Source: an optimization exercise on an open RTL-to-GDS flow (aim: small area). Production flows keep margins and buffers that such runs may drop. RTL that was checked went through simulation tests only; none was proved equivalent to the original. Not every run is shown, and edits may drop behaviour that the tests do not exercise. No functional check of the RTL was part of run 4. Power figures rest on the tool's default switching activity, not on a simulated workload.

$ cat design/flow/run.sh
#!/bin/bash
# synth_recipe.tcl (not shown) runs the flow's synth.tcl, then flattens the netlist and writes it again
# the make line also repeats each setting of config.mk as NAME=value (left out here)
make -C /OpenROAD-flow-scripts/flow DESIGN_CONFIG=/design/flow/config.mk WORK_HOME=/design/flow/orfs CLKGATE_MAP_FILE= SYNTH_SCRIPT=/design/flow/synth_recipe.tcl finish
$ cat design/flow/config.mk
export PLATFORM = sky130hd
export DESIGN_NAME = top
export DESIGN_NICKNAME = top
export VERILOG_FILES = /design/flow/design.v
export SDC_FILE = /design/flow/constraint.sdc
export NUM_CORES = 4
export LEC_CHECK = 0
export CAP_MARGIN = 20
export CORE_MARGIN = 2
export CORE_UTILIZATION = 40
export SLEW_MARGIN = 20
$ cat design/flow/constraint.sdc
create_clock -name core_clock -period 20.0 [get_ports {clk}]
set_input_delay 4.0000 -clock core_clock [delete_from_list [all_inputs] [get_ports {clk}]]
set_output_delay 4.0000 -clock core_clock [all_outputs]
set_load 0.01 [all_outputs]
$ cat design/flow/design.v
module button_counter (
    input clk,
    input reset,
    input inc,
    output reg [3:0] q,
    output carry
);
    assign carry = inc & q[0] & q[3];
    always @(posedge clk) begin
        if (reset)
            q <= 4'd0;
        else begin
            q[0] <= q[0] ^ inc;
            q[1] <= q[1] ^ (inc & q[0] & ~q[3]);
            q[2] <= q[2] ^ (inc & q[0] & q[1]);
            q[3] <= q[3] ^ (inc & q[0] & (q[3] | (q[1] & q[2])));
        end
    end
endmodule
module top (
    input clk,              
    input rst,              
    input [2:0] buttons,    
    input sw_left,          
    input sw_right,         
    output [6:0] segments,  
    output [7:0] anodes     
);
    reg a_d, b_d, c_d;
    always @(posedge clk) begin
        a_d <= buttons[0];
        b_d <= buttons[1];
        c_d <= buttons[2];
    end
    reg coinc, coinc_prev, cp, cp_d;
    always @(posedge clk) begin
        if (rst) begin
            coinc <= 1'b0;
            coinc_prev <= 1'b0;
            cp <= 1'b0;
            cp_d <= 1'b0;
        end else begin
            coinc <= a_d & b_d;
            coinc_prev <= coinc;
            cp <= coinc & ~coinc_prev;
            cp_d <= cp;
        end
    end
    localparam [9:0] SUSP_FIRST = 10'd124;
    reg [9:0] susp;
    wire susp_idle = (susp & 10'b0011011011) == 10'b0000000000;
    wire susp_last = (susp & 10'b0100110111) == 10'b0000000001;
    wire susp_first = (susp & 10'b1011111011) == 10'b0001111000;
    wire susp_start = cp & susp_idle;
    always @(posedge clk) begin
        if (rst | susp_last)
            susp <= 10'd0;
        else
            susp <= {susp[8:0], susp[9] ^ susp[2]} | (susp_start ? SUSP_FIRST : 10'd0);
    end
    wire en = susp_idle | susp_first;
    reg a_state, a_prev, b_state, b_prev;
    always @(posedge clk) begin
        if (rst) begin
            a_state <= 1'b0;
            a_prev <= 1'b0;
            b_state <= 1'b0;
            b_prev <= 1'b0;
        end else if (en) begin
            a_state <= a_d;
            a_prev <= a_state;
            b_state <= b_d;
            b_prev <= b_state;
        end
    end
    wire inc_a = en & a_state & ~a_prev;
    wire inc_b = en & b_state & ~b_prev;
    wire [15:0] digits_a, digits_b, digits_c;
    wire [4:0] carry_a, carry_b, carry_c;
    assign carry_a[0] = inc_a;
    assign carry_b[0] = inc_b;
    assign carry_c[0] = cp_d;
    genvar i;
    generate
        for (i = 0; i < 4; i = i + 1) begin : bcd
            button_counter ca (.clk(clk), .reset(rst), .inc(carry_a[i]),
                               .q(digits_a[4*i+3:4*i]), .carry(carry_a[i+1]));
            button_counter cb (.clk(clk), .reset(rst), .inc(carry_b[i]),
                               .q(digits_b[4*i+3:4*i]), .carry(carry_b[i+1]));
            button_counter cc (.clk(clk), .reset(rst), .inc(carry_c[i]),
                               .q(digits_c[4*i+3:4*i]), .carry(carry_c[i+1]));
        end
    endgenerate
    reg c_prev, c_pulse;
    always @(posedge clk) begin
        if (rst) begin
            c_prev <= 1'b0;
            c_pulse <= 1'b0;
        end else begin
            c_prev <= c_d;
            c_pulse <= c_d & ~c_prev;
        end
    end
    reg measuring;
    reg [2:0] t_hun, s_hun;
    reg [3:0] t_ten, t_one, s_ten, s_one;
    wire timeout = t_hun[2] & t_hun[1] & t_ten[2] & t_ten[1];  
    wire stop = measuring & (c_pulse | timeout);
    wire run = measuring & ~stop;
    wire one9 = t_one[3] & t_one[0];
    wire ten9 = t_ten[3] & t_ten[0];
    always @(posedge clk) begin
        if (rst)
            measuring <= 1'b0;
        else
            measuring <= measuring ? ~(c_pulse | timeout) : cp;
        if (rst | ~run) begin
            t_one <= 4'd0;
            t_ten <= 4'd0;
            t_hun <= 3'd0;
        end else begin
            t_one <= one9 ? 4'd0 : t_one + 4'd1;
            if (one9) begin
                t_ten <= ten9 ? 4'd0 : t_ten + 4'd1;
                if (ten9)
                    t_hun <= t_hun + 3'd1;
            end
        end
        if (rst) begin
            s_one <= 4'd0;
            s_ten <= 4'd0;
            s_hun <= 3'd0;
        end else if (stop) begin
            s_one <= t_one;
            s_ten <= t_ten;
            s_hun <= t_hun;
        end
    end
    wire [15:0] digits_d = {4'd0, 1'b0, s_hun, s_ten, s_one};
    localparam [7:0] SCAN_RESET = 8'd156;
    localparam [7:0] SCAN_FIRST = 8'd188;
    reg [7:0] scan;
    reg [2:0] cur;
    wire tick = (scan & 8'b11111010) == 8'b10010010;
    always @(posedge clk) begin
        if (rst) begin
            scan <= SCAN_RESET;
            cur <= 3'd0;
        end else begin
            scan <= tick ? SCAN_FIRST : {scan[6:0], scan[7] ^ scan[2]};
            cur <= cur + {2'b00, tick};
        end
    end
    wire [1:0] mode = {sw_left, sw_right};
    reg [3:0] digit;
    always @(*) begin
        case (mode)
            2'b00: digit = cur[2] ? digits_b[4*cur[1:0] +: 4] : digits_a[4*cur[1:0] +: 4];
            2'b01: digit = digits_c[4*cur[1:0] +: 4];
            default: digit = digits_d[4*cur[1:0] +: 4];
        endcase
    end
    wire blank = (sw_left & sw_right) | ((sw_left | sw_right) & cur[2]);
    reg [6:0] seg;
    always @(*) begin
        case (digit)
            4'd0: seg = 7'b0000001;
            4'd1: seg = 7'b1001111;
            4'd2: seg = 7'b0010010;
            4'd3: seg = 7'b0000110;
            4'd4: seg = 7'b1001100;
            4'd5: seg = 7'b0100100;
            4'd6: seg = 7'b0100000;
            4'd7: seg = 7'b0001111;
            4'd8: seg = 7'b0000000;
            4'd9: seg = 7'b0000100;
            default: seg = 7'b1111111;
        endcase
    end
    assign segments = seg | {7{blank}};
    assign anodes = (sw_left & sw_right) ? 8'hFF : ~(8'b00000001 << cur);
endmodule
**Run 1: signal wires by layer**

Only two layers are drawn.
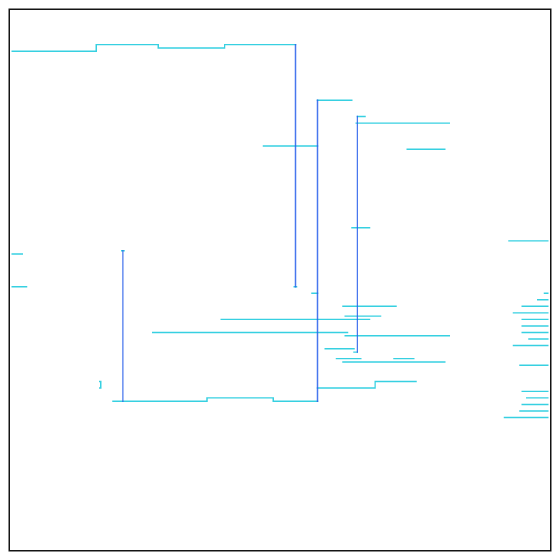
M4: drawn in blue, wire length 193 µm. M3: drawn in cyan, wire length 421 µm.
DR vias: 3365
Routed wire per std cell: 13.17 µm
Total Routing Usage GR: 0.1512

**Run 1: logic cells by family**

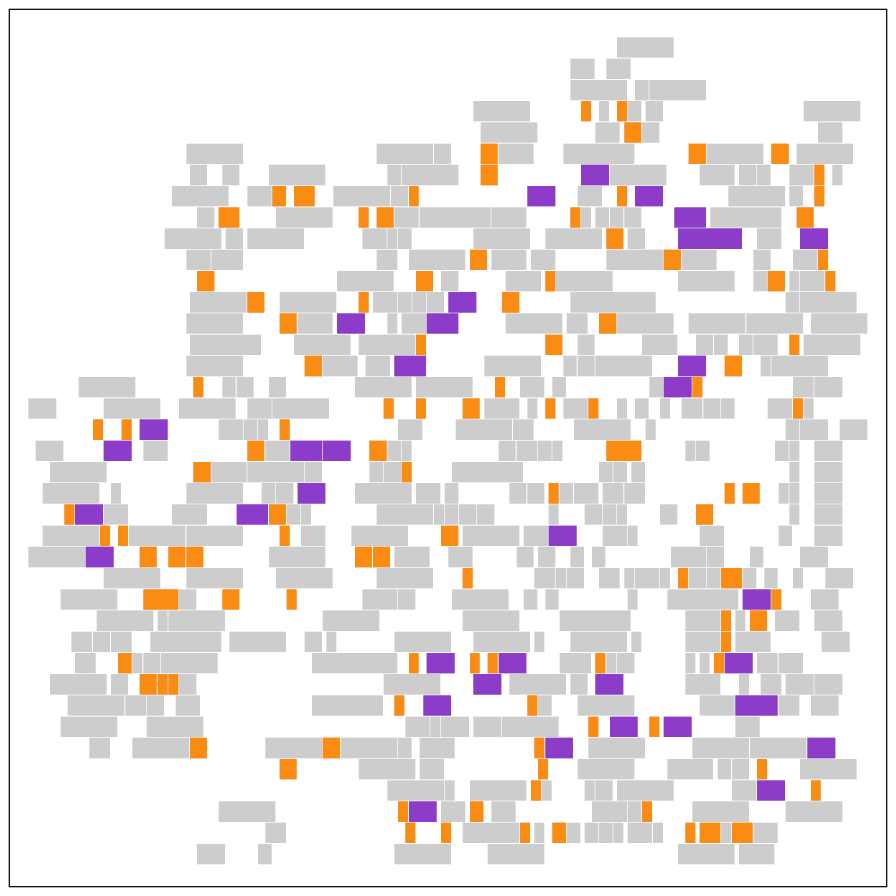
nor cells: drawn in orange, cells 110, most used nor2_1, where widely spread. mux cells: drawn in purple, cells 35, most used mux2i_1.
final std cells w/o fill: 666
multi-input combinational area share: 0.4580
most common cell after layout, fill and taps aside: dfxtp_1

==> flow_summary.yaml, run 1 <==
run_status:
  status: "no timing/DRC/antenna violations"
power:
  p_clk_w: 0.000195
  p_leak_nw: 2.141
  swShare: 0.2240
  sequentialPower_w: 0.000215
  maxPowerGroup: "sequential cells"
  peakVddDrop_v: 0.00005019
  pwr-share-clk: 0.449
clock_tree:
  clk_pin_slew_ps: 70
  worst_skew_pair.late_latency_ps: 350
  cts_max_path_buffers: 2
  clkSinkCount: 105
  cts_tree: "built"
floorplan:
  io_pins: 22
  start_util: 0.4106
  die_width_um: 112.3
  die_y_um: 112.3
synthesis:
  synth-seq-area-share: 0.4484
  ys.flop_type: "dfxtp_1"
  syn_area_mm2: 0.004688
  synth_edf_count: 0
  ys_seq_elements: 105
  yosysUniqueCellTypes: 47
sta:
  slew_viol_final: 0
  hold_slack_ps: 381.0
  totalNegativeSetupSlack_ps: 0
  layout_min_cycle_time_ps: 11550
  worst_pin_slew_ps: 870.7
  max-slew-margin-rel: 0.4147
  setup_viol: 0
finish:
  antenna_cells: 0
  layout_common_cells: "105 x dfxtp_1, 60 x nor2_1, 38 x nand2_1"
  nFillCells: 1140
  drive_above_1_share: 0.06119
global_route:
  grtUsageMet2: 0.2345
  top_usage_layer: "met2"
  grt_pass1_wl_um: 15230
  grt.met3_usage: 0.04374
  grt_max_degree: 82
critical_path:
  end_kind: "output port"
  crit_arrival_ps: 7550
  worstPathRequired_ps: 16000
  cp.buffers_inverters: 3
  crit_slowest_cell: "nor4_2"
  path_delay_family: "buffers and inverters"
  cp_cell_sequence: "clkdlybuf4s50_1 > nor2_1 > a21oi_1 > nor4_2 > inv_1 > ha_1 > mux2_4 > a32oi_1 > clkdlybuf4s50_1"
  start_kind: "input pin"
drt:
  vias_per_cell: 5.053
  final_antenna_net_count: 0
  drtIter0Drc: 245
placement:
  portBuffers: 21
  place_inst: 650
  post_dp_cell_area_mm2: 0.004984
  hpwl_um: 6258
flow_run:
  maxCapViolCount: 0
worst_hold_path:
  hold_path_depth: 1
**Run 1: full-chip view from the flow's report step**

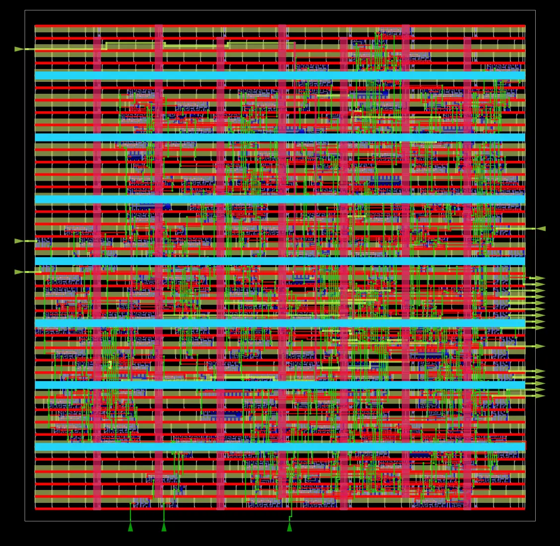
Std-Cell Rows: 39
final core occ: 0.4660
wirelength, routed: 8774 µm

-- run 1: synthesized netlist by cell type (3+ instances only) --
master	instances
xnor2_1	16
nand2b_1	19
nand2_1	38
o21a_1	5
mux2_2	5
a31oi_1	3
and2_1	13
a22oi_1	3
o21ai_0	8
a21oi_1	28
clkbuf_1	13
nor2_1	60
nor3_1	4
nor2b_1	37
ha_1	23
inv_1	11
mux2i_1	28
o211ai_1	4
nor3b_1	5
a211oi_1	3
dfxtp_1	105
o22ai_1	4
nand3_1	16
xor2_1	17
or3_1	4
-- run 1: cell families after synthesis --
kind of cell | share of synthesized area
xor gates and xnor gates | 0.06165
AOI/OAI and AO/OA | 0.08861
muxes | 0.07980
DFF | 0.4484
adders and majority gates | 0.06138
and+or+nand+nor | 0.2285
buffers and inverters | 0.03176
-- run 1: stage by stage --
step	utilization	total power, W	setup WS (ps)
after floorplan	-	0.0002362	9900
after global placement	0.4364	0.0002431	8648
after detailed placement	0.4364	0.0002437	8476
after CTS	0.4660	0.0004395	8477
after global routing	0.4660	0.0004512	8182
final	0.4660	0.0004331	8447
-- run 1: cell type report --
class / count / area [µm²] / share of cell area
multi-input cells: 367 / 2437 / 0.4580
well taps: 143 / 178.9 / 0.03362
repair buffers: 23 / 220.2 / 0.04138
flip-flops and latches: 105 / 2102 / 0.3950
clock buffers: 9 / 225.2 / 0.04232
inverters: 12 / 45.04 / 0.008465
clock inverters: 7 / 112.6 / 0.02116
-- run 1: registers in the layout, indices dropped and copies added, names as in the netlist, 3 cells and up --
| signal | flops |
|---|---|
| t_hun | 3 |
| bcd.cb.q | 16 |
| bcd.cc.q | 16 |
| cur | 3 |
| bcd.ca.q | 16 |
| s_one | 4 |
| susp | 10 |
| t_one | 4 |
| scan | 8 |
| t_ten | 4 |
| s_hun | 3 |
| s_ten | 4 |
-- run 1: per-layer routing --
metal / vias up / routed length [µm]
met5: - / 0
met4: 0 / 193
met2: 56 / 4005
met1: 1569 / 4154
li1: 1729 / -
met3: 11 / 420
-- run 1: final timing paths --
check | startpoint | to | slack [ps]
max | sw_right | segments[2] | 8450
min | c_prev | c_pulse | 380
max reg2reg | susp[4] | bcd[3].ca.q[1] | 16730
min reg2reg | c_prev | c_pulse | 380
**Run 1: a small window of the routed layout**

Window x 72 to 97, y 16 to 41 µm. Cells in grey, sequential cells in the stronger grey; small squares are vias.
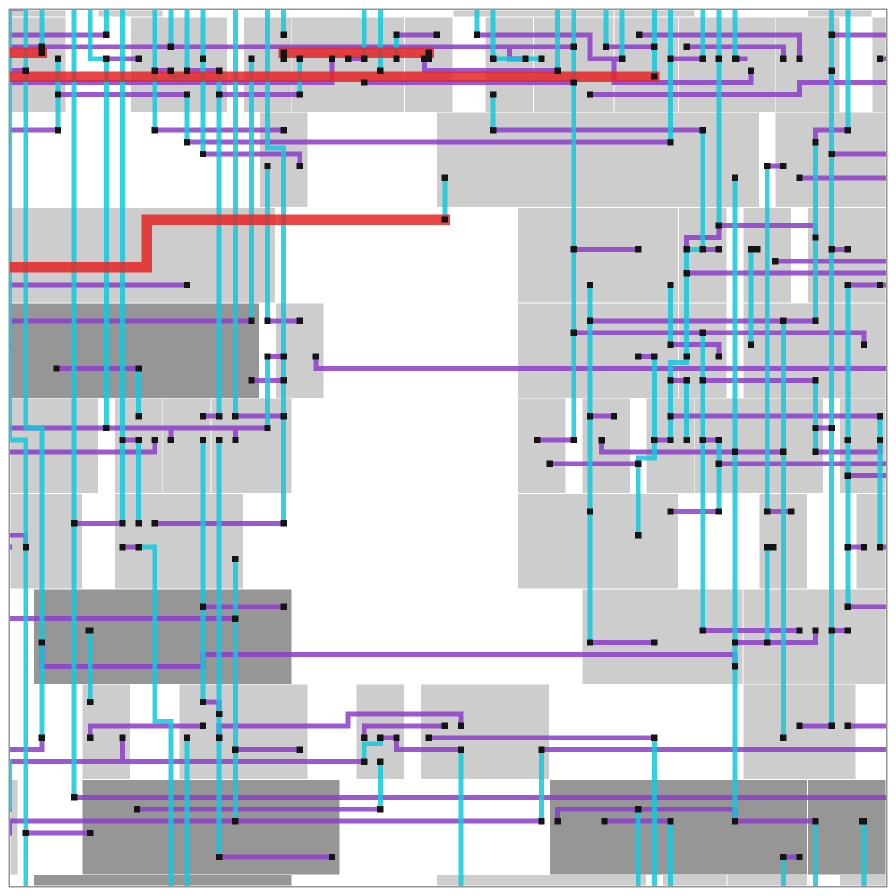

==> run 1 -> run 2 <==
--- a/design/flow/config.mk
+++ b/design/flow/config.mk
@@ -8,4 +8,6 @@
 export CAP_MARGIN = 20
 export CORE_MARGIN = 2
 export CORE_UTILIZATION = 40
+export CTS_BUF_LIST = sky130_fd_sc_hd__clkbuf_8
+export CTS_CLUSTER_SIZE = 20
 export SLEW_MARGIN = 20
**Run 2: a small window of the routed layout**

Window x 72 to 97, y 16 to 41 µm. Cells in grey, sequential cells in the stronger grey; small squares are vias.
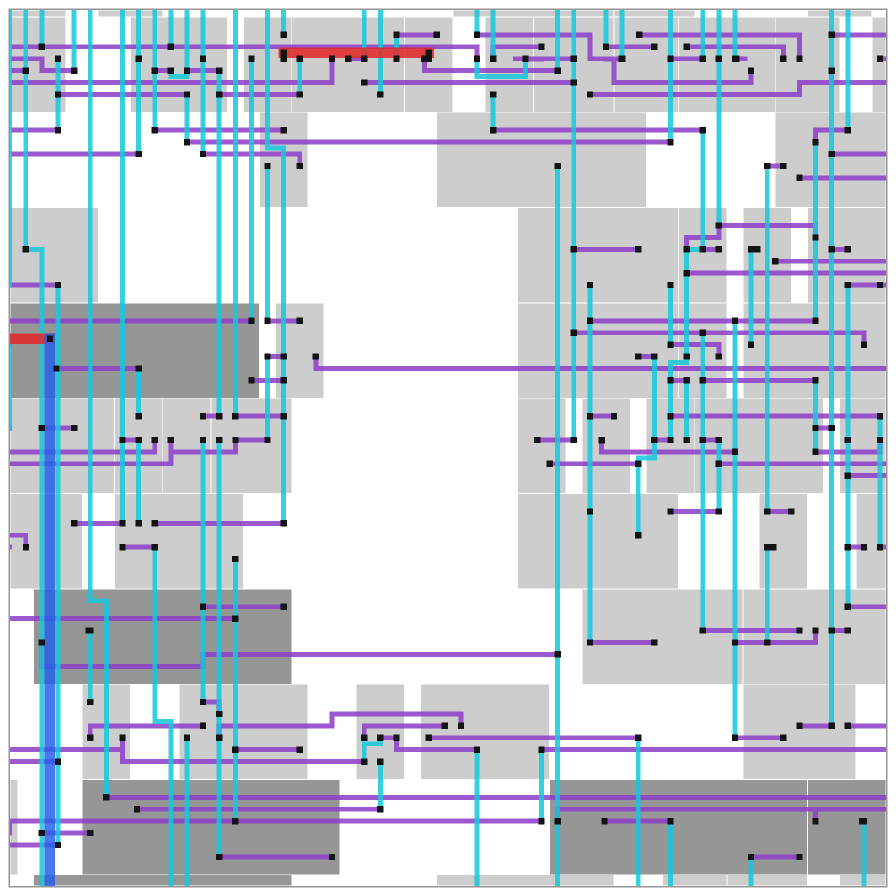
M2: drawn in cyan. M1: drawn in purple. M4: drawn in blue. M3: drawn in red.
45 logic cells have their middle in the window. Netlist names of flops here include s_one (2). Sequential cells in the window: 4. Most frequent: nor2_1 (7).

**Run 2: routing view**

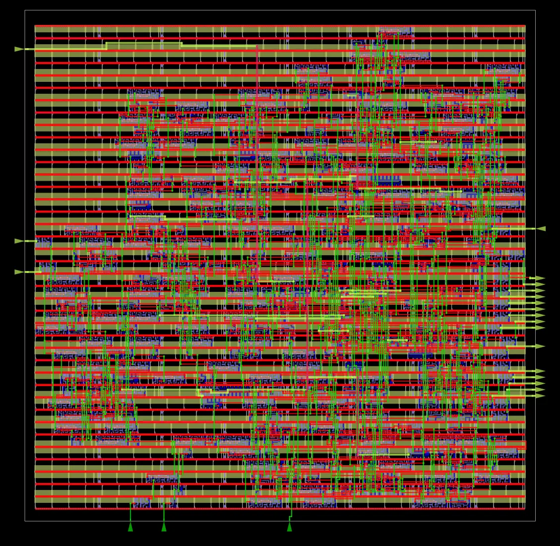
DR vias: 3340
Max Used Layer: met4
wl on met1: 4247 µm
met3 wire length: 407 µm
Routed wire per std cell: 13.14 µm

**Run 2: signal wires by layer**

Only two layers are drawn.
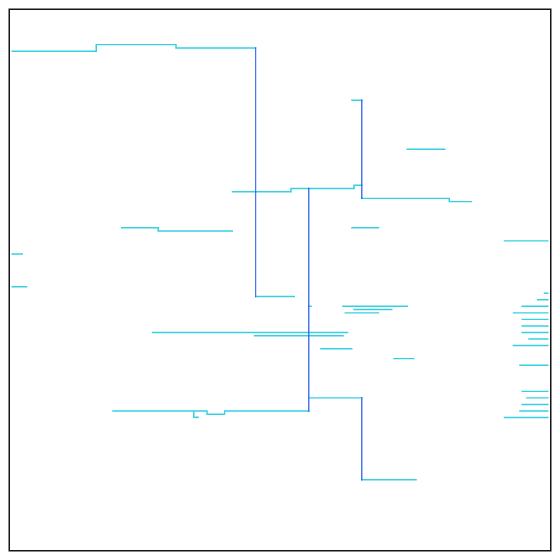
M4: drawn in blue, wire length 135 µm. M3: drawn in cyan, wire length 408 µm.
wirelength, routed: 8752 µm
Total Routing Usage GR: 0.1501

==> run 2 against run 1 <==
Compared with the run above:
- still clean
- sequential share of layout area is 0.77 points higher
- global-route usage is 0.11 points lower
- power is 10% lower
- combinational power hardly changed
- via count is 0.74% lower
- utilization is 0.89 points lower
- critical endpoint unchanged
- largest cell class unchanged
- largest power group unchanged
==> flow_summary.yaml, run 2 <==
run_status:
  status: "no timing/DRC/antenna violations"
floorplan:
  die_y_um: 112.3
  start_util: 0.4106
  fp-row-count: 39
  die_width_um: 112.3
clock_tree:
  clk_pin_slew_ps: 100
  cts_max_path_buffers: 2
  cts_tree: "built"
  worst_skew_pair.late_latency_ps: 390
  clkSinkCount: 105
finish:
  nFillCells: 1145
  antenna_cells: 0
  top_regs: "bcd.ca.q (16), bcd.cb.q (16), bcd.cc.q (16)"
  utilization: 0.4572
critical_path:
  worstPathRequired_ps: 16000
  r2r_start: "susp[4]"
  start_kind: "input pin"
  path_delay_family: "buffers and inverters"
  cp.buffers_inverters: 3
  crit_slowest_cell: "nor4_2"
power:
  pwr-share-clk: 0.386
  peakVddDrop_v: 0.00005948
  p_leak_nw: 2.095
placement:
  post_dp_cell_area_mm2: 0.004984
  portBuffers: 21
synthesis:
  syn_area_mm2: 0.004688
  synth_commonest_cells: "105 x dfxtp_1, 60 x nor2_1, 38 x nand2_1"
  yosysUniqueCellTypes: 47
sta:
  max-slew-margin-rel: 0.4172
  totalNegativeSetupSlack_ps: 0
  setup_viol: 0
  slew_viol_final: 0
  layout_min_cycle_time_ps: 11540
flow_run:
  maxCapViolCount: 0
global_route:
  grt_max_degree: 82
worst_hold_path:
  worstHoldStart: "c_prev"
  whs_endpoint: "c_pulse"
  hold_path_depth: 1
drt:
  final_antenna_net_count: 0
## run 2: cell counts after synthesis
Identical to the previous run, type by type.
## run 2: kinds of logic (layout without fill, tap and decap cells)
logic type | after synthesis | after routing | synth area share
XOR/XNOR | 33 | 33 | 0.06165
flip-flops | 105 | 105 | 0.4484
adder cells (fa/ha/maj) | 23 | 23 | 0.06138
buffers and inverters | 33 | 51 | 0.03176
multiplexers | 35 | 35 | 0.07980
AND/OR/NAND/NOR | 209 | 209 | 0.2285
AO/OA/AOI/OAI | 67 | 67 | 0.08861
## run 2: layout make-up
type | instances | area [µm²] | share of cell area
clock buffers | 9 | 123.9 | 0.02373
clock inverters | 7 | 112.6 | 0.02157
inverters | 12 | 45.04 | 0.008629
multi-input cells | 367 | 2437 | 0.4669
flip-flops and latches | 105 | 2102 | 0.4027
well taps | 143 | 178.9 | 0.03428
repair buffers | 23 | 220.2 | 0.04219
## run 2: power groups by stage
| stage | clock, W | combinational, W | sequential (W) |
|---|---|---|---|
| 2_1_floorplan | 0 | 0.0000172 | 0.000219 |
| 3_3_place_gp | 0 | 0.0000236 | 0.000220 |
| 3_5_place_dp | 0 | 0.0000240 | 0.000220 |
| 4_1_cts | 0.000157 | 0.0000241 | 0.000215 |
| 5_1_grt | 0.000164 | 0.0000268 | 0.000215 |
| 6_report | 0.000150 | 0.0000239 | 0.000215 |
## run 2: how the worst max path moves through the flow
| stage | endpoint | start | depth (start not counted) |
|---|---|---|---|
| 2_1_floorplan | segments[2] | sw_left | 10 |
| 3_3_place_gp | segments[2] | sw_right | 9 |
| 3_5_place_dp | segments[2] | sw_right | 9 |
| 4_1_cts | segments[2] | sw_right | 9 |
| 5_1_grt | segments[2] | sw_right | 9 |
| 6_report | segments[2] | sw_right | 9 |
## run 2: metrics by stage
stage / cells / hold slack (ps)
floorplan: 505 / 367.4
global placement: 650 / 375.0
detailed placement: 650 / 371.1
CTS: 666 / 386.8
global route: 666 / 398.6
finish: 666 / 385.3
## run 2: layer usage
layer / GRT usage / routed length [µm] / vias to the layer above
li1: - / - / 1728
met1: 0.1959 / 4247 / 1553
met2: 0.2345 / 3961 / 48
met3: 0.04968 / 407 / 11
met4: 0.05122 / 135 / 0
met5: 0 / 0 / -
**Run 2: met1 routing**

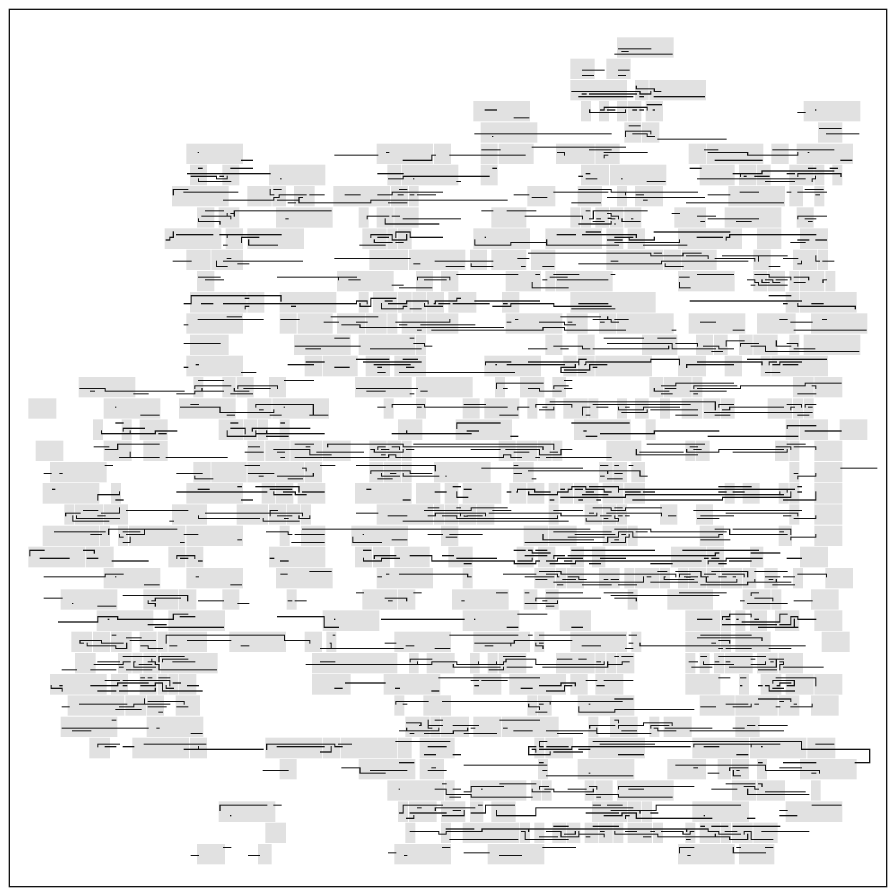

==> run 2 -> run 3 <==
--- a/design/flow/config.mk
+++ b/design/flow/config.mk
@@ -8,6 +8,6 @@
 export CAP_MARGIN = 20
 export CORE_MARGIN = 2
 export CORE_UTILIZATION = 40
-export CTS_BUF_LIST = sky130_fd_sc_hd__clkbuf_8
-export CTS_CLUSTER_SIZE = 20
+export CTS_CLUSTER_DIAMETER = 200
+export CTS_CLUSTER_SIZE = 30
 export SLEW_MARGIN = 20
**Run 3: met1 routing**

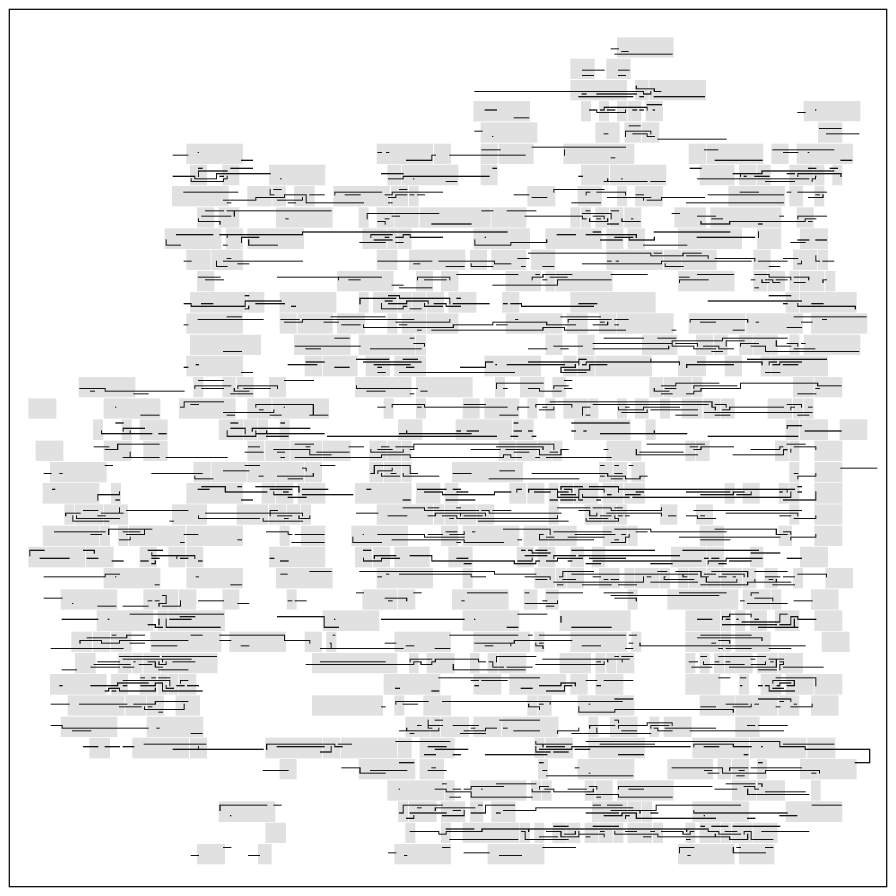
The longest straight run is 29.0 µm. The layer holds 47% of the routed length.
Global Route met1 Usage: 0.1982
DR vias: 3365

==> run 3 against run 2 <==
Compared with the run above:
- setup slack got worse by 8.1 ps
- utilization up 0.89 points
- combinational power about the same
- design area grew 1.9%
- count of clock-buffer cells in the layout did not move
- sequential cell count is the same
- power up 11%
- via count rose by 0.75%
- critical path type unchanged
==> flow_summary.yaml, run 3 <==
run_status:
  status: "no timing/DRC/antenna violations"
clock_tree:
  clkSinkCount: 105
  worst_skew_pair.late_latency_ps: 350
  cts_tree: "built"
  clk_pin_slew_ps: 70
  cts_max_path_buffers: 2
drt:
  wl_um: 8774
critical_path:
  crit_slowest_cell: "nor4_2"
  start_kind: "input pin"
  cp.buffers_inverters: 3
floorplan:
  die_y_um: 112.3
  fp-row-count: 39
synthesis:
  yosysUniqueCellTypes: 47
global_route:
  top_usage_layer: "met2"
  grt_max_degree: 82
sta:
  slew_viol_final: 0
  setup_viol: 0
  totalNegativeSetupSlack_ps: 0
  layout_min_cycle_time_ps: 11550
finish:
  seqCellArea_mm2: 0.002102
  top_regs: "bcd.ca.q (16), bcd.cb.q (16), bcd.cc.q (16)"
  antenna_cells: 0
  utilization: 0.4660
power:
  peakVddDrop_v: 0.00005019
  p_leak_nw: 2.141
  pwr-share-clk: 0.449
**Run 3: routing view**

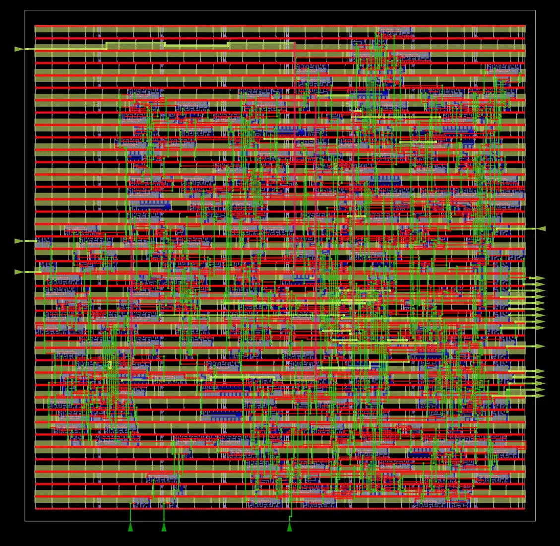
DR WL met2: 4005 µm
Routed wire per std cell: 13.17 µm
Total Routing Usage GR: 0.1512
wl on met1: 4154 µm

==> run 3: cell counts after synthesis <==
No cell type changed its count.
==> run 3: routing by layer <==
layer,up-vias,share of wire
met5,-,0
met3,11,0.048
met1,1569,0.47
met4,0,0.022
met2,56,0.46
li1,1729,-
==> run 3: stage by stage <==
stage | hold slack (ps) | total power (W) | cell area, µm² | setup slack (ps) | instances
after floorplan | 367.4 | 0.0002362 | 4688 | 9900 | 505
after global placement | 375.0 | 0.0002431 | 4984 | 8648 | 650
after detailed placement | 371.1 | 0.0002437 | 4984 | 8476 | 650
after CTS | 381.8 | 0.0004395 | 5321 | 8477 | 666
after global routing | 392.7 | 0.0004512 | 5321 | 8182 | 666
final | 381.0 | 0.0004331 | 5321 | 8447 | 666
==> run 3: path summary, 6_finish.rpt <==
kind,endpoint,startpoint
setup reg to reg,bcd[3].ca.q[1],susp[4]
hold / removal,c_pulse,c_prev
setup / recovery,segments[2],sw_right
hold reg to reg,c_pulse,c_prev
==> run 3: power by group through the flow <==
stage,Clock [W],Combinational (W),Sequential [W]
after CTS,0.000201,0.0000242,0.000215
after global placement,0,0.0000236,0.000220
final,0.000195,0.0000239,0.000215
after global routing,0.000209,0.0000269,0.000215
after floorplan,0,0.0000172,0.000219
after detailed placement,0,0.0000240,0.000220
==> run 3: cell type report <==
type                            count  share of cell area
Timing Repair Buffer               23             0.04138
Inverter                           12            0.008465
Sequential cell                   105              0.3950
Multi-Input combinational cell    367              0.4580
Tap cell                          143             0.03362
Clock inverter                      7             0.02116
Clock buffer                        9             0.04232
==> run 3: cells by family after synthesis <==
group,Yosys count,synth area share
adder cells (fa/ha/maj),23,0.06138
buffers and inverters,33,0.03176
AO/OA/AOI/OAI,67,0.08861
flip-flops,105,0.4484
multiplexers,35,0.07980
XOR/XNOR,33,0.06165
AND/OR/NAND/NOR,209,0.2285
## Run 4: files that changed since run 3, shown whole
removed: design/flow/run.sh
==> design/flow/design.v <==
module button_counter (
    input clk,
    input reset,
    input inc,
    output reg [3:0] q,
    output carry
);
    assign carry = inc & q[0] & q[3];
    always @(posedge clk) begin
        if (reset)
            q <= 4'd0;
        else begin
            q[0] <= q[0] ^ inc;
            q[1] <= q[1] ^ (inc & q[0] & ~q[3]);
            q[2] <= q[2] ^ (inc & q[0] & q[1]);
            q[3] <= q[3] ^ (inc & q[0] & (q[3] | (q[1] & q[2])));
        end
    end
endmodule
module top (
    input clk,              
    input rst,              
    input [2:0] buttons,    
    input sw_left,          
    input sw_right,         
    output [6:0] segments,  
    output [7:0] anodes     
);
    reg a_d, b_d, c_d;
    always @(posedge clk) begin
        a_d <= buttons[0];
        b_d <= buttons[1];
        c_d <= buttons[2];
    end
    reg coinc, coinc_prev, cp, cp_d;
    always @(posedge clk) begin
        if (rst) begin
            coinc <= 1'b0; coinc_prev <= 1'b0; cp <= 1'b0; cp_d <= 1'b0;
        end else begin
            coinc <= a_d & b_d; coinc_prev <= coinc; cp <= coinc & ~coinc_prev; cp_d <= cp;
        end
    end
    wire en;
    m_susp u_susp (.clk(clk), .rst(rst), .cp(cp), .en(en));
    wire inc_a, inc_b;
    m_edge u_edge (.clk(clk), .rst(rst), .en(en), .a_d(a_d), .b_d(b_d), .inc_a(inc_a), .inc_b(inc_b));
    wire [15:0] digits_a, digits_b, digits_c;
    m_cnt u_cnta (.clk(clk), .rst(rst), .inc(inc_a), .q(digits_a));
    m_cnt u_cntb (.clk(clk), .rst(rst), .inc(inc_b), .q(digits_b));
    m_cnt u_cntc (.clk(clk), .rst(rst), .inc(cp_d), .q(digits_c));
    wire [10:0] digits_d;
    m_tdc u_tdc (.clk(clk), .rst(rst), .cp(cp), .c_d(c_d), .q(digits_d));
    wire [2:0] cur;
    m_scan u_scan (.clk(clk), .rst(rst), .cur(cur));
    m_disp u_disp (.sw_left(sw_left), .sw_right(sw_right), .cur(cur), .da(digits_a), .db(digits_b),
                   .dc(digits_c), .dd(digits_d), .segments(segments), .anodes(anodes));
endmodule
module m_susp (input clk, input rst, input cp, output en);
    localparam [9:0] SUSP_FIRST = 10'd124;
    reg [9:0] susp;
    wire susp_idle = (susp & 10'b0011011011) == 10'b0000000000;
    wire susp_last = (susp & 10'b0100110111) == 10'b0000000001;
    wire susp_first = (susp & 10'b1011111011) == 10'b0001111000;
    wire susp_start = cp & susp_idle;
    always @(posedge clk) begin
        if (rst | susp_last)
            susp <= 10'd0;
        else
            susp <= {susp[8:0], susp[9] ^ susp[2]} | (susp_start ? SUSP_FIRST : 10'd0);
    end
    assign en = susp_idle | susp_first;
endmodule
module m_edge (input clk, input rst, input en, input a_d, input b_d, output inc_a, output inc_b);
    reg a_state, a_prev, b_state, b_prev;
    always @(posedge clk) begin
        if (rst) begin
            a_state <= 1'b0; a_prev <= 1'b0; b_state <= 1'b0; b_prev <= 1'b0;
        end else if (en) begin
            a_state <= a_d; a_prev <= a_state; b_state <= b_d; b_prev <= b_state;
        end
    end
    assign inc_a = en & a_state & ~a_prev;
    assign inc_b = en & b_state & ~b_prev;
endmodule
module m_cnt (input clk, input rst, input inc, output [15:0] q);
    wire [4:0] c;
    assign c[0] = inc;
    genvar i;
    generate
        for (i = 0; i < 4; i = i + 1) begin : bcd
            button_counter d (.clk(clk), .reset(rst), .inc(c[i]), .q(q[4*i+3:4*i]), .carry(c[i+1]));
        end
    endgenerate
endmodule
module m_tdc (input clk, input rst, input cp, input c_d, output [10:0] q);
    reg c_prev, c_pulse;
    always @(posedge clk) begin
        if (rst) begin
            c_prev <= 1'b0; c_pulse <= 1'b0;
        end else begin
            c_prev <= c_d; c_pulse <= c_d & ~c_prev;
        end
    end
    reg measuring;
    reg [2:0] t_hun, s_hun;
    reg [3:0] t_ten, t_one, s_ten, s_one;
    wire timeout = t_hun[2] & t_hun[1] & t_ten[2] & t_ten[1];
    wire stop = measuring & (c_pulse | timeout);
    wire run = measuring & ~stop;
    wire one9 = t_one[3] & t_one[0];
    wire ten9 = t_ten[3] & t_ten[0];
    always @(posedge clk) begin
        if (rst)
            measuring <= 1'b0;
        else
            measuring <= measuring ? ~(c_pulse | timeout) : cp;
        if (rst | ~run) begin
            t_one <= 4'd0; t_ten <= 4'd0; t_hun <= 3'd0;
        end else begin
            t_one <= one9 ? 4'd0 : t_one + 4'd1;
            if (one9) begin
                t_ten <= ten9 ? 4'd0 : t_ten + 4'd1;
                if (ten9)
                    t_hun <= t_hun + 3'd1;
            end
        end
        if (rst) begin
            s_one <= 4'd0; s_ten <= 4'd0; s_hun <= 3'd0;
        end else if (stop) begin
            s_one <= t_one; s_ten <= t_ten; s_hun <= t_hun;
        end
    end
    assign q = {s_hun, s_ten, s_one};
endmodule
module m_scan (input clk, input rst, output reg [2:0] cur);
    localparam [7:0] SCAN_RESET = 8'd156;
    localparam [7:0] SCAN_FIRST = 8'd188;
    reg [7:0] scan;
    wire tick = (scan & 8'b11111010) == 8'b10010010;
    always @(posedge clk) begin
        if (rst) begin
            scan <= SCAN_RESET; cur <= 3'd0;
        end else begin
            scan <= tick ? SCAN_FIRST : {scan[6:0], scan[7] ^ scan[2]};
            cur <= cur + {2'b00, tick};
        end
    end
endmodule
module m_disp (input sw_left, input sw_right, input [2:0] cur, input [15:0] da, input [15:0] db,
               input [15:0] dc, input [10:0] dd, output [6:0] segments, output [7:0] anodes);
    wire [15:0] digits_d = {5'd0, dd};
    wire [1:0] mode = {sw_left, sw_right};
    reg [3:0] digit;
    always @(*) begin
        case (mode)
            2'b00: digit = cur[2] ? db[4*cur[1:0] +: 4] : da[4*cur[1:0] +: 4];
            2'b01: digit = dc[4*cur[1:0] +: 4];
            default: digit = digits_d[4*cur[1:0] +: 4];
        endcase
    end
    wire blank = (sw_left & sw_right) | ((sw_left | sw_right) & cur[2]);
    reg [6:0] seg;
    always @(*) begin
        case (digit)
            4'd0: seg = 7'b0000001;
            4'd1: seg = 7'b1001111;
            4'd2: seg = 7'b0010010;
            4'd3: seg = 7'b0000110;
            4'd4: seg = 7'b1001100;
            4'd5: seg = 7'b0100100;
            4'd6: seg = 7'b0100000;
            4'd7: seg = 7'b0001111;
            4'd8: seg = 7'b0000000;
            4'd9: seg = 7'b0000100;
            default: seg = 7'b1111111;
        endcase
    end
    assign segments = seg | {7{blank}};
    assign anodes = (sw_left & sw_right) ? 8'hFF : ~(8'b00000001 << cur);
endmodule
==> design/flow/flow/run.sh <==
#!/bin/bash
# Own flow: the standard layout with an area-oriented ABC script in synthesis,
# buf_1 port buffers and a clock tree without dummy loads.
set -euo pipefail
export FLOW_SYNTH_TCL="$PWD/synth_recipe.tcl"
bash standard.sh \
  "SYNTH_SCRIPT=$PWD/flow/synth.tcl" \
  "BUFFER_PORTS_ARGS=-buffer_cell sky130_fd_sc_hd__buf_1" \
  "CTS_ARGS=-sink_clustering_enable -repair_clock_nets -dont_use_dummy_load -buf_list sky130_fd_sc_hd__clkbuf_8 -sink_clustering_size 20" \
  finish > standard.log 2>&1
==> design/flow/flow/area.abc <==
strash
dch
amap
topo
==> design/flow/flow/synth.tcl <==
# The standard synthesis (synth_recipe.tcl) with ABC run on an area-oriented script.
# Registers are mapped before ABC runs, so they come out as in the standard synthesis.
set area_script [file join [file dirname [info script]] area.abc]
proc abc {args} {
  global area_script
  set i [lsearch -exact $args -script]
  if { $i >= 0 } {
    set args [lreplace $args [expr {$i + 1}] [expr {$i + 1}] $area_script]
  }
  yosys abc {*}$args
}
source $::env(FLOW_SYNTH_TCL)
==> design/flow/standard.sh <==
#!/bin/bash
# synth_recipe.tcl (not shown) runs the flow's synth.tcl, then flattens the netlist and writes it again
# the make line also repeats each setting of config.mk as NAME=value (left out here)
make -C /OpenROAD-flow-scripts/flow DESIGN_CONFIG=/design/flow/config.mk WORK_HOME=/design/flow/orfs CLKGATE_MAP_FILE= SYNTH_SCRIPT=/design/flow/synth_recipe.tcl "${@:-finish}"
==> design/flow/config.mk <==
export PLATFORM = sky130hd
export DESIGN_NAME = top
export DESIGN_NICKNAME = top
export VERILOG_FILES = /design/flow/design.v
export SDC_FILE = /design/flow/constraint.sdc
export NUM_CORES = 4
export LEC_CHECK = 0
export CAP_MARGIN = 20
export CORE_MARGIN = 2
export CORE_UTILIZATION = 40
export SLEW_MARGIN = 20
**Run 4: signal wires by layer**

Only two layers are drawn.
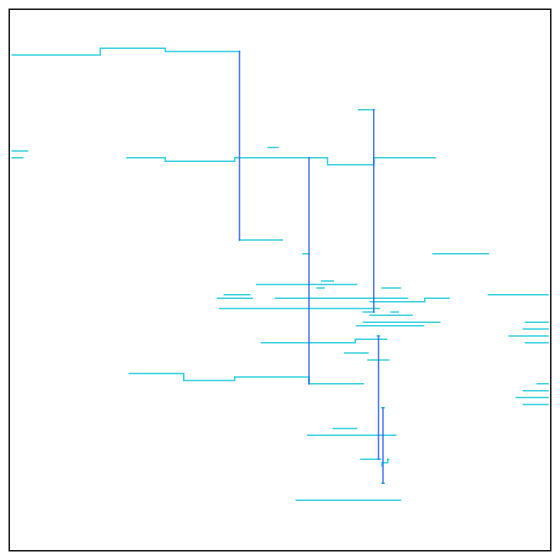
M4: drawn in blue, wire length 162 µm. M3: drawn in cyan, wire length 482 µm.
wirelength, routed: 8791 µm
Routed wire per std cell: 13.42 µm
DR vias: 3533

**Run 4: met1 routing**

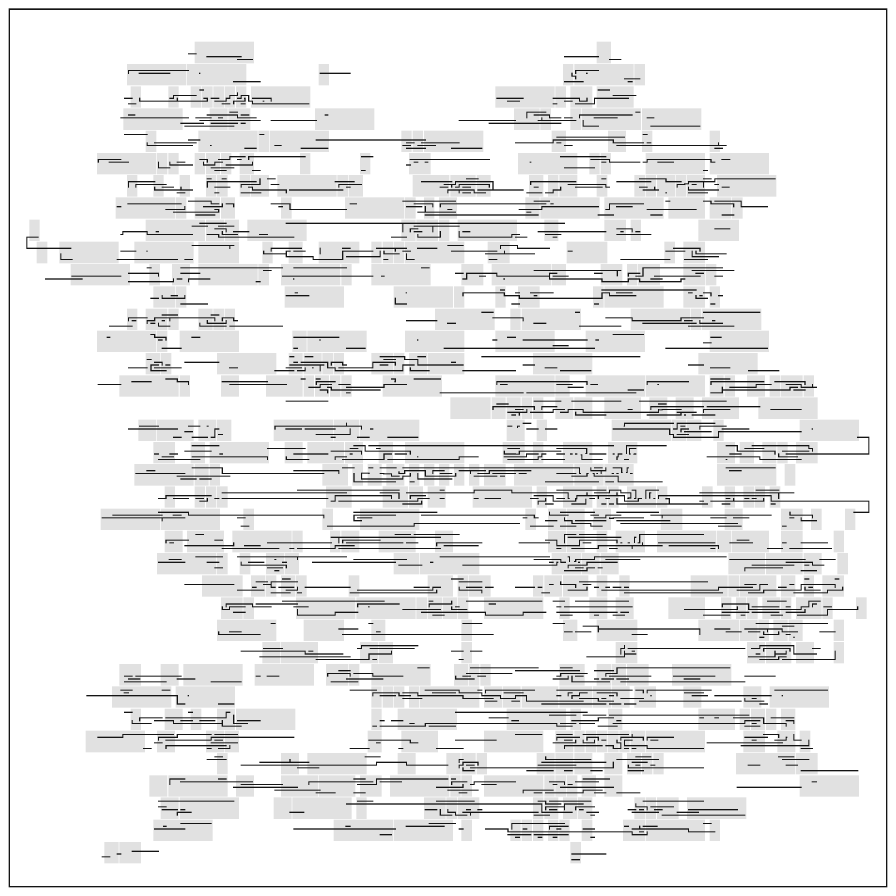
The wires run mostly horizontal. 519 nets have wire on it. The layer holds 48% of the routed length.
Global Route met1 Usage: 0.2232

**Run 4: full-chip view from the flow's report step**

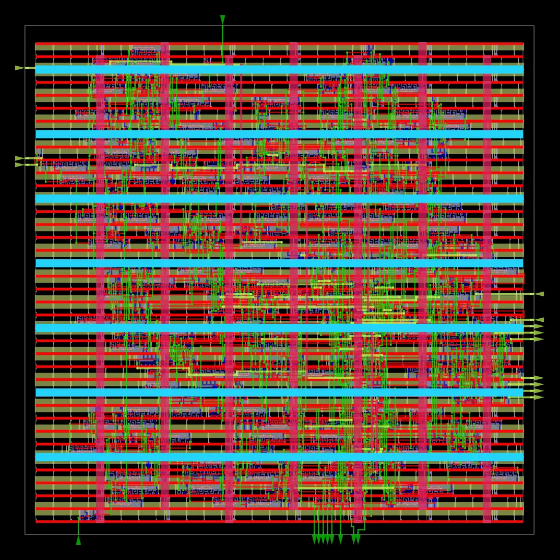
final std cells w/o fill: 655
IO Count: 22
final core occ: 0.4504
Std-Cell Rows: 37
final instance area: 0.004649 mm²

==> run 4 against run 3 <==
Compared with the run above:
- still clean
- non-clock buffer count did not move
- critical path depth increased by 3
- clock power is 47% lower
- sequential cell count stayed put
- design area shrank 13%
- sequential power is essentially flat
==> flow_summary.yaml, run 4 <==
drt:
  top_layer: "met4"
  met1_length_um: 4234
  vias_per_cell: 5.394
  met3_length_um: 482
  drtIter0Drc: 225
  route.met2.wl_um: 3913
  final_antenna_net_count: 0
global_route:
  grt_pass1_wl_um: 15120
  grt_max_degree: 77
  grt_usage: 0.1639
  grt_overflow_total: 0
run_status:
  status: "no timing/DRC/antenna violations"
sta:
  max-slew-margin-rel: 0.4588
  slew_viol_final: 0
  totalNegativeSetupSlack_ps: 0
  setup_viol: 0
clock_tree:
  clkSinkCount: 105
  clk_pin_slew_ps: 100
  cts_max_path_buffers: 2
  worst_skew_pair.late_latency_ps: 360
  cts_tree: "built"
  cts_made_buffers: 9
finish:
  top_regs: "u_cnta.bcd.d.q (16), u_cntb.bcd.d.q (16), u_cntc.bcd.d.q (16)"
  antenna_cells: 0
synthesis:
  yosysUniqueCellTypes: 29
critical_path:
  start_kind: "input pin"
floorplan:
  die_area_mm2: 0.01149
  die_y_um: 107.2
power:
  p_leak_nw: 1.686
  peakVddDrop_v: 0.00005410
  power.density_mw_per_mm2: 72.13
placement:
  place_inst: 645
-- run 4: cell count changes after synthesis, sizes merged, moves of 13 or more --
| cell | previous run | this run |
|---|---|---|
| clkinv | 1 | 46 |
| nor2 | 60 | 95 |
| mux2i | 28 | 0 |
| nor3 | 4 | 27 |
| nand2b | 19 | 0 |
| a211oi | 3 | 21 |
| nor2b | 37 | 20 |
| xor2 | 17 | 0 |
| xnor2 | 16 | 0 |
| and3 | 0 | 13 |
| clkbuf | 13 | 0 |
| nand2 | 38 | 25 |
| o22ai | 4 | 17 |
-- run 4: power breakdown --
group	total (W)	leakage (nW)	switching [W]	internal [W]
logic	0.0000178	0.770	0.0000116	0.00000622
clock network	0.000103	0.0647	0.0000622	0.0000405
registers	0.000215	0.851	0.00000214	0.000213
total	0.000335	1.69	0.0000759	0.000259
-- run 4: critical path: stages --
cell and delay, ps:
buf_1 220, nor2_1 690, clkinv_1 240, o22ai_1 210
a31oi_1 70, o221ai_1 370, clkinv_1 250, ha_1 240
o21ai_0 230, a21oi_1 60, or2_0 200, buf_1 130
-- run 4: final cells by class --
type                    count  area (µm²)  area share
flip-flops and latches    105        2102      0.4521
multi-input cells         336        1986      0.4271
inverters                  46       172.7     0.03714
well taps                 136       170.2     0.03660
clock buffers               9       123.9     0.02664
repair buffers             23       95.09     0.02045
-- run 4: final timing paths --
check / endpoint / slack [ps] / startpoint
worst min register to register: cp / 390 / coinc_prev
worst min-delay path: cp / 390 / coinc_prev
worst max register to register: u_cnta.bcd[3].d.q[3] / 16660 / u_susp.susp[1]
worst max-delay path: segments[0] / 9090 / sw_left
-- run 4: cell families after synthesis --
| logic type | share of synthesized area |
|---|---|
| compound gates | 0.1812 |
| flops | 0.4934 |
| buf+inv | 0.04053 |
| fa+ha+maj | 0.06755 |
| simple gates | 0.2173 |
-- run 4: per-stage QoR --
stage	setup WS (ps)	area, µm²	hold slack, ps	utilization	total power [W]
final	9088	4649	389.9	0.4504	0.0003354
after global routing	8668	4649	416.1	0.4504	0.0003530
after floorplan	9785	4260	370.9	-	0.0002303
after CTS	9051	4642	394.9	0.4496	0.0003411
after detailed placement	9060	4518	379.8	0.4376	0.0002374
after global placement	9260	4518	377.5	0.4376	0.0002368
**Run 4: a small window of the routed layout**

Window x 68 to 93, y 14 to 39 µm. Cells in grey, sequential cells in the stronger grey; small squares are vias.
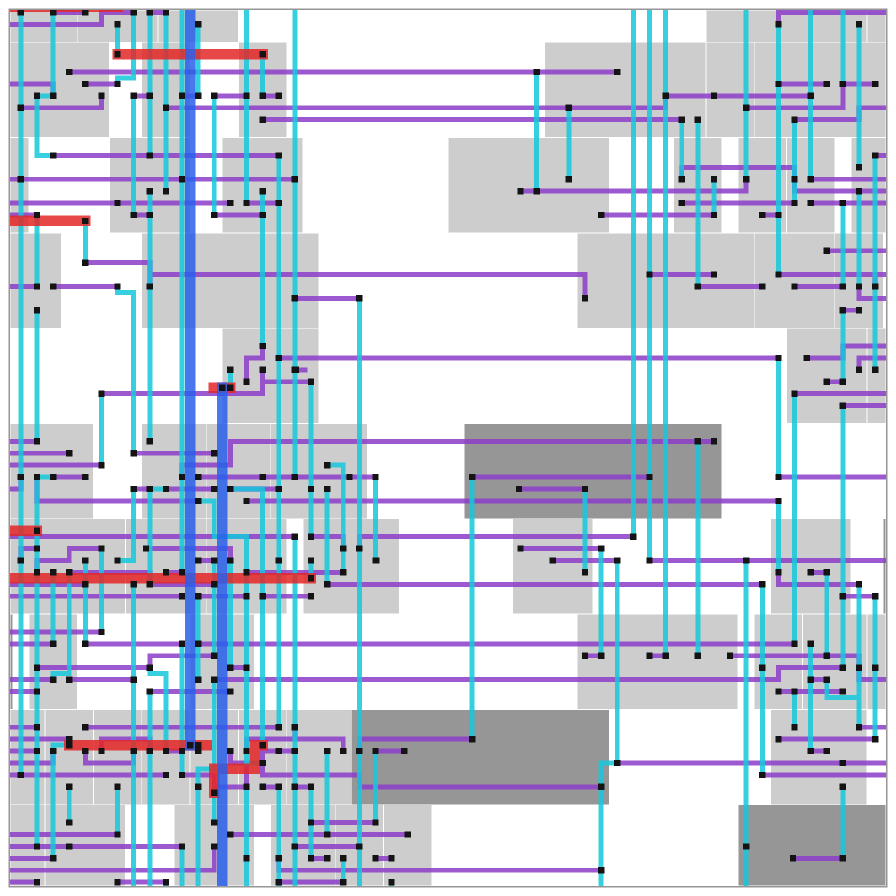

==> run 4 -> run 5 <==
--- a/design/flow/design.v
+++ b/design/flow/design.v
@@ -148,33 +148,28 @@
 endmodule
 module m_disp (input sw_left, input sw_right, input [2:0] cur, input [15:0] da, input [15:0] db,
                input [15:0] dc, input [10:0] dd, output [6:0] segments, output [7:0] anodes);
-    wire [15:0] digits_d = {5'd0, dd};
-    wire [1:0] mode = {sw_left, sw_right};
-    reg [3:0] digit;
+    wire [15:0] ddx = {5'd0, dd};
+    wire m0 = ~sw_left & ~sw_right;
+    wire sa = m0 & ~cur[2];
+    wire sb = m0 & cur[2];
+    wire sc = ~sw_left & sw_right & ~cur[2];
+    wire sd = sw_left & ~sw_right & ~cur[2];
+    reg [3:0] xa, xb, xc, xd;
     always @(*) begin
-        case (mode)
-            2'b00: digit = cur[2] ? db[4*cur[1:0] +: 4] : da[4*cur[1:0] +: 4];
-            2'b01: digit = dc[4*cur[1:0] +: 4];
-            default: digit = digits_d[4*cur[1:0] +: 4];
+        case (cur[1:0])
+            2'd0: begin xa = da[3:0]; xb = db[3:0]; xc = dc[3:0]; xd = ddx[3:0]; end
+            2'd1: begin xa = da[7:4]; xb = db[7:4]; xc = dc[7:4]; xd = ddx[7:4]; end
+            2'd2: begin xa = da[11:8]; xb = db[11:8]; xc = dc[11:8]; xd = ddx[11:8]; end
+            default: begin xa = da[15:12]; xb = db[15:12]; xc = dc[15:12]; xd = ddx[15:12]; end
         endcase
     end
-    wire blank = (sw_left & sw_right) | ((sw_left | sw_right) & cur[2]);
-    reg [6:0] seg;
-    always @(*) begin
-        case (digit)
-            4'd0: seg = 7'b0000001;
-            4'd1: seg = 7'b1001111;
-            4'd2: seg = 7'b0010010;
-            4'd3: seg = 7'b0000110;
-            4'd4: seg = 7'b1001100;
-            4'd5: seg = 7'b0100100;
-            4'd6: seg = 7'b0100000;
-            4'd7: seg = 7'b0001111;
-            4'd8: seg = 7'b0000000;
-            4'd9: seg = 7'b0000100;
-            default: seg = 7'b1111111;
-        endcase
-    end
-    assign segments = seg | {7{blank}};
+    wire [3:0] d = (xa | {4{~sa}}) & (xb | {4{~sb}}) & (xc | {4{~sc}}) & (xd | {4{~sd}});
+    assign segments[6] = (~d[3] & ~d[2] & ~d[1] & d[0]) | (d[2] & ~d[1] & ~d[0]) | (d[3] & d[2]);
+    assign segments[5] = d[2] & ((d[1] ^ d[0]) | d[3]);
+    assign segments[4] = (~d[2] & d[1] & ~d[0]) | (d[3] & d[2]);
+    assign segments[3] = (~d[3] & ~d[2] & ~d[1] & d[0]) | (d[2] & ~d[1] & ~d[0]) | (d[2] & d[1] & d[0]);
+    assign segments[2] = d[0] | (d[2] & ~d[1]);
+    assign segments[1] = (~d[2] & d[1]) | (d[1] & d[0]) | (~d[3] & ~d[2] & d[0]);
+    assign segments[0] = (~d[3] & ~d[2] & ~d[1]) | (d[2] & d[1] & d[0]);
     assign anodes = (sw_left & sw_right) ? 8'hFF : ~(8'b00000001 << cur);
 endmodule
==> design/flow/flow/run.sh (replaced) <==
#!/bin/bash
# Own flow: the standard layout with an area-oriented ABC script in synthesis,
# buf_1 port buffers and a clock tree without dummy loads.
set -euo pipefail
export FLOW_SYNTH_TCL="$PWD/synth_recipe.tcl"
bash standard.sh \
  "SYNTH_SCRIPT=$PWD/flow/synth.tcl" "ADDER_MAP_FILE=" \
  "BUFFER_PORTS_ARGS=-buffer_cell sky130_fd_sc_hd__buf_1" \
  "CTS_ARGS=-sink_clustering_enable -repair_clock_nets -dont_use_dummy_load -buf_list sky130_fd_sc_hd__clkbuf_8 -sink_clustering_size 30" \
  finish > standard.log 2>&1
==> design/flow/flow/area.abc (replaced) <==
strash
dch -f
amap
topo
**Run 5: a small window of the routed layout**

Window x 66 to 91, y 14 to 39 µm. Cells in grey, sequential cells in the stronger grey; small squares are vias.
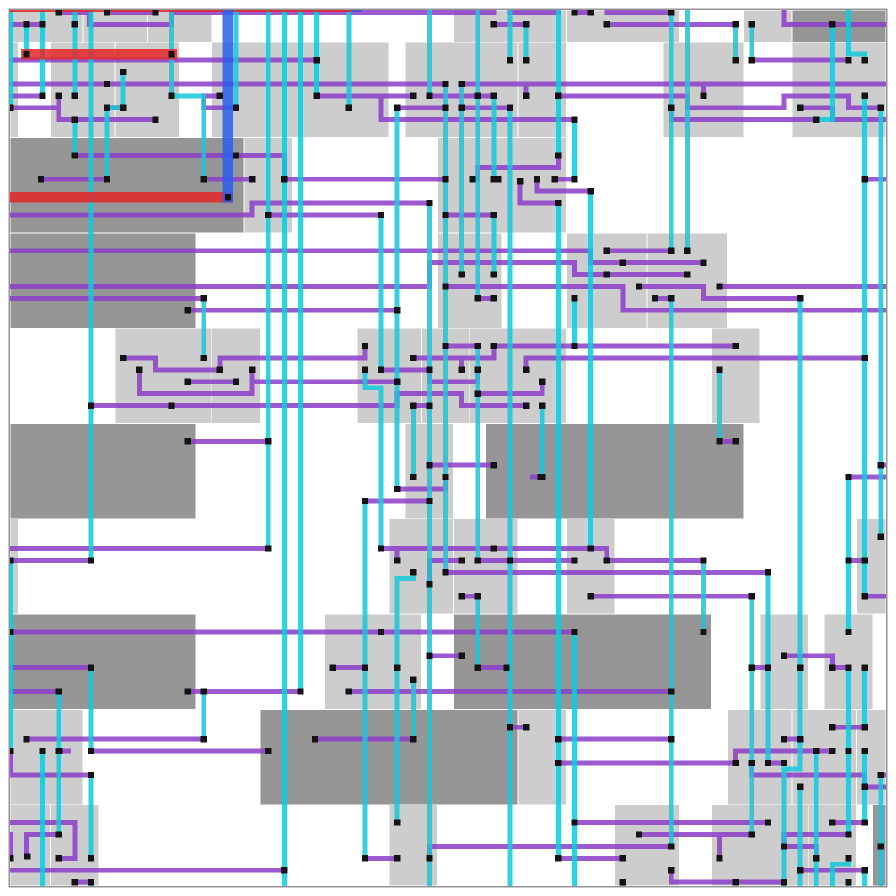
M4: drawn in blue. M2: drawn in cyan. M3: drawn in red. M1: drawn in purple.
42 logic cells have their middle in the window. Sequential cells in the window: 7. Netlist names of flops here include u_cntc.bcd.d.q (5), u_tdc.s_one (2). Most frequent: nor2_1 (7), dfxtp_1 (7).

**Run 5: logic cells by family**

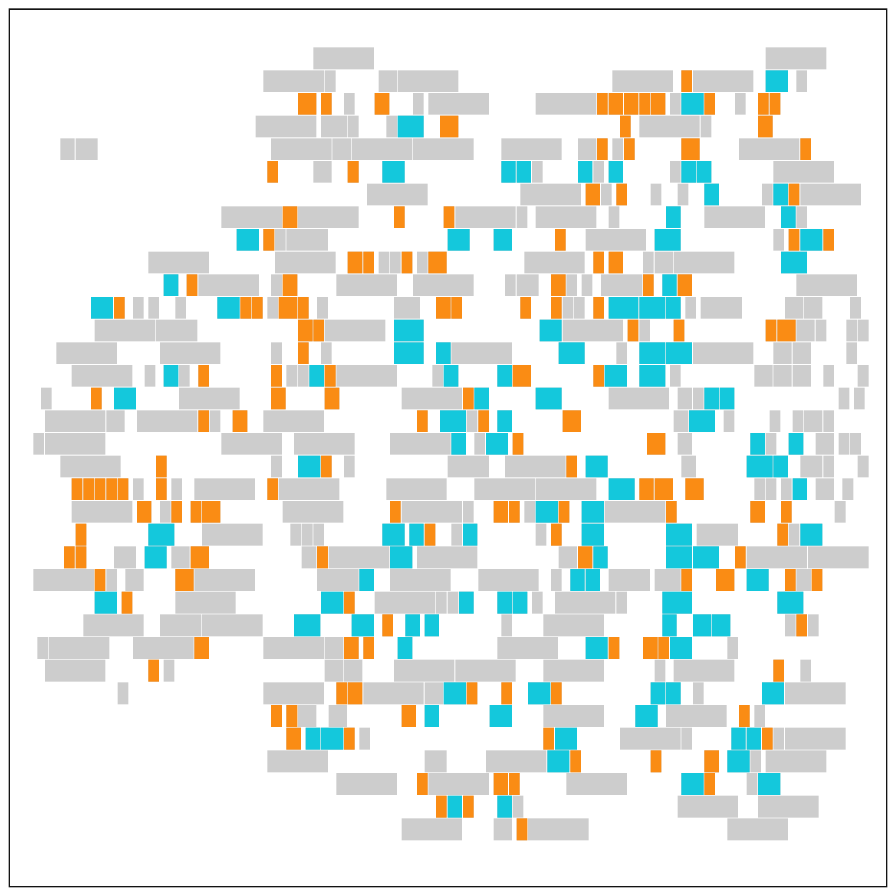
aoi and oai cells: drawn in cyan, cells 112. nor cells: drawn in orange, cells 150, most used nor2_1, where widely spread.
final std cells w/o fill: 664
multi-input combinational area share: 0.4003

==> run 5 against run 4 <==
Compared with the run above:
- maximum frequency is 7.6% higher
- setup slack better by 770 ps
- sequential power hardly changed
- critical path depth is 2 lower
- utilization is 0.31 points higher
- combinational power is 6% higher
- design area is 3.8% lower
- count of clock-buffer cells in the layout stayed put
- sequential cell count stayed put
==> flow_summary.yaml, run 5 <==
finish:
  antenna_cells: 0
  nets: 540
  nFillCells: 1012
  multi_input_area_mm2: 0.001790
  syn_to_final_growth_pct: 9.428
  top_regs: "u_cnta.bcd.d.q (16), u_cntb.bcd.d.q (16), u_cntc.bcd.d.q (16)"
sta:
  setup_slack_ps: 9855
  max-slew-margin-rel: 0.2884
  totalNegativeSetupSlack_ps: 0
  slew_viol_final: 0
  hold_slack_ps: 379.6
  setup_viol: 0
  worst_pin_slew_ps: 1058
critical_path:
  start_kind: "input pin"
  crit_slowest_cell: "nor4_1"
  cpPeakStageDelay_ps: 610
  reg2reg_to: "u_cntb.bcd[3].d.q[2]"
  cp_cell_sequence: "buf_1 > clkinv_1 > nand3_1 > a2111oi_0 > nor4_1 > clkinv_1 > o21ai_0 > o21a_1 > or2_0 > buf_1"
  r2r_start: "u_susp.susp[7]"
  startpoint: "sw_right"
  rrSetupSlack_ps: 16580
  crit_end: "segments[3]"
drt:
  drtIter0Drc: 145
  vias_per_cell: 5.191
  vias: 3447
  final_antenna_net_count: 0
global_route:
  grt_pass1_wl_um: 14480
  use_met1: 0.2145
  grt_overflow_total: 0
  grtUsageMet2: 0.2625
  grt_max_degree: 67
power:
  seqPwrFrac: 0.639
  peakVddDrop_v: 0.00004550
  pwr-share-clk: 0.305
  combPwrFrac: 0.056
  swShare: 0.2282
  power.density_mw_per_mm2: 75.14
  power_switching_w: 0.00007671
  p_leak_nw: 1.456
clock_tree:
  clkSinkCount: 105
  cts_made_buffers: 9
  worst_skew_pair.late_latency_ps: 370
  clk_pin_slew_ps: 70
  cts_tree: "built"
  cts_max_path_buffers: 2
floorplan:
  die_area_mm2: 0.01104
  die_y_um: 105.1
  io_pins: 22
placement:
  dpl_worst_slack_ps: 9892
run_status:
  status: "no timing/DRC/antenna violations"
synthesis:
  yosysUniqueCellTypes: 34
  synthCells: 499
**Run 5: signal wires by layer**

Only two layers are drawn.
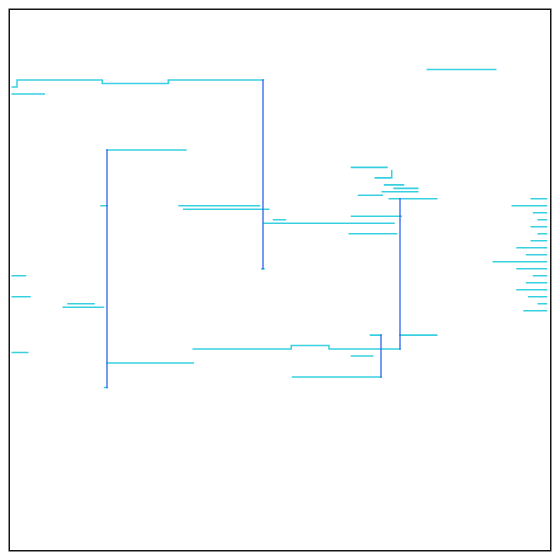
M3: drawn in cyan, wire length 387 µm. M4: drawn in blue, wire length 120 µm.
wirelength, routed: 8620 µm
Routed wire per std cell: 12.98 µm

run 5: cell count changes after synthesis, moves of 8 or more:
cell | before | now
ha_1 | 23 | 0
o21ai_0 | 4 | 27
nand2_1 | 25 | 41
o22ai_1 | 17 | 3
nor2_1 | 95 | 105
or2_0 | 3 | 13
nor2b_1 | 20 | 12
run 5: power by group through the flow:
stage | Combinational (W) | Clock (W) | Sequential [W]
after global routing | 0.0000214 | 0.000115 | 0.000215
final | 0.0000189 | 0.000103 | 0.000215
after floorplan | 0.0000122 | 0 | 0.000219
after global placement | 0.0000183 | 0 | 0.000219
after detailed placement | 0.0000191 | 0 | 0.000219
after CTS | 0.0000191 | 0.000108 | 0.000215
run 5: how the worst min path moves through the flow:
stage                     to  slack (ps)  depth (start not counted)    startpoint
2_1_floorplan             cp         370                          1    coinc_prev
3_3_place_gp   u_tdc.c_pulse         380                          1  u_tdc.c_prev
3_5_place_dp   u_tdc.c_pulse         380                          1  u_tdc.c_prev
4_1_cts                   cp         380                          1    coinc_prev
5_1_grt        u_tdc.c_pulse         410                          1  u_tdc.c_prev
6_report                  cp         380                          1    coinc_prev
run 5: layer usage:
| metal | wire length (µm) | share of wire |
|---|---|---|
| met5 | 0 | 0 |
| met4 | 120 | 0.014 |
| met2 | 3807 | 0.44 |
| met3 | 386 | 0.045 |
| met1 | 4306 | 0.50 |
run 5: layout make-up:
type,instances,area share
well taps,133,0.03720
repair buffers,23,0.02126
inverters,52,0.04364
flip-flops and latches,105,0.4699
clock buffers,9,0.02769
multi-input cells,342,0.4003
run 5: logic make-up (layout without fill, tap and decap cells):
group	count (synthesis)	count (layout)	share of synthesized area
compound gates	116	116	0.1916
buf+inv	52	84	0.04775
flops	105	105	0.5142
simple gates	226	226	0.2464
run 5: metrics by stage:
| stage | area, µm² | utilization | power [W] | std cells |
|---|---|---|---|---|
| final | 4473 | 0.4535 | 0.0003361 | 664 |
| after global routing | 4473 | 0.4535 | 0.0003512 | 664 |
| after CTS | 4473 | 0.4535 | 0.0003414 | 664 |
| after detailed placement | 4349 | 0.4409 | 0.0002385 | 655 |
| after global placement | 4349 | 0.4409 | 0.0002378 | 655 |
| after floorplan | 4088 | - | 0.0002311 | 499 |
run 5: critical path: cells and delay by family:
family          cells  cell delay [ps]
compound gates      3              580
buf+inv             4              660
simple gates        3              910
**Run 5: met1 routing**

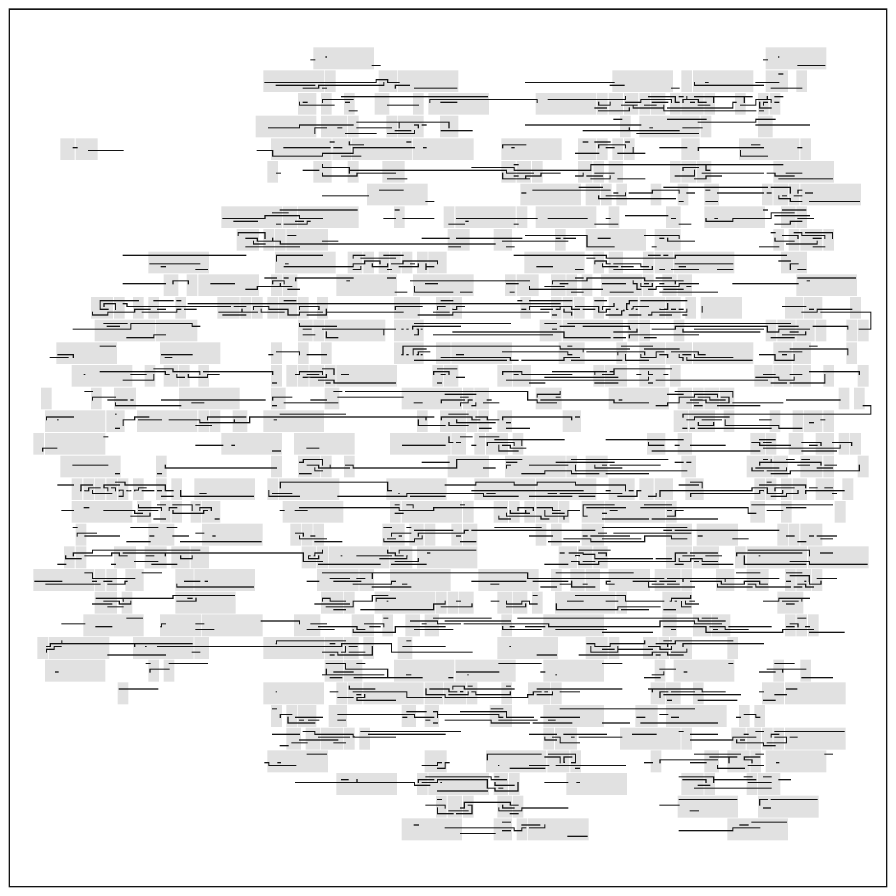

==> run 5 -> run 6 <==
==> design/flow/flow/run.sh (replaced) <==
#!/bin/bash
# Own flow: the standard layout with an area-oriented ABC script in synthesis,
# buf_1 port buffers and a clock tree without dummy loads.
set -euo pipefail
export FLOW_SYNTH_TCL="$PWD/synth_recipe.tcl"
bash standard.sh \
  "SYNTH_SCRIPT=$PWD/flow/synth.tcl" "ADDER_MAP_FILE=" \
  "BUFFER_PORTS_ARGS=-buffer_cell sky130_fd_sc_hd__buf_1" \
  "CTS_ARGS=-sink_clustering_enable -repair_clock_nets -dont_use_dummy_load -buf_list sky130_fd_sc_hd__clkbuf_8 -sink_clustering_size 20" \
  finish > standard.log 2>&1
--- a/design/flow/config.mk
+++ b/design/flow/config.mk
@@ -7,5 +7,5 @@
 export LEC_CHECK = 0
 export CAP_MARGIN = 20
 export CORE_MARGIN = 2
-export CORE_UTILIZATION = 40
+export CORE_UTILIZATION = 65
 export SLEW_MARGIN = 20
**Run 6: met1 routing**

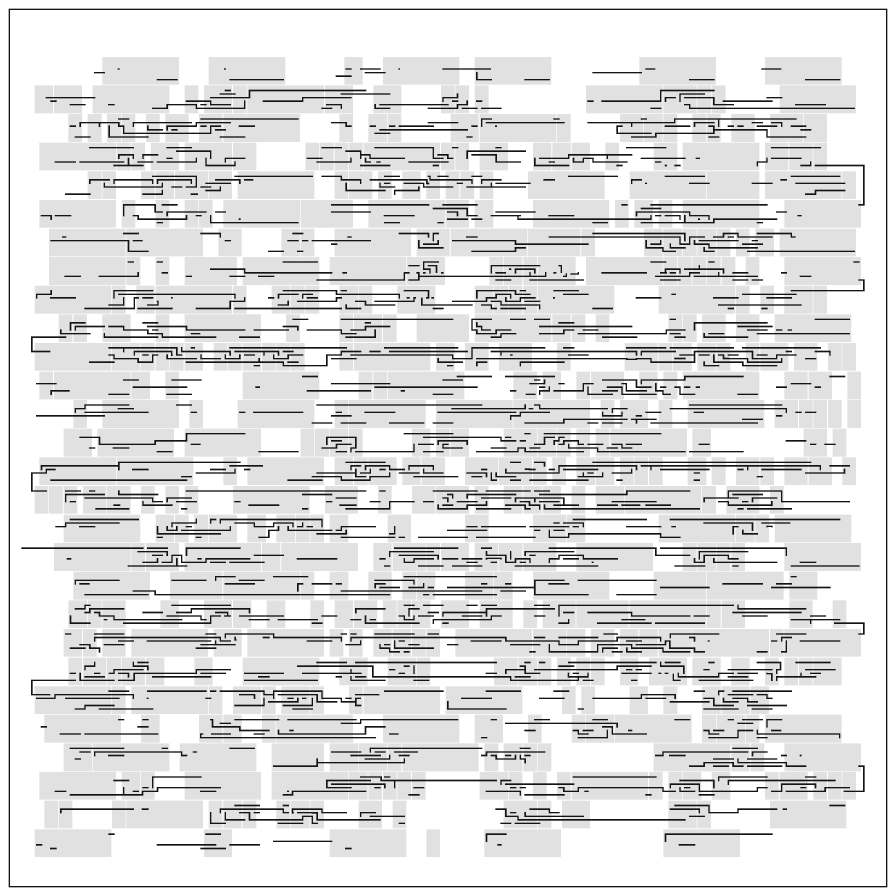
The layer holds 44% of the routed length. The longest straight run is 22.3 µm.
wirelength, routed: 8525 µm
DR vias: 3588

**Run 6: logic cells by family**

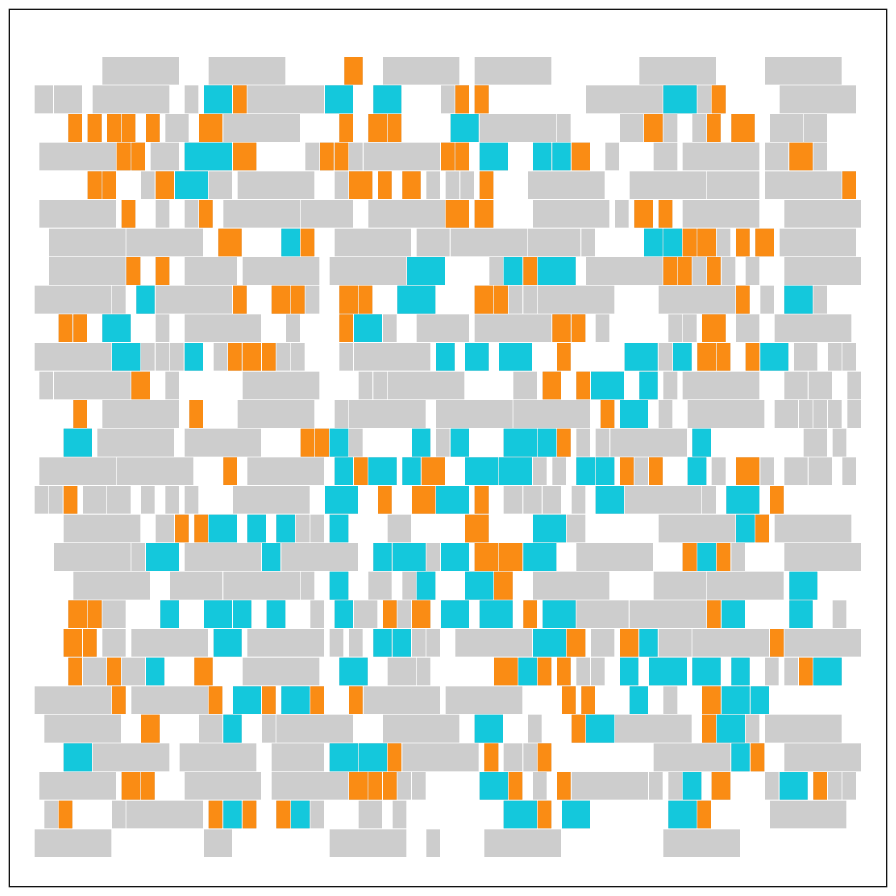
nor cells: drawn in orange, cells 150, most used nor2_1, where widely spread. aoi and oai cells: drawn in cyan, cells 112.
final std cells w/o fill: 605
multi-input combinational area share: 0.4082

==> run 6 against run 5 <==
Compared with the run above:
- still clean
- utilization is 28 points higher
- worst hold slack better by 12 ps
- setup slack worse by 68 ps
- count of clock-buffer cells in the layout stayed put
==> flow_summary.yaml, run 6 <==
drt:
  drtIter0Drc: 343
  vias_per_cell: 5.931
global_route:
  use_met1: 0.3463
  grt_max_degree: 67
  grt_pass1_wl_um: 14790
  grtUsageMet2: 0.4025
sta:
  worst_pin_slew_ps: 1030
  hold_slack_ps: 391.9
  slew_viol_final: 0
  max-slew-margin-rel: 0.3111
power:
  power_w: 0.0003355
  peakVddDrop_v: 0.00006809
  p_leak_nw: 1.453
placement:
  place_inst: 596
finish:
  utilization: 0.7341
  syn_to_final_growth_pct: 7.591
  antenna_cells: 0
  nets: 539
critical_path:
  start_kind: "input pin"
  cpPeakStageDelay_ps: 620
  cp_cell_sequence: "buf_1 > clkinv_1 > nand3_1 > a2111oi_0 > nor4_1 > clkinv_1 > o21ai_0 > o21a_1 > or2_0 > buf_1"
  rrSetupSlack_ps: 16620
  cp.buffers_inverters: 4
run_status:
  status: "no timing/DRC/antenna violations"
clock_tree:
  cts_max_path_buffers: 2
  cts_tree: "built"
synthesis:
  yosysUniqueCellTypes: 34
**Run 6: a small window of the routed layout**

Window x 50 to 75, y 8 to 33 µm. Cells in grey, sequential cells in the stronger grey; small squares are vias.
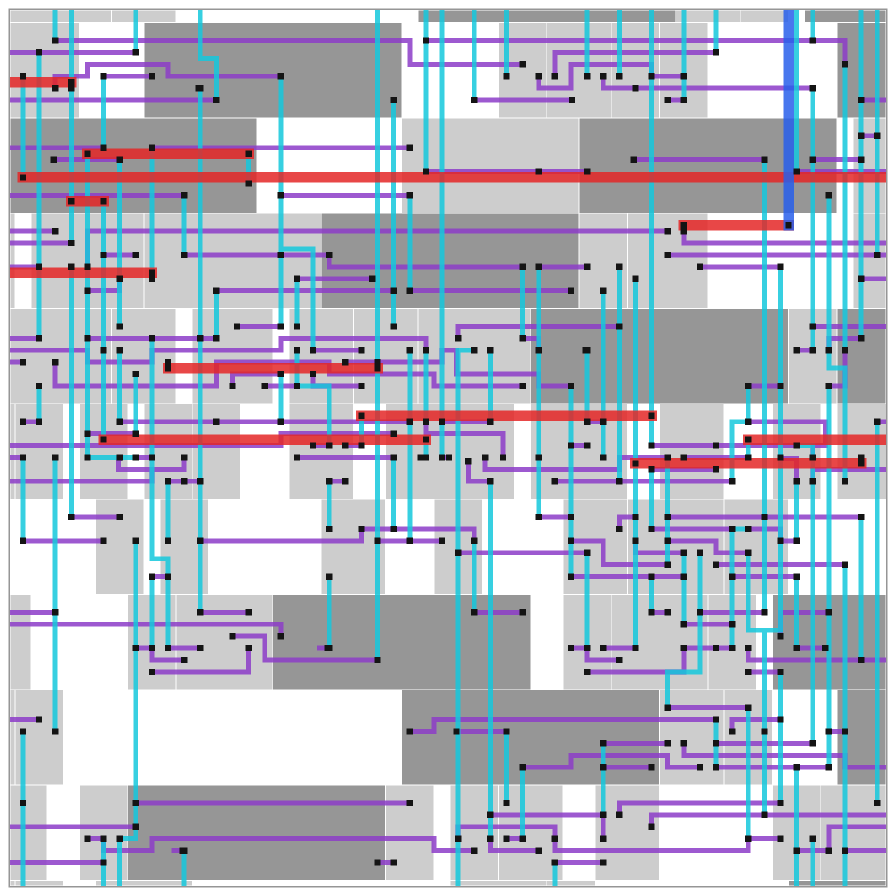
M1: drawn in purple. M4: drawn in blue. M3: drawn in red. M2: drawn in cyan.
Netlist names of flops here include u_cntc.bcd.d.q (8). Sequential cells in the window: 8. 58 logic cells have their middle in the window. Most frequent: nor2_1 (13), dfxtp_1 (8), nand2_1 (6).

[run 6: cell counts after synthesis]
No cell type changed its count.
[run 6: power breakdown]
part | internal (W) | leakage [nW] | switching, W | total [W]
Clock | 0.0000405 | 0.0647 | 0.0000607 | 0.000101
Sequential | 0.000213 | 0.851 | 0.00000206 | 0.000215
Combinational | 0.00000630 | 0.537 | 0.0000133 | 0.0000196
[run 6: stage by stage]
stage	instance area (µm²)	worst slack [ps]
global placement	4269	9964
floorplan	4088	10280
global route	4398	9598
finish	4398	9787
detailed placement	4269	9856
CTS	4393	9845
[run 6: path summary, 6_finish.rpt]
kind	startpoint	depth (start not counted)	to
setup / recovery	sw_right	10	segments[3]
setup reg to reg	u_susp.susp[7]	14	u_cntb.bcd[3].d.q[2]
hold / removal	u_tdc.c_prev	1	u_tdc.c_pulse
hold reg to reg	u_tdc.c_prev	1	u_tdc.c_pulse
[run 6: area by class of cell]
class | instances | area, µm²
well taps | 75 | 93.84
clock buffers | 9 | 123.9
fillers | 471 | 1593
flip-flops and latches | 105 | 2102
repair buffers | 22 | 87.58
multi-input cells | 342 | 1795
inverters | 52 | 195.2
[run 6: logic make-up (layout without fill, tap and decap cells)]
family,Yosys count,after routing,synth area share
simple gates,226,226,0.2464
compound gates,116,116,0.1916
flops,105,105,0.5142
buf+inv,52,83,0.04775
[run 6: per-layer routing]
| layer | vias up | routed length (µm) | share of wire |
|---|---|---|---|
| li1 | 1809 | - | - |
| met1 | 1637 | 3772 | 0.44 |
| met2 | 125 | 4009 | 0.47 |
| met3 | 17 | 560 | 0.066 |
| met4 | 0 | 183 | 0.021 |
| met5 | - | 0 | 0 |
==> run 6 -> run 7 <==
--- a/design/flow/config.mk
+++ b/design/flow/config.mk
@@ -7,5 +7,5 @@
 export LEC_CHECK = 0
 export CAP_MARGIN = 20
 export CORE_MARGIN = 2
-export CORE_UTILIZATION = 65
+export CORE_UTILIZATION = 40
 export SLEW_MARGIN = 20
==> run 7 against run 6 <==
Compared with the run above:
- critical endpoint unchanged
- first-iteration DRC count down 58%
- critical path type unchanged
- maximum frequency increased by 0.67%
- routed wire length up 1.1%
- largest power group unchanged
- clock skew shrank 3.7 ps
- sequential power about the same
==> flow_summary.yaml, run 7 <==
run_status:
  status: "no timing/DRC/antenna violations"
drt:
  drtPass1Iterations: 5
  vias: 3447
  drtIter0Drc: 145
  vias_per_cell: 5.191
  wl_um: 8620
  final_antenna_net_count: 0
  post-route-drc-count: 0
power:
  seqPwrFrac: 0.639
  internal-power_w: 0.0002594
  power_switching_w: 0.00007671
  combPwrFrac: 0.056
  pwr-share-clk: 0.305
  swShare: 0.2282
  peakVddDrop_v: 0.00004550
  p_leak_nw: 1.456
clock_tree:
  cts_resized: 0
  worst_skew_pair.late_latency_ps: 370
  htree_levels: 3
  cts_hold_buffers: 0
  clkSinkCount: 105
  postCtsSetupRepairBufs: 0
  cts_made_buffers: 9
  cts_tree: "built"
  cts-root-buf: "clkbuf_8"
  cts_max_path_buffers: 2
synthesis:
  synth_top_area_cell: "dfxtp_1"
  syn_area_per_cell_um2: 8.192
  synth-seq-area-share: 0.5142
  yosysUniqueCellTypes: 34
  yosys_warnings: 7
critical_path:
  worstPathRequired_ps: 16000
  crit_arrival_ps: 6140
  rrSetupSlack_ps: 16580
  start_kind: "input pin"
global_route:
  grt_pass1_wl_um: 14480
  grt_overflow_total: 0
  grt_usage: 0.1640
  grt_max_degree: 67
finish:
  post-route-cell-area_mm2: 0.004473
  syn_to_final_growth_pct: 9.428
  nFillCells: 1012
  antenna_cells: 0
  nets: 540
sta:
  totalNegativeSetupSlack_ps: 0
  setup_viol: 0
  max-slew-margin-rel: 0.2884
  worst_pin_slew_ps: 1058
  max_freq_mhz: 98.57
  slew_viol_final: 0
worst_hold_path:
  hold_class: "flip-flop to flip-flop"
placement:
  portBuffers: 21
  hpwl_um: 6192
  finalWeightedCongestion: 0.8372
  post_dp_cell_area_mm2: 0.004349
==> run 7: final timing paths <==
| kind | startpoint | end | cells past startpoint |
|---|---|---|---|
| setup / recovery | sw_right | segments[3] | 10 |
| hold / removal | coinc_prev | cp | 1 |
| setup reg to reg | u_susp.susp[7] | u_cntb.bcd[3].d.q[2] | 14 |
| hold reg to reg | coinc_prev | cp | 1 |
==> run 7: power by group through the flow <==
| stage | Clock [W] | Combinational, W | Sequential [W] |
|---|---|---|---|
| floorplan | 0 | 0.0000122 | 0.000219 |
| global placement | 0 | 0.0000183 | 0.000219 |
| detailed placement | 0 | 0.0000191 | 0.000219 |
| CTS | 0.000108 | 0.0000191 | 0.000215 |
| global route | 0.000115 | 0.0000214 | 0.000215 |
| finish | 0.000103 | 0.0000189 | 0.000215 |
==> run 7: through the flow <==
stage	worst slack (ps)	total power (W)	utilization	hold slack, ps	instances
detailed placement	9892	0.0002385	0.4409	379.0	655
global route	9518	0.0003512	0.4535	406.0	664
CTS	9884	0.0003414	0.4535	382.9	664
floorplan	10280	0.0002311	-	370.9	499
finish	9855	0.0003361	0.4535	379.6	664
global placement	10080	0.0002378	0.4409	380.3	655
==> run 7: cell type report <==
cell class | instances | area [µm²] | share of cell area
sequential | 105 | 2102 | 0.4699
multi-input combinational | 342 | 1790 | 0.4003
inverter | 52 | 195.2 | 0.04364
tap | 133 | 166.4 | 0.03720
clock buffer | 9 | 123.9 | 0.02769
timing repair buffer | 23 | 95.09 | 0.02126
==> run 7: layer usage <==
| metal | part of all wire | GRT usage | wire [µm] | vias to the layer above |
|---|---|---|---|---|
| li1 | - | - | - | 1821 |
| met1 | 0.50 | 0.2145 | 4306 | 1546 |
| met2 | 0.44 | 0.2625 | 3807 | 69 |
| met3 | 0.045 | 0.04367 | 386 | 11 |
| met4 | 0.014 | 0.05429 | 120 | 0 |
| met5 | 0 | 0 | 0 | - |
==> run 7: logic make-up (layout without fill, tap and decap cells) <==
kind of cell | Yosys count | in the layout | share of synthesized area
DFF | 105 | 105 | 0.5142
AOI/OAI and AO/OA | 116 | 116 | 0.1916
and+or+nand+nor | 226 | 226 | 0.2464
buffers and inverters | 52 | 84 | 0.04775
==> run 7: worst max-delay path, stage by stage <==
cell and delay [ps]:
buf_1 130, clkinv_1 140, nand3_1 200, a2111oi_0 120, nor4_1 610, clkinv_1 240
o21ai_0 290, o21a_1 170, or2_0 100, buf_1 150
==> run 7 -> run 8 <==
==> design/flow/config.mk (replaced) <==
export PLATFORM = sky130hd
export DESIGN_NAME = top
export DESIGN_NICKNAME = top
export VERILOG_FILES = /design/flow/design.v
export SDC_FILE = /design/flow/constraint.sdc
export NUM_CORES = 4
export LEC_CHECK = 0
export CAP_MARGIN = 0
export CORE_MARGIN = 2
export CORE_UTILIZATION = 40
export SLEW_MARGIN = 0
==> run 8 against run 7 <==
Compared with the run above:
- via count stayed put
- final cell count stayed put
- synthesized cell count stayed put
- combinational power hardly changed
- routed wire length stayed put
- critical path depth stayed put
- clock power hardly changed
- power stayed put
- sequential cell count stayed put
- still clean
- die area stayed put
- setup slack stayed put
- synthesized area stayed put
==> flow_summary.yaml, run 8 <==
critical_path:
  start_kind: "input pin"
  crit_end: "segments[3]"
  path_delay_family: "simple AND/OR/NAND/NOR gates"
  crit_slowest_cell: "nor4_1"
  cp_cell_sequence: "buf_1 > clkinv_1 > nand3_1 > a2111oi_0 > nor4_1 > clkinv_1 > o21ai_0 > o21a_1 > or2_0 > buf_1"
  crit_arrival_ps: 6140
  crit_cells: 10
  worstPathRequired_ps: 16000
  cp.buffers_inverters: 4
  cpPeakStageDelay_ps: 610
  rrSetupSlack_ps: 16580
run_status:
  status: "no timing/DRC/antenna violations"
drt:
  vias_per_cell: 5.191
  final_antenna_net_count: 0
  drtIter0Drc: 145
  post-route-drc-count: 0
  drtPass1Iterations: 5
  vias: 3447
  wl_um: 8620
clock_tree:
  htree_levels: 3
  cts-root-buf: "clkbuf_8"
  worst_skew_pair.late_latency_ps: 370
  postCtsSetupRepairBufs: 0
  cts_hold_buffers: 0
  clkSinkCount: 105
  cts_resized: 0
  cts_tree: "built"
global_route:
  grt_pass1_wl_um: 14480
  grt_overflow_total: 0
  grt_usage: 0.1640
  grt_max_degree: 67
finish:
  nets: 540
  antenna_cells: 0
  utilization: 0.4535
  syn_to_final_growth_pct: 9.428
sta:
  max-slew-margin-rel: 0.2884
  max_freq_mhz: 98.57
  worst_pin_slew_ps: 1058
  setup_viol: 0
  slew_viol_final: 0
  setup_slack_ps: 9855
  hold_slack_ps: 379.6
floorplan:
  die_area_mm2: 0.01104
synthesis:
  syn_area_per_cell_um2: 8.192
  synth_top_area_cell: "dfxtp_1"
  synth-seq-area-share: 0.5142
  yosysUniqueCellTypes: 34
placement:
  hpwl_um: 6192
  portBuffers: 21
  dpl_worst_slack_ps: 9892
worst_hold_path:
  hold_class: "flip-flop to flip-flop"
power:
  p_leak_nw: 1.456
  peakVddDrop_v: 0.00004550
==> run 8: per-layer routing <==
| layer | global-route usage | up-vias | routed length (µm) |
|---|---|---|---|
| li1 | - | 1821 | - |
| met1 | 0.2145 | 1546 | 4306 |
| met2 | 0.2625 | 69 | 3807 |
| met3 | 0.04367 | 11 | 386 |
| met4 | 0.05429 | 0 | 120 |
| met5 | 0 | - | 0 |
==> run 8: report_power, final <==
part           switching, W  internal (W)
Combinational     0.0000126    0.00000626
Sequential       0.00000201      0.000213
Clock             0.0000621     0.0000405
==> run 8: worst min path at each step <==
stage	startpoint	endpoint	slack (ps)	cells past startpoint
2_1_floorplan	coinc_prev	cp	370	1
3_3_place_gp	u_tdc.c_prev	u_tdc.c_pulse	380	1
3_5_place_dp	u_tdc.c_prev	u_tdc.c_pulse	380	1
4_1_cts	coinc_prev	cp	380	1
5_1_grt	u_tdc.c_prev	u_tdc.c_pulse	410	1
6_report	coinc_prev	cp	380	1
==> run 8: through the flow <==
step / cells / instance area (µm²)
2_1_floorplan: 499 / 4088
5_1_grt: 664 / 4473
4_1_cts: 664 / 4473
3_3_place_gp: 655 / 4349
3_5_place_dp: 655 / 4349
6_report: 664 / 4473
==> run 8: final cells by class <==
class	count	area, µm²
clock buffers	9	123.9
inverters	52	195.2
flip-flops and latches	105	2102
multi-input cells	342	1790
repair buffers	23	95.09
fillers	1012	5391
well taps	133	166.4
==> run 8: cells by family (layout without fill, tap and decap cells) <==
| group | Yosys count | count (layout) | share of synthesized area |
|---|---|---|---|
| AOI/OAI and AO/OA | 116 | 116 | 0.1916 |
| buffers and inverters | 52 | 84 | 0.04775 |
| DFF | 105 | 105 | 0.5142 |
| and+or+nand+nor | 226 | 226 | 0.2464 |
==> run 8 -> run 9 <==
==> design/flow/flow/area.abc (replaced) <==
&get -n
&st
&dch -f
&nf -p -R 1000
&put
&get -n
&st
&dch -f
&nf -p -R 1000
&put
topo
==> design/flow/config.mk (replaced) <==
export PLATFORM = sky130hd
export DESIGN_NAME = top
export DESIGN_NICKNAME = top
export VERILOG_FILES = /design/flow/design.v
export SDC_FILE = /design/flow/constraint.sdc
export NUM_CORES = 4
export LEC_CHECK = 0
export CAP_MARGIN = 20
export CORE_MARGIN = 2
export CORE_UTILIZATION = 40
export GPL_TIMING_DRIVEN = 0
export SLEW_MARGIN = 20
**Run 9: signal wires by layer**

Only two layers are drawn.
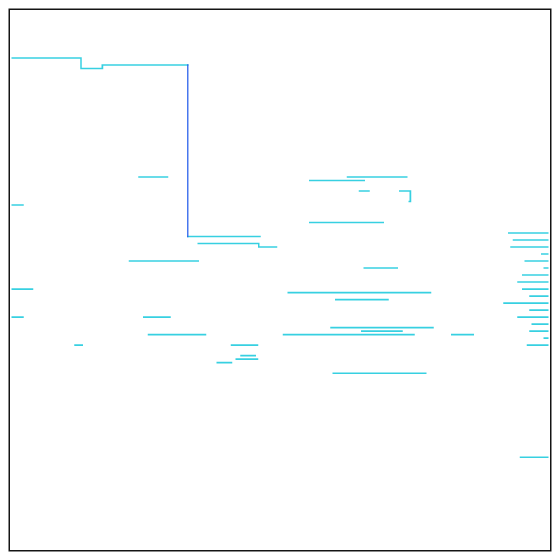
M3: drawn in cyan, wire length 368 µm. M4: drawn in blue, wire length 33.3 µm.
Total Routing Usage GR: 0.1587
wirelength, routed: 8474 µm
DR vias: 3421
Routed wire per std cell: 13.43 µm

**Run 9: a small window of the routed layout**

Window x 66 to 91, y 14 to 39 µm. Cells in grey, sequential cells in the stronger grey; small squares are vias.
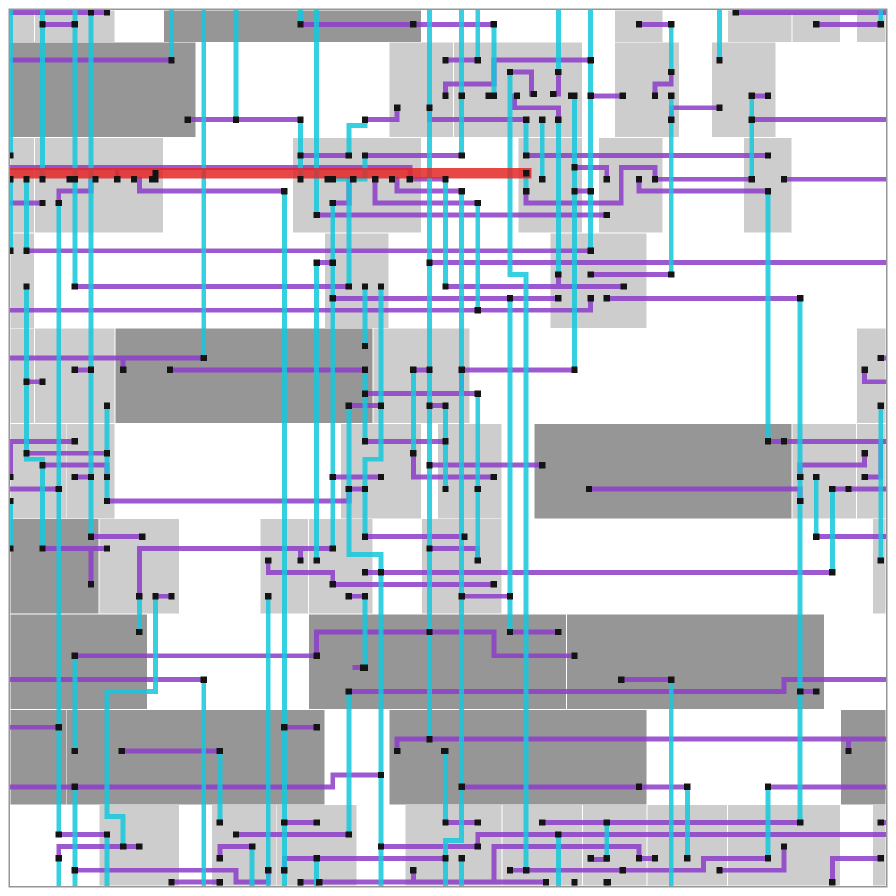
M2: drawn in cyan. M3: drawn in red. M1: drawn in purple.
Netlist names of flops here include u_cntc.bcd.d.q (8). Most frequent: dfxtp_1 (8), a21oi_1 (5). Sequential cells in the window: 8. 40 logic cells have their middle in the window.

==> run 9 against run 8 <==
Compared with the run above:
- setup slack improved by 20 ps
- routed wire length is 1.7% lower
- power is 0.33% lower
- sequential power is essentially flat
- critical path depth did not move
- largest power group unchanged
==> flow_summary.yaml, run 9 <==
critical_path:
  crit_slowest_cell: "nor4_1"
  cpPeakStageDelay_ps: 710
  worstPathRequired_ps: 16000
  crit_arrival_ps: 6120
  cp.buffers_inverters: 3
  cp_cell_sequence: "buf_1 > nor3b_1 > o21ai_0 > a21oi_1 > nor4_1 > clkinv_1 > o21ai_0 > o21ai_0 > nand2_1 > buf_1"
  crit_top_cell: "o21ai_0"
finish:
  nFillCells: 1026
  nets: 507
  antenna_cells: 0
  post-route-cell-area_mm2: 0.004472
  syn_to_final_growth_pct: 9.902
  utilization: 0.4554
clock_tree:
  cts_tree: "built"
  postCtsSetupRepairBufs: 0
  htree_levels: 3
  clkSinkCount: 105
  cts_resized: 0
  worst_skew_pair.late_latency_ps: 350
  cts_hold_buffers: 0
floorplan:
  die_area_mm2: 0.01099
  core_area_mm2: 0.009819
sta:
  setup_slack_ps: 9876
  setup_viol: 0
  layout_min_cycle_time_ps: 10120
  worst_pin_slew_ps: 1104
  max-slew-margin-rel: 0.2625
  max_freq_mhz: 98.77
  slew_viol_final: 0
  hold_slack_ps: 387.1
  hold_violations: 0
synthesis:
  yosys.area_share.simple: 0.2854
  ys.flop_type: "dfxtp_1"
  syn_area_per_cell_um2: 8.732
  synth_compound_area_frac: 0.1599
  yosysUniqueCellTypes: 34
  synthXorXnorAreaFrac: 0.02583
  synth_top_family_by_area: "simple AND/OR/NAND/NOR gates"
  synthAdderAreaFrac: 0
  synth_top_area_cell: "dfxtp_1"
  synth-seq-area-share: 0.5166
placement:
  hpwl_um: 5938
  portBuffers: 21
  post_dp_cell_area_mm2: 0.004338
  dpl_worst_slack_ps: 9863
global_route:
  grt_pass1_wl_um: 14460
  grt_overflow_total: 0
power:
  peakVddDrop_v: 0.00003682
  p_leak_nw: 1.602
drt:
  drtPass1Iterations: 6
  drtIter0Drc: 185
  post-route-drc-count: 0
  final_antenna_net_count: 0
  vias_per_cell: 5.422
worst_hold_path:
  hold_class: "flip-flop to flip-flop"
run_status:
  status: "no timing/DRC/antenna violations"
**Run 9: met1 routing**

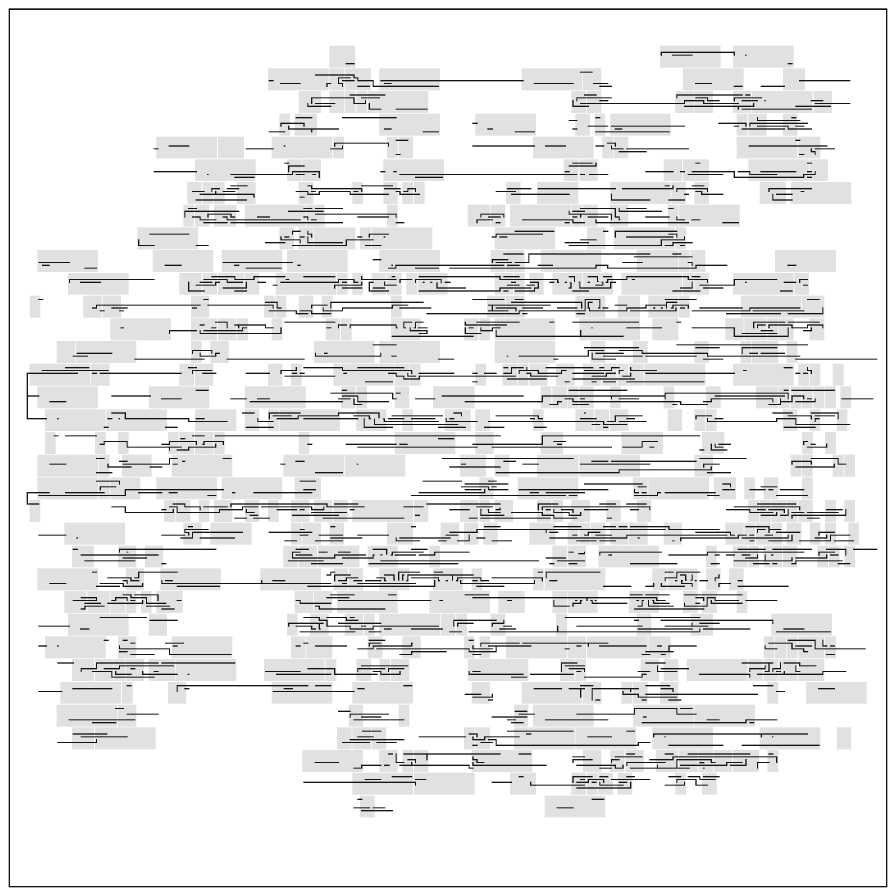
The layer carries 4190 µm of wire. The wires run mostly horizontal. 473 nets have wire on it.
Global Route met1 Usage: 0.2100

-- run 9: metal layers --
metal	global-route usage	up-vias	routed length [µm]
met5	0	-	0
li1	-	1744	-
met1	0.2100	1605	4193
met4	0.04667	0	33
met2	0.2597	70	3879
met3	0.03493	2	367
-- run 9: kinds of logic (layout without fill, tap and decap cells) --
kind of cell	count (synthesis)	in the layout
flops	105	105
xor+xnor	12	12
mux	2	2
compound gates	102	102
simple gates	237	237
buf+inv	8	40
-- run 9: stage by stage --
step | power (W) | std cells
finish | 0.0003350 | 631
global route | 0.0003500 | 631
CTS | 0.0003410 | 630
detailed placement | 0.0002392 | 621
global placement | 0.0002381 | 620
floorplan | 0.0002310 | 466
-- run 9: path summary, 6_finish.rpt --
check,start,slack (ps),endpoint,cells past startpoint
worst min register to register,u_tdc.c_prev,390,u_tdc.c_pulse,1
worst max register to register,u_susp.susp[1],16820,u_cnta.bcd[3].d.q[2],11
worst min-delay path,u_tdc.c_prev,390,u_tdc.c_pulse,1
worst max-delay path,sw_left,9880,segments[6],10
-- run 9: where the power goes --
group | switching, W | total [W] | internal, W | leakage, nW
Clock | 0.0000601 | 0.000101 | 0.0000405 | 0.0647
Combinational | 0.0000124 | 0.0000196 | 0.00000722 | 0.686
Sequential | 0.00000221 | 0.000215 | 0.000213 | 0.851
Total | 0.0000747 | 0.000335 | 0.000260 | 1.60
-- run 9: area by class of cell --
cell class / count / area [µm²] / area share
Multi-Input combinational cell: 353 / 1942 / 0.4342
Sequential cell: 105 / 2102 / 0.4701
Timing Repair Buffer: 23 / 107.6 / 0.02406
Inverter: 8 / 30.03 / 0.006715
Clock buffer: 9 / 123.9 / 0.02770
Tap cell: 133 / 166.4 / 0.03721
-- run 9: worst reg2reg max path, stage by stage, from the launching register on --
cell,delay [ps]
dfxtp_1,330
nor2_1,180
nand3_1,100
o41ai_1,800
nand2_1,160
nor2_1,280
and3_1,260
and3_1,250
and3_1,240
and2_0,190
a21oi_1,80
a311oi_1,240
==> run 9 -> run 10 <==
==> design/flow/flow/run.sh (replaced) <==
#!/bin/bash
# Own flow: the standard layout with an area-oriented ABC script in synthesis,
# buf_1 port buffers and a clock tree without dummy loads.
set -euo pipefail
export FLOW_SYNTH_TCL="$PWD/synth_recipe.tcl"
bash standard.sh \
  "SYNTH_SCRIPT=$PWD/flow/synth.tcl" "ADDER_MAP_FILE=" \
  "BUFFER_PORTS_ARGS=-buffer_cell sky130_fd_sc_hd__buf_1" \
  "CTS_ARGS=-sink_clustering_enable -repair_clock_nets -dont_use_dummy_load -buf_list sky130_fd_sc_hd__clkbuf_4" \
  finish > standard.log 2>&1
--- a/design/flow/config.mk
+++ b/design/flow/config.mk
@@ -7,6 +7,6 @@
 export LEC_CHECK = 0
 export CAP_MARGIN = 20
 export CORE_MARGIN = 2
-export CORE_UTILIZATION = 40
+export CORE_UTILIZATION = 85
 export GPL_TIMING_DRIVEN = 0
 export SLEW_MARGIN = 20
==> run 10 against run 9 <==
Compared with the run above:
- the run now fails in global placement (3_3_place_gp)
- synthesized cell count unchanged
- synthesized area is the same
==> flow_summary.yaml, run 10 <==
run_status:
  status: "stopped before the end"
  haltStage: "global placement (3_3_place_gp)"
  firstError: "[ERROR GPL-0301] Utilization 101.085 % exceeds 100%."
synthesis:
  synth.area.top_cells: "dfxtp_1 52%, a21oi_1 6.2%, nand2_1 5.4%"
  ys_seq_elements: 105
  synth_most_common_cell: "dfxtp_1"
  synth_top_area_cell: "dfxtp_1"
  synth_compound_area_frac: 0.1599
  yosys.area_share.simple: 0.2854
  synth_top_family_by_area: "simple AND/OR/NAND/NOR gates"
  synthXorXnorAreaFrac: 0.02583
  synth_commonest_cells: "105 x dfxtp_1, 58 x nand2_1, 50 x a21oi_1"
  syn_area_per_cell_um2: 8.732
  syn_area_mm2: 0.004069
  yosysUniqueCellTypes: 34
  ys.flop_type: "dfxtp_1"
  synth_edf_count: 0
  yosys_warnings: 7
  synthCells: 466
  synth-seq-area-share: 0.5166
  async_flop_share: 0
  synth.area.mux_share: 0.004920
  synth_top_area_frac: 0.5166
  synth_nets: 473
  synthAdderAreaFrac: 0
floorplan:
  start_util: 0.8730
  die_width_um: 73.19
  io_pins: 22
  die_y_um: 73.19
  fp-row-count: 25
placement:
  portBuffers: 21
-- run 10: kinds of logic after synthesis --
group / after synthesis
xor gates and xnor gates: 12
AOI/OAI and AO/OA: 102
and+or+nand+nor: 237
buffers and inverters: 8
DFF: 105
muxes: 2
==> run 10 -> run 11 <==
--- a/design/flow/flow/run.sh
+++ b/design/flow/flow/run.sh
@@ -6,5 +6,5 @@
 bash standard.sh \
   "SYNTH_SCRIPT=$PWD/flow/synth.tcl" "ADDER_MAP_FILE=" \
   "BUFFER_PORTS_ARGS=-buffer_cell sky130_fd_sc_hd__buf_1" \
-  "CTS_ARGS=-sink_clustering_enable -repair_clock_nets -dont_use_dummy_load -buf_list sky130_fd_sc_hd__clkbuf_4" \
+  "CTS_ARGS=-sink_clustering_enable -repair_clock_nets -dont_use_dummy_load -buf_list {sky130_fd_sc_hd__clkbuf_4 sky130_fd_sc_hd__clkbuf_8} -root_buf sky130_fd_sc_hd__clkbuf_8 -sink_clustering_size 10" \
   finish > standard.log 2>&1
==> design/flow/flow/area.abc (replaced) <==
strash
dch -f
amap
topo
--- a/design/flow/config.mk
+++ b/design/flow/config.mk
@@ -7,6 +7,5 @@
 export LEC_CHECK = 0
 export CAP_MARGIN = 20
 export CORE_MARGIN = 2
-export CORE_UTILIZATION = 85
-export GPL_TIMING_DRIVEN = 0
+export CORE_UTILIZATION = 65
 export SLEW_MARGIN = 20
**Run 11: full-chip view from the flow's report step**

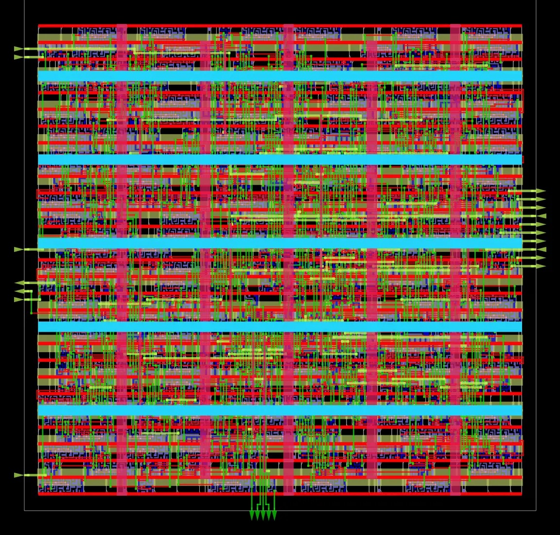
area of the die: 0.006939 mm²
die height: 83.30 µm

**Run 11: signal wires by layer**

Only two layers are drawn.
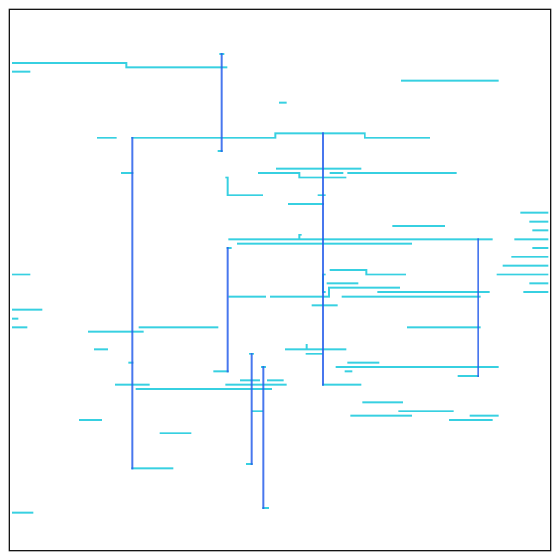
M4: drawn in blue, wire length 184 µm. M3: drawn in cyan, wire length 561 µm.
Routed wire per std cell: 14.09 µm
Total Routing Usage GR: 0.2603

==> run 11 against run 10 <==
Compared with the run above:
- now clean on timing, DRC and antenna
- synthesized area grew 0.46%
- synthesized cell count grew 7.1%
==> flow_summary.yaml, run 11 <==
synthesis:
  synth_edf_count: 0
  synth_nets: 506
  syn_area_mm2: 0.004088
  yosys.area_share.simple: 0.2464
  synth_top_area_cell: "dfxtp_1"
  synth.area.mux_share: 0
  synthCells: 499
  ys_seq_elements: 105
  ys.flop_type: "dfxtp_1"
  synth-seq-area-share: 0.5142
  synth_commonest_cells: "105 x dfxtp_1, 105 x nor2_1, 52 x clkinv_1"
  synthXorXnorAreaFrac: 0
  yosys_warnings: 7
  synth_top_area_frac: 0.5142
  synthAdderAreaFrac: 0
  syn_area_per_cell_um2: 8.192
  yosysUniqueCellTypes: 34
  async_flop_share: 0
  synth_compound_area_frac: 0.1916
  synth_top_family_by_area: "simple AND/OR/NAND/NOR gates"
clock_tree:
  clk_pin_slew_ps: 100
  cts_hold_buffers: 0
sta:
  hold_slack_ps: 391.9
  period_share: 0.5106
  setup_slack_ps: 9787
run_status:
  status: "no timing/DRC/antenna violations"
placement:
  portBuffers: 21
floorplan:
  die_width_um: 83.30
  fp-row-count: 28
  start_util: 0.6823
  io_pins: 22
critical_path:
  end_kind: "output port"
  worstPathRequired_ps: 16000
drt:
  post-route-drc-count: 0
  final_antenna_net_count: 0
  vias_per_cell: 5.931
global_route:
  grt_pass1_vias: 3244
  grt_overflow_total: 0
power:
  p_leak_nw: 1.453
**Run 11: routing view**

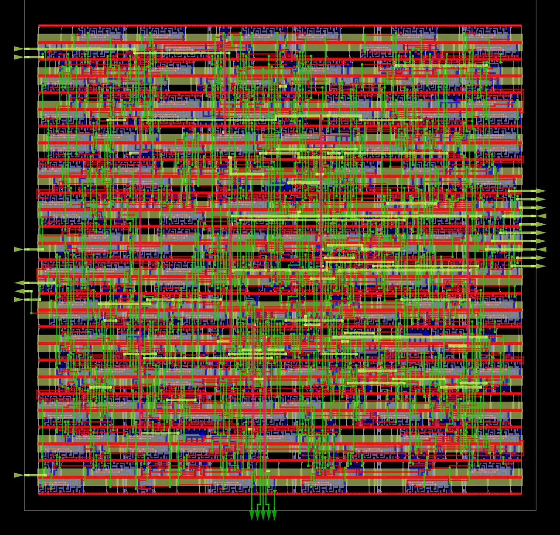
wirelength, routed: 8525 µm
met3 wire length: 560 µm
wl on met1: 3772 µm
DR vias: 3588

==> run 11: per-layer routing <==
metal | vias to the layer above | GRT usage | share of wire
met3 | 17 | 0.06064 | 0.066
met1 | 1637 | 0.3463 | 0.44
met4 | 0 | 0.1207 | 0.021
met2 | 125 | 0.4025 | 0.47
met5 | - | 0 | 0
li1 | 1809 | - | -
==> run 11: cells by family after synthesis <==
kind of cell	after synthesis
DFF	105
buffers and inverters	52
AOI/OAI and AO/OA	116
and+or+nand+nor	226
==> run 11: cell type report <==
type | count | area [µm²]
Timing Repair Buffer | 22 | 87.58
Clock buffer | 9 | 123.9
Sequential cell | 105 | 2102
Tap cell | 75 | 93.84
Inverter | 52 | 195.2
Multi-Input combinational cell | 342 | 1795
Fill cell | 471 | 1593
==> run 11: path summary, 6_finish.rpt <==
path             startpoint              endpoint  slack, ps  depth (start not counted)
min reg2reg    u_tdc.c_prev         u_tdc.c_pulse        390                          1
min            u_tdc.c_prev         u_tdc.c_pulse        390                          1
max reg2reg  u_susp.susp[7]  u_cntb.bcd[3].d.q[2]      16620                         14
max                sw_right           segments[3]       9790                         10
==> run 11: through the flow <==
| step | std cells | utilization |
|---|---|---|
| final | 605 | 0.7341 |
| after floorplan | 499 | - |
| after global placement | 596 | 0.7126 |
| after detailed placement | 596 | 0.7126 |
| after CTS | 605 | 0.7333 |
| after global routing | 605 | 0.7341 |
==> run 11: critical path, stage by stage <==
cell	delay (ps)
buf_1	150
clkinv_1	150
nand3_1	170
a2111oi_0	110
nor4_1	620
clkinv_1	250
o21ai_0	260
o21a_1	170
or2_0	150
buf_1	180
==> run 11: power groups by stage <==
stage / logic (W) / clock network (W) / registers [W]
after global routing: 0.0000218 / 0.000110 / 0.000215
final: 0.0000196 / 0.000101 / 0.000215
after global placement: 0.0000187 / 0 / 0.000219
after floorplan: 0.0000122 / 0 / 0.000219
after detailed placement: 0.0000194 / 0 / 0.000220
after CTS: 0.0000195 / 0.000102 / 0.000215
==> run 11 -> run 12 <==
--- a/design/flow/design.v
+++ b/design/flow/design.v
@@ -34,10 +34,11 @@
     end
     reg coinc, coinc_prev, cp, cp_d;
     always @(posedge clk) begin
+        coinc_prev <= coinc;
         if (rst) begin
-            coinc <= 1'b0; coinc_prev <= 1'b0; cp <= 1'b0; cp_d <= 1'b0;
+            coinc <= 1'b0; cp <= 1'b0; cp_d <= 1'b0;
         end else begin
-            coinc <= a_d & b_d; coinc_prev <= coinc; cp <= coinc & ~coinc_prev; cp_d <= cp;
+            coinc <= a_d & b_d; cp <= coinc & ~coinc_prev; cp_d <= cp;
         end
     end
     wire en;
@@ -73,10 +74,13 @@
 module m_edge (input clk, input rst, input en, input a_d, input b_d, output inc_a, output inc_b);
     reg a_state, a_prev, b_state, b_prev;
     always @(posedge clk) begin
+        if (en) begin
+            a_prev <= a_state; b_prev <= b_state;
+        end
         if (rst) begin
-            a_state <= 1'b0; a_prev <= 1'b0; b_state <= 1'b0; b_prev <= 1'b0;
+            a_state <= 1'b0; b_state <= 1'b0;
         end else if (en) begin
-            a_state <= a_d; a_prev <= a_state; b_state <= b_d; b_prev <= b_state;
+            a_state <= a_d; b_state <= b_d;
         end
     end
     assign inc_a = en & a_state & ~a_prev;
@@ -95,11 +99,7 @@
 module m_tdc (input clk, input rst, input cp, input c_d, output [10:0] q);
     reg c_prev, c_pulse;
     always @(posedge clk) begin
-        if (rst) begin
-            c_prev <= 1'b0; c_pulse <= 1'b0;
-        end else begin
-            c_prev <= c_d; c_pulse <= c_d & ~c_prev;
-        end
+        c_prev <= c_d; c_pulse <= c_d & ~c_prev;
     end
     reg measuring;
     reg [2:0] t_hun, s_hun;
@@ -114,7 +114,7 @@
             measuring <= 1'b0;
         else
             measuring <= measuring ? ~(c_pulse | timeout) : cp;
-        if (rst | ~run) begin
+        if (~run) begin
             t_one <= 4'd0; t_ten <= 4'd0; t_hun <= 3'd0;
         end else begin
             t_one <= one9 ? 4'd0 : t_one + 4'd1;
==> design/flow/flow/run.sh (replaced) <==
#!/bin/bash
# Own flow: the standard layout with area-oriented ABC scripts in synthesis (synth.tcl),
# buf_1 port buffers and a clock tree without dummy loads.
set -euo pipefail
export FLOW_SYNTH_TCL="$PWD/synth_recipe.tcl"
bash standard.sh \
  "SYNTH_SCRIPT=$PWD/flow/synth.tcl" "ADDER_MAP_FILE=" \
  "BUFFER_PORTS_ARGS=-buffer_cell sky130_fd_sc_hd__buf_1" \
  "CTS_ARGS=-sink_clustering_enable -repair_clock_nets -dont_use_dummy_load -buf_list sky130_fd_sc_hd__clkbuf_8 -sink_clustering_size 20" \
  finish > standard.log 2>&1
==> design/flow/flow/a1.abc (new file) <==
strash
dch -f
amap
topo
==> design/flow/flow/a2.abc (new file) <==
&get -n
&st
&dch -f
&nf -p -R 1000 -F 8 -A 8
&put
topo
==> design/flow/flow/a3.abc (new file) <==
strash
fraig
dch -f
amap
topo
==> design/flow/flow/a4.abc (new file) <==
&get -n
&st
&dch -f
&nf -p -R 1000
&put
&get -n
&st
&dch -f
&nf -p -R 1000
&put
topo
==> design/flow/flow/a5.abc (new file) <==
strash
dch
amap
topo
==> design/flow/flow/a6.abc (new file) <==
strash
if -K 4 -a
mfs2 -a
strash
dc2
dch -f
amap
topo
==> design/flow/flow/synth.tcl (replaced) <==
# The standard synthesis (synth_recipe.tcl), but ABC maps the logic with each of a
# few area-oriented scripts (a*.abc here) and the smallest result is kept.
# Registers are mapped before ABC runs, so they come out as in the standard synthesis.
set abc_scripts [lsort [glob [file join [file dirname [file normalize [info script]]] a*.abc]]]
proc abc {args} {
  global abc_scripts
  set i [lsearch -exact $args -script]
  set j [lsearch -exact $args -liberty]
  set lib [lindex $args [expr {$j + 1}]]
  set best_area 1e18
  set best_script ""
  yosys design -save before_abc
  foreach s $abc_scripts {
    yosys design -load before_abc
    yosys abc {*}[lreplace $args [expr {$i + 1}] [expr {$i + 1}] $s]
    set report [yosys tee -q -s result.string stat -liberty $lib]
    regexp {Chip area for [^:]*: ([0-9.]+)} $report -> area
    puts "abc script $s: area $area"
    if { $area < $best_area } {
      set best_area $area
      set best_script $s
    }
  }
  yosys design -load before_abc
  puts "abc script kept: $best_script (area $best_area)"
  yosys abc {*}[lreplace $args [expr {$i + 1}] [expr {$i + 1}] $best_script]
}
source $::env(FLOW_SYNTH_TCL)
--- a/design/flow/config.mk
+++ b/design/flow/config.mk
@@ -7,5 +7,6 @@
 export LEC_CHECK = 0
 export CAP_MARGIN = 20
 export CORE_MARGIN = 2
-export CORE_UTILIZATION = 65
+export CORE_UTILIZATION = 40
+export GPL_TIMING_DRIVEN = 0
 export SLEW_MARGIN = 20
removed: design/flow/flow/area.abc
**Run 12: signal wires by layer**

Only two layers are drawn.
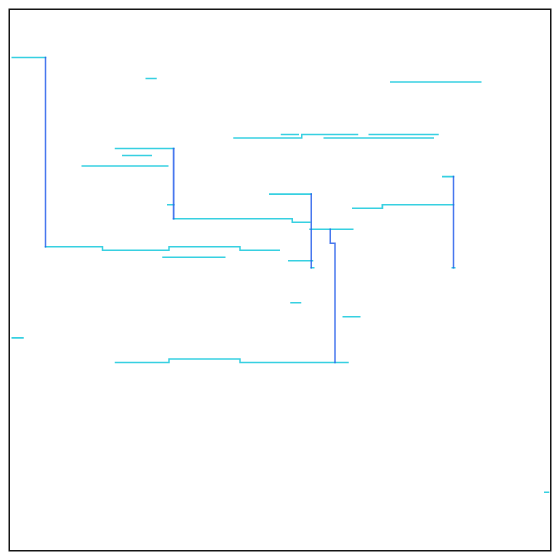
M3: drawn in cyan, wire length 307 µm. M4: drawn in blue, wire length 109 µm.
Routed wire per std cell: 13.35 µm
Total Routing Usage GR: 0.1608
wirelength, routed: 8293 µm
DR vias: 3332

**Run 12: met1 routing**

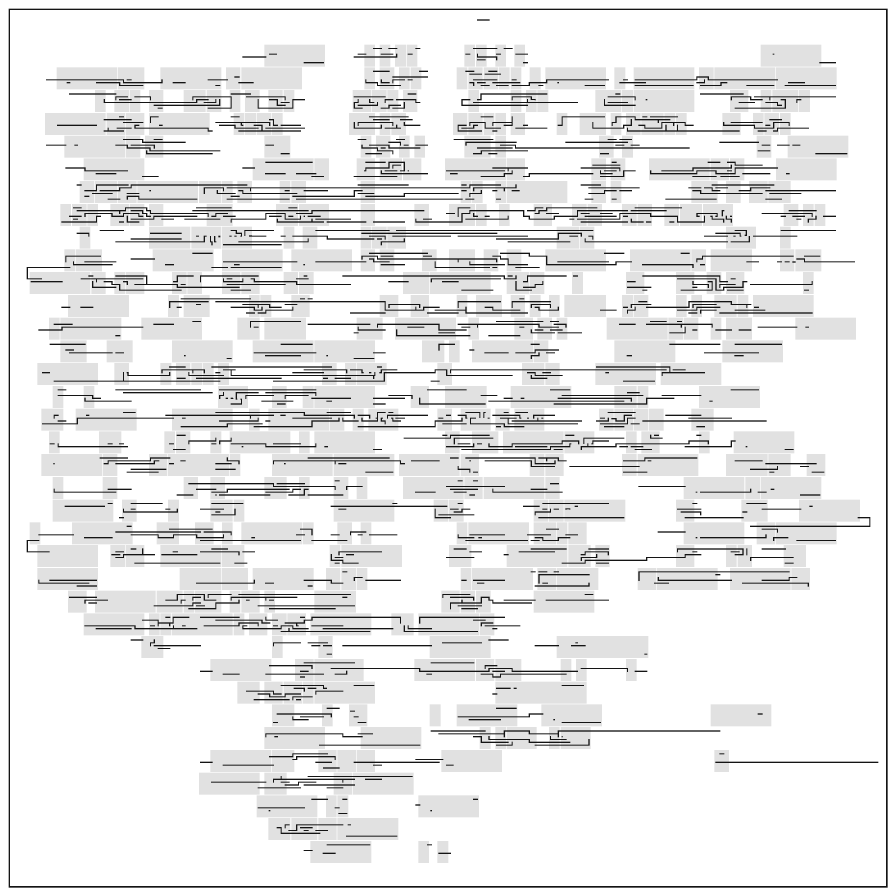
The layer holds 49% of the routed length. The longest straight run is 29.0 µm. The wires run mostly horizontal. The layer carries 4080 µm of wire. 472 nets have wire on it.
Global Route met1 Usage: 0.2108

==> run 12 against run 11 <==
Compared with the run above:
- largest power group unchanged
- power is 0.62% higher
- clock power barely moved
- utilization down 28 points
- still clean on timing, DRC and antenna
- register-to-register slack worse by 60 ps
- critical path type unchanged
- die area up 58%
- non-clock buffer count grew 1
- count of clock-buffer cells in the layout unchanged
- sequential power about the same
- synthesized cell count fell by 8.6%
- highest routed layer unchanged
- design area grew 1.9%
==> flow_summary.yaml, run 12 <==
run_status:
  status: "no timing/DRC/antenna violations"
critical_path:
  end_kind: "output port"
  crit_end: "segments[3]"
  startpoint: "sw_left"
  r2r_start: "u_susp.susp[1]"
synthesis:
  synthCells: 456
  syn_area_per_cell_um2: 8.901
  ys.flop_type: "dfxtp_1"
  yosysUniqueCellTypes: 38
  synth-seq-area-share: 0.5228
  async_flop_share: 0
  ys_seq_elements: 105
  synth_top_area_cell: "dfxtp_1"
placement:
  place_inst: 612
  portBuffers: 21
global_route:
  grt_pass1_vias: 3086
power:
  p_leak_nw: 1.565
  maxPowerGroup: "sequential cells"
  sequentialPower_w: 0.000216
  p_clk_w: 0.000102
finish:
  utilization: 0.4564
  nFillCells: 1006
clock_tree:
  cts_hold_buffers: 0
  clk_pin_slew_ps: 80
floorplan:
  die_area_mm2: 0.01097
  io_pins: 22
drt:
  final_antenna_net_count: 0
  post-route-drc-count: 0
worst_hold_path:
  whs_endpoint: "u_tdc.c_prev"
**Run 12: logic cells by family**

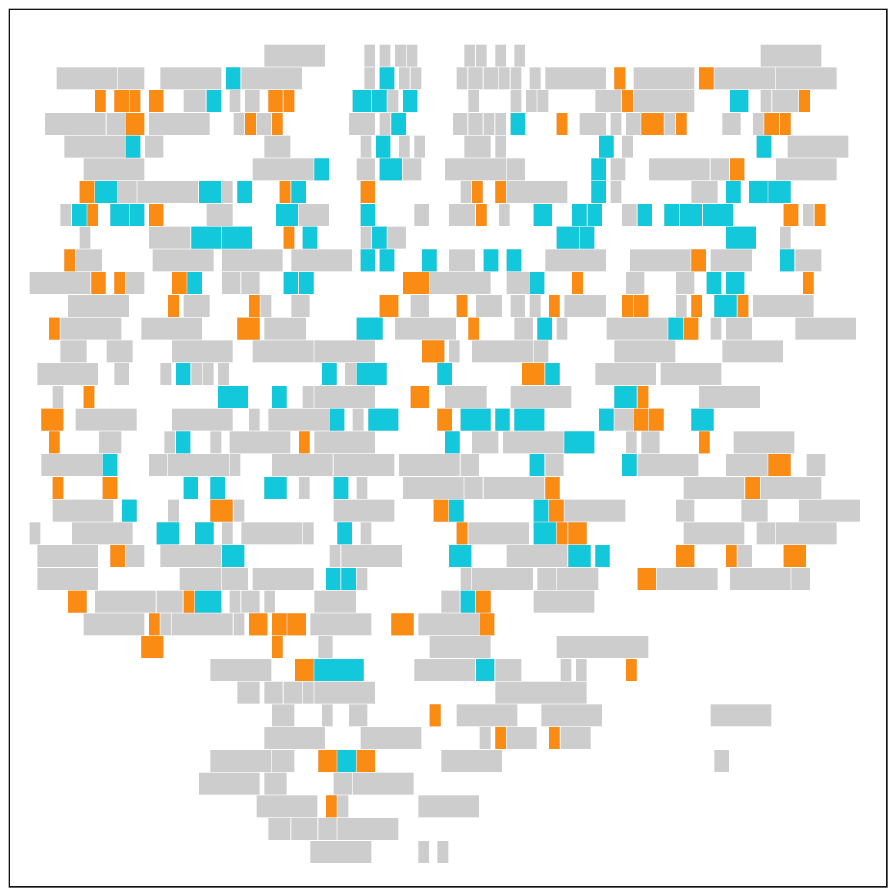
aoi and oai cells: drawn in cyan, cells 102, most used a21oi_1. nor cells: drawn in orange, cells 98, most used nor2_1.
final std cells w/o fill: 621
multi-input combinational area share: 0.4257

## run 12: cell families after synthesis
logic type / after synthesis / synth area share
AND/OR/NAND/NOR: 205 / 0.2438
AO/OA/AOI/OAI: 115 / 0.1794
flip-flops: 105 / 0.5228
XOR/XNOR: 18 / 0.03884
buffers and inverters: 11 / 0.01017
multiplexers: 2 / 0.004932
## run 12: per-stage QoR
step,hold slack [ps],worst slack (ps),power [W]
2_1_floorplan,323.2,10610,0.0002322
3_3_place_gp,335.1,10320,0.0002392
3_5_place_dp,332.9,10260,0.0002409
4_1_cts,355.4,10260,0.0003428
5_1_grt,369.0,10120,0.0003538
6_report,354.8,10240,0.0003376
## run 12: routing by layer
metal / vias to the layer above / wire, µm / track usage
met4: 0 / 109 / 0.05238
li1: 1712 / - / -
met3: 12 / 306 / 0.04554
met2: 42 / 3797 / 0.2556
met1: 1566 / 4079 / 0.2108
met5: - / 0 / 0
## run 12: worst max-delay path: stages
cell	delay [ps]
buf_1	130
or3_1	430
a21oi_1	140
o21ai_0	140
nand4_1	270
nand2b_1	130
o21ai_0	160
nand2_1	80
o21ai_0	90
buf_1	180
## run 12: area by class of cell
type,count,area [µm²],area share
Multi-Input combinational cell,340,1908,0.4257
Tap cell,133,166.4,0.03713
Timing Repair Buffer,23,120.1,0.02680
Sequential cell,105,2122,0.4735
Inverter,11,41.29,0.009213
Clock buffer,9,123.9,0.02764

==> screenshots <==
Logic cells by family.
shot_01.png
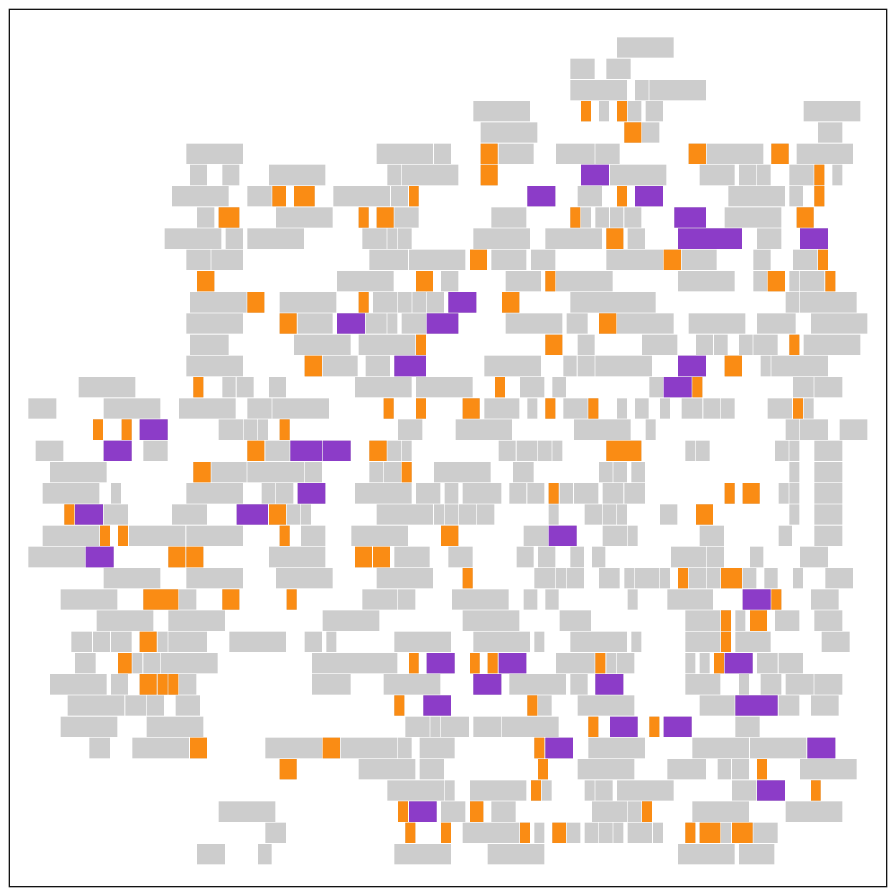
shot_02.png
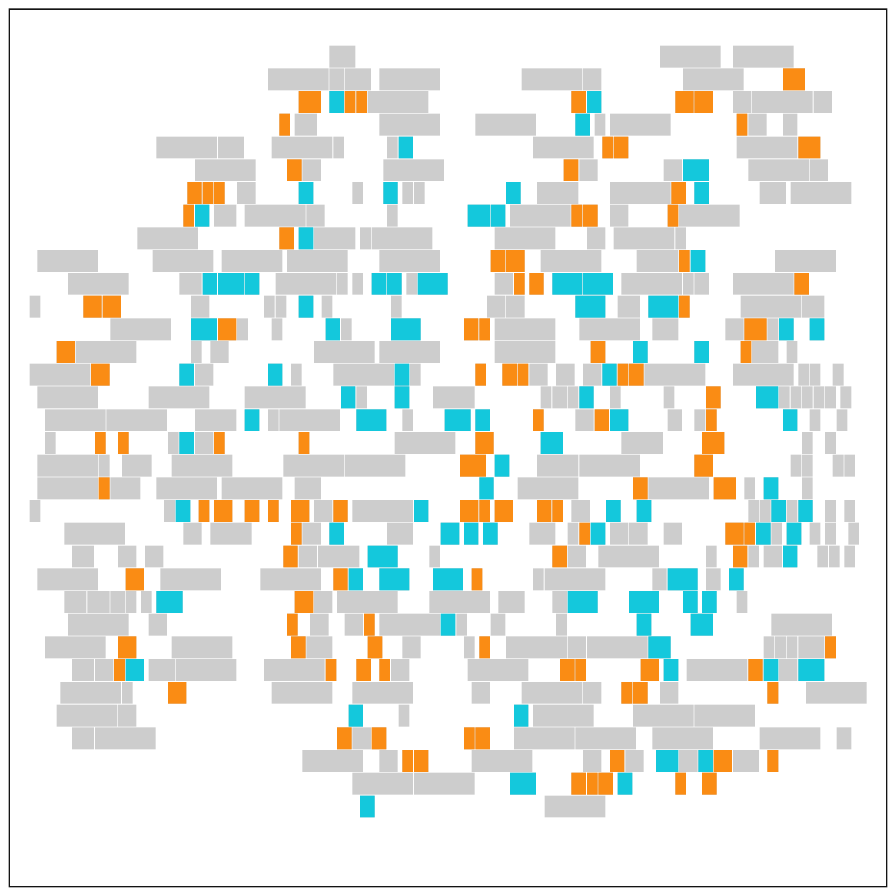
shot_03.png
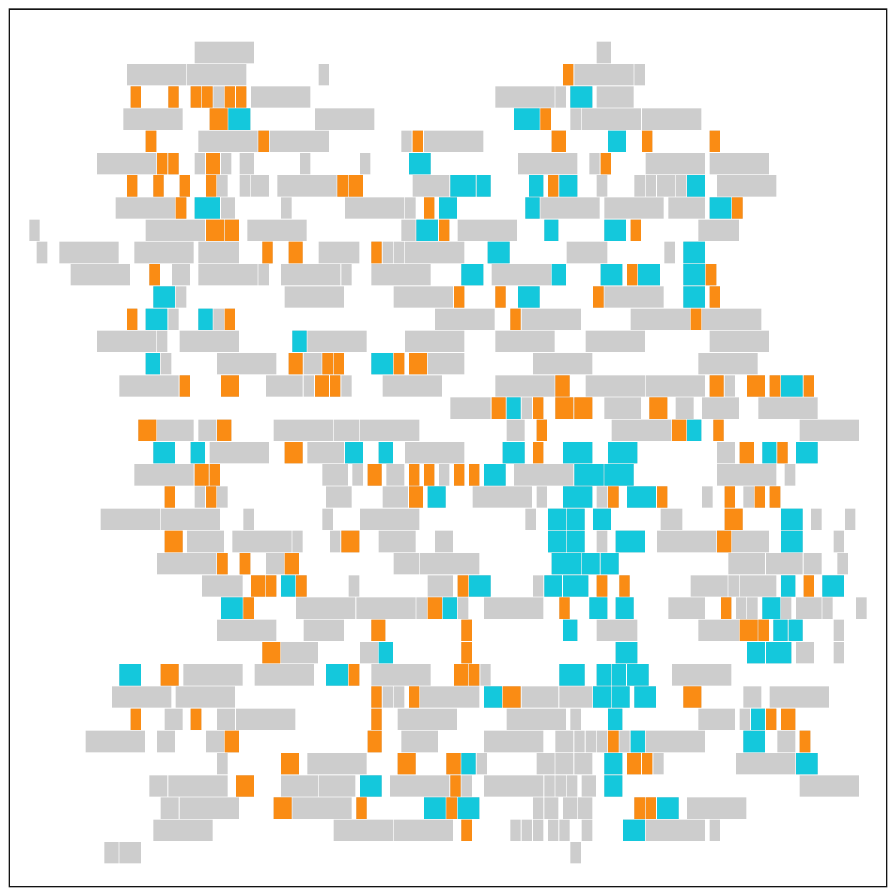
run 4 -> shot_03.png
run 9 -> shot_02.png
run 2 -> shot_01.png

Key to shot_03.png:
aoi and oai cells: drawn in cyan, cells 102, most used a21oi_1. nor cells: drawn in orange, cells 144, most used nor2_1, where widely spread.

[afterwards: timing with drivers on the ports]
How much do the figures lean on ideal ports? The routed layouts below were timed once more, with nothing changed but the port constraints. Step 1, drivers: a clkbuf_16 drives clk and a buf_2 each remaining input, both assumed. Step 2, shift: input delay + t, output delay - t, t = (earliest + latest rising clock arrival at the registers) / 2. This alone moves slack from input paths to output paths. a / b / c = no drivers / after step 1 / after step 2; a / b = the first two.
run | t (ns) | setup WS [ns]
run 1 | 0.385 | 8.447 / 8.424 / 8.424
run 2 | 0.417 | 8.455 / 8.431 / 8.431
run 3 | 0.385 | 8.447 / 8.424 / 8.424
run 4 | 0.383 | 9.088 / 9.067 / 9.067
run 5 | 0.391 | 9.855 / 9.832 / 9.832
run 6 | 0.382 | 9.787 / 9.763 / 9.763
run 7 | 0.391 | 9.855 / 9.832 / 9.832
run 8 | 0.391 | 9.855 / 9.832 / 9.832
run 9 | 0.371 | 9.876 / 9.849 / 9.849
run 11 | 0.382 | 9.787 / 9.763 / 9.763
run 12 | 0.390 | 10.244 / 10.220 / 10.220
After both steps setup and hold are still met in every run listed.
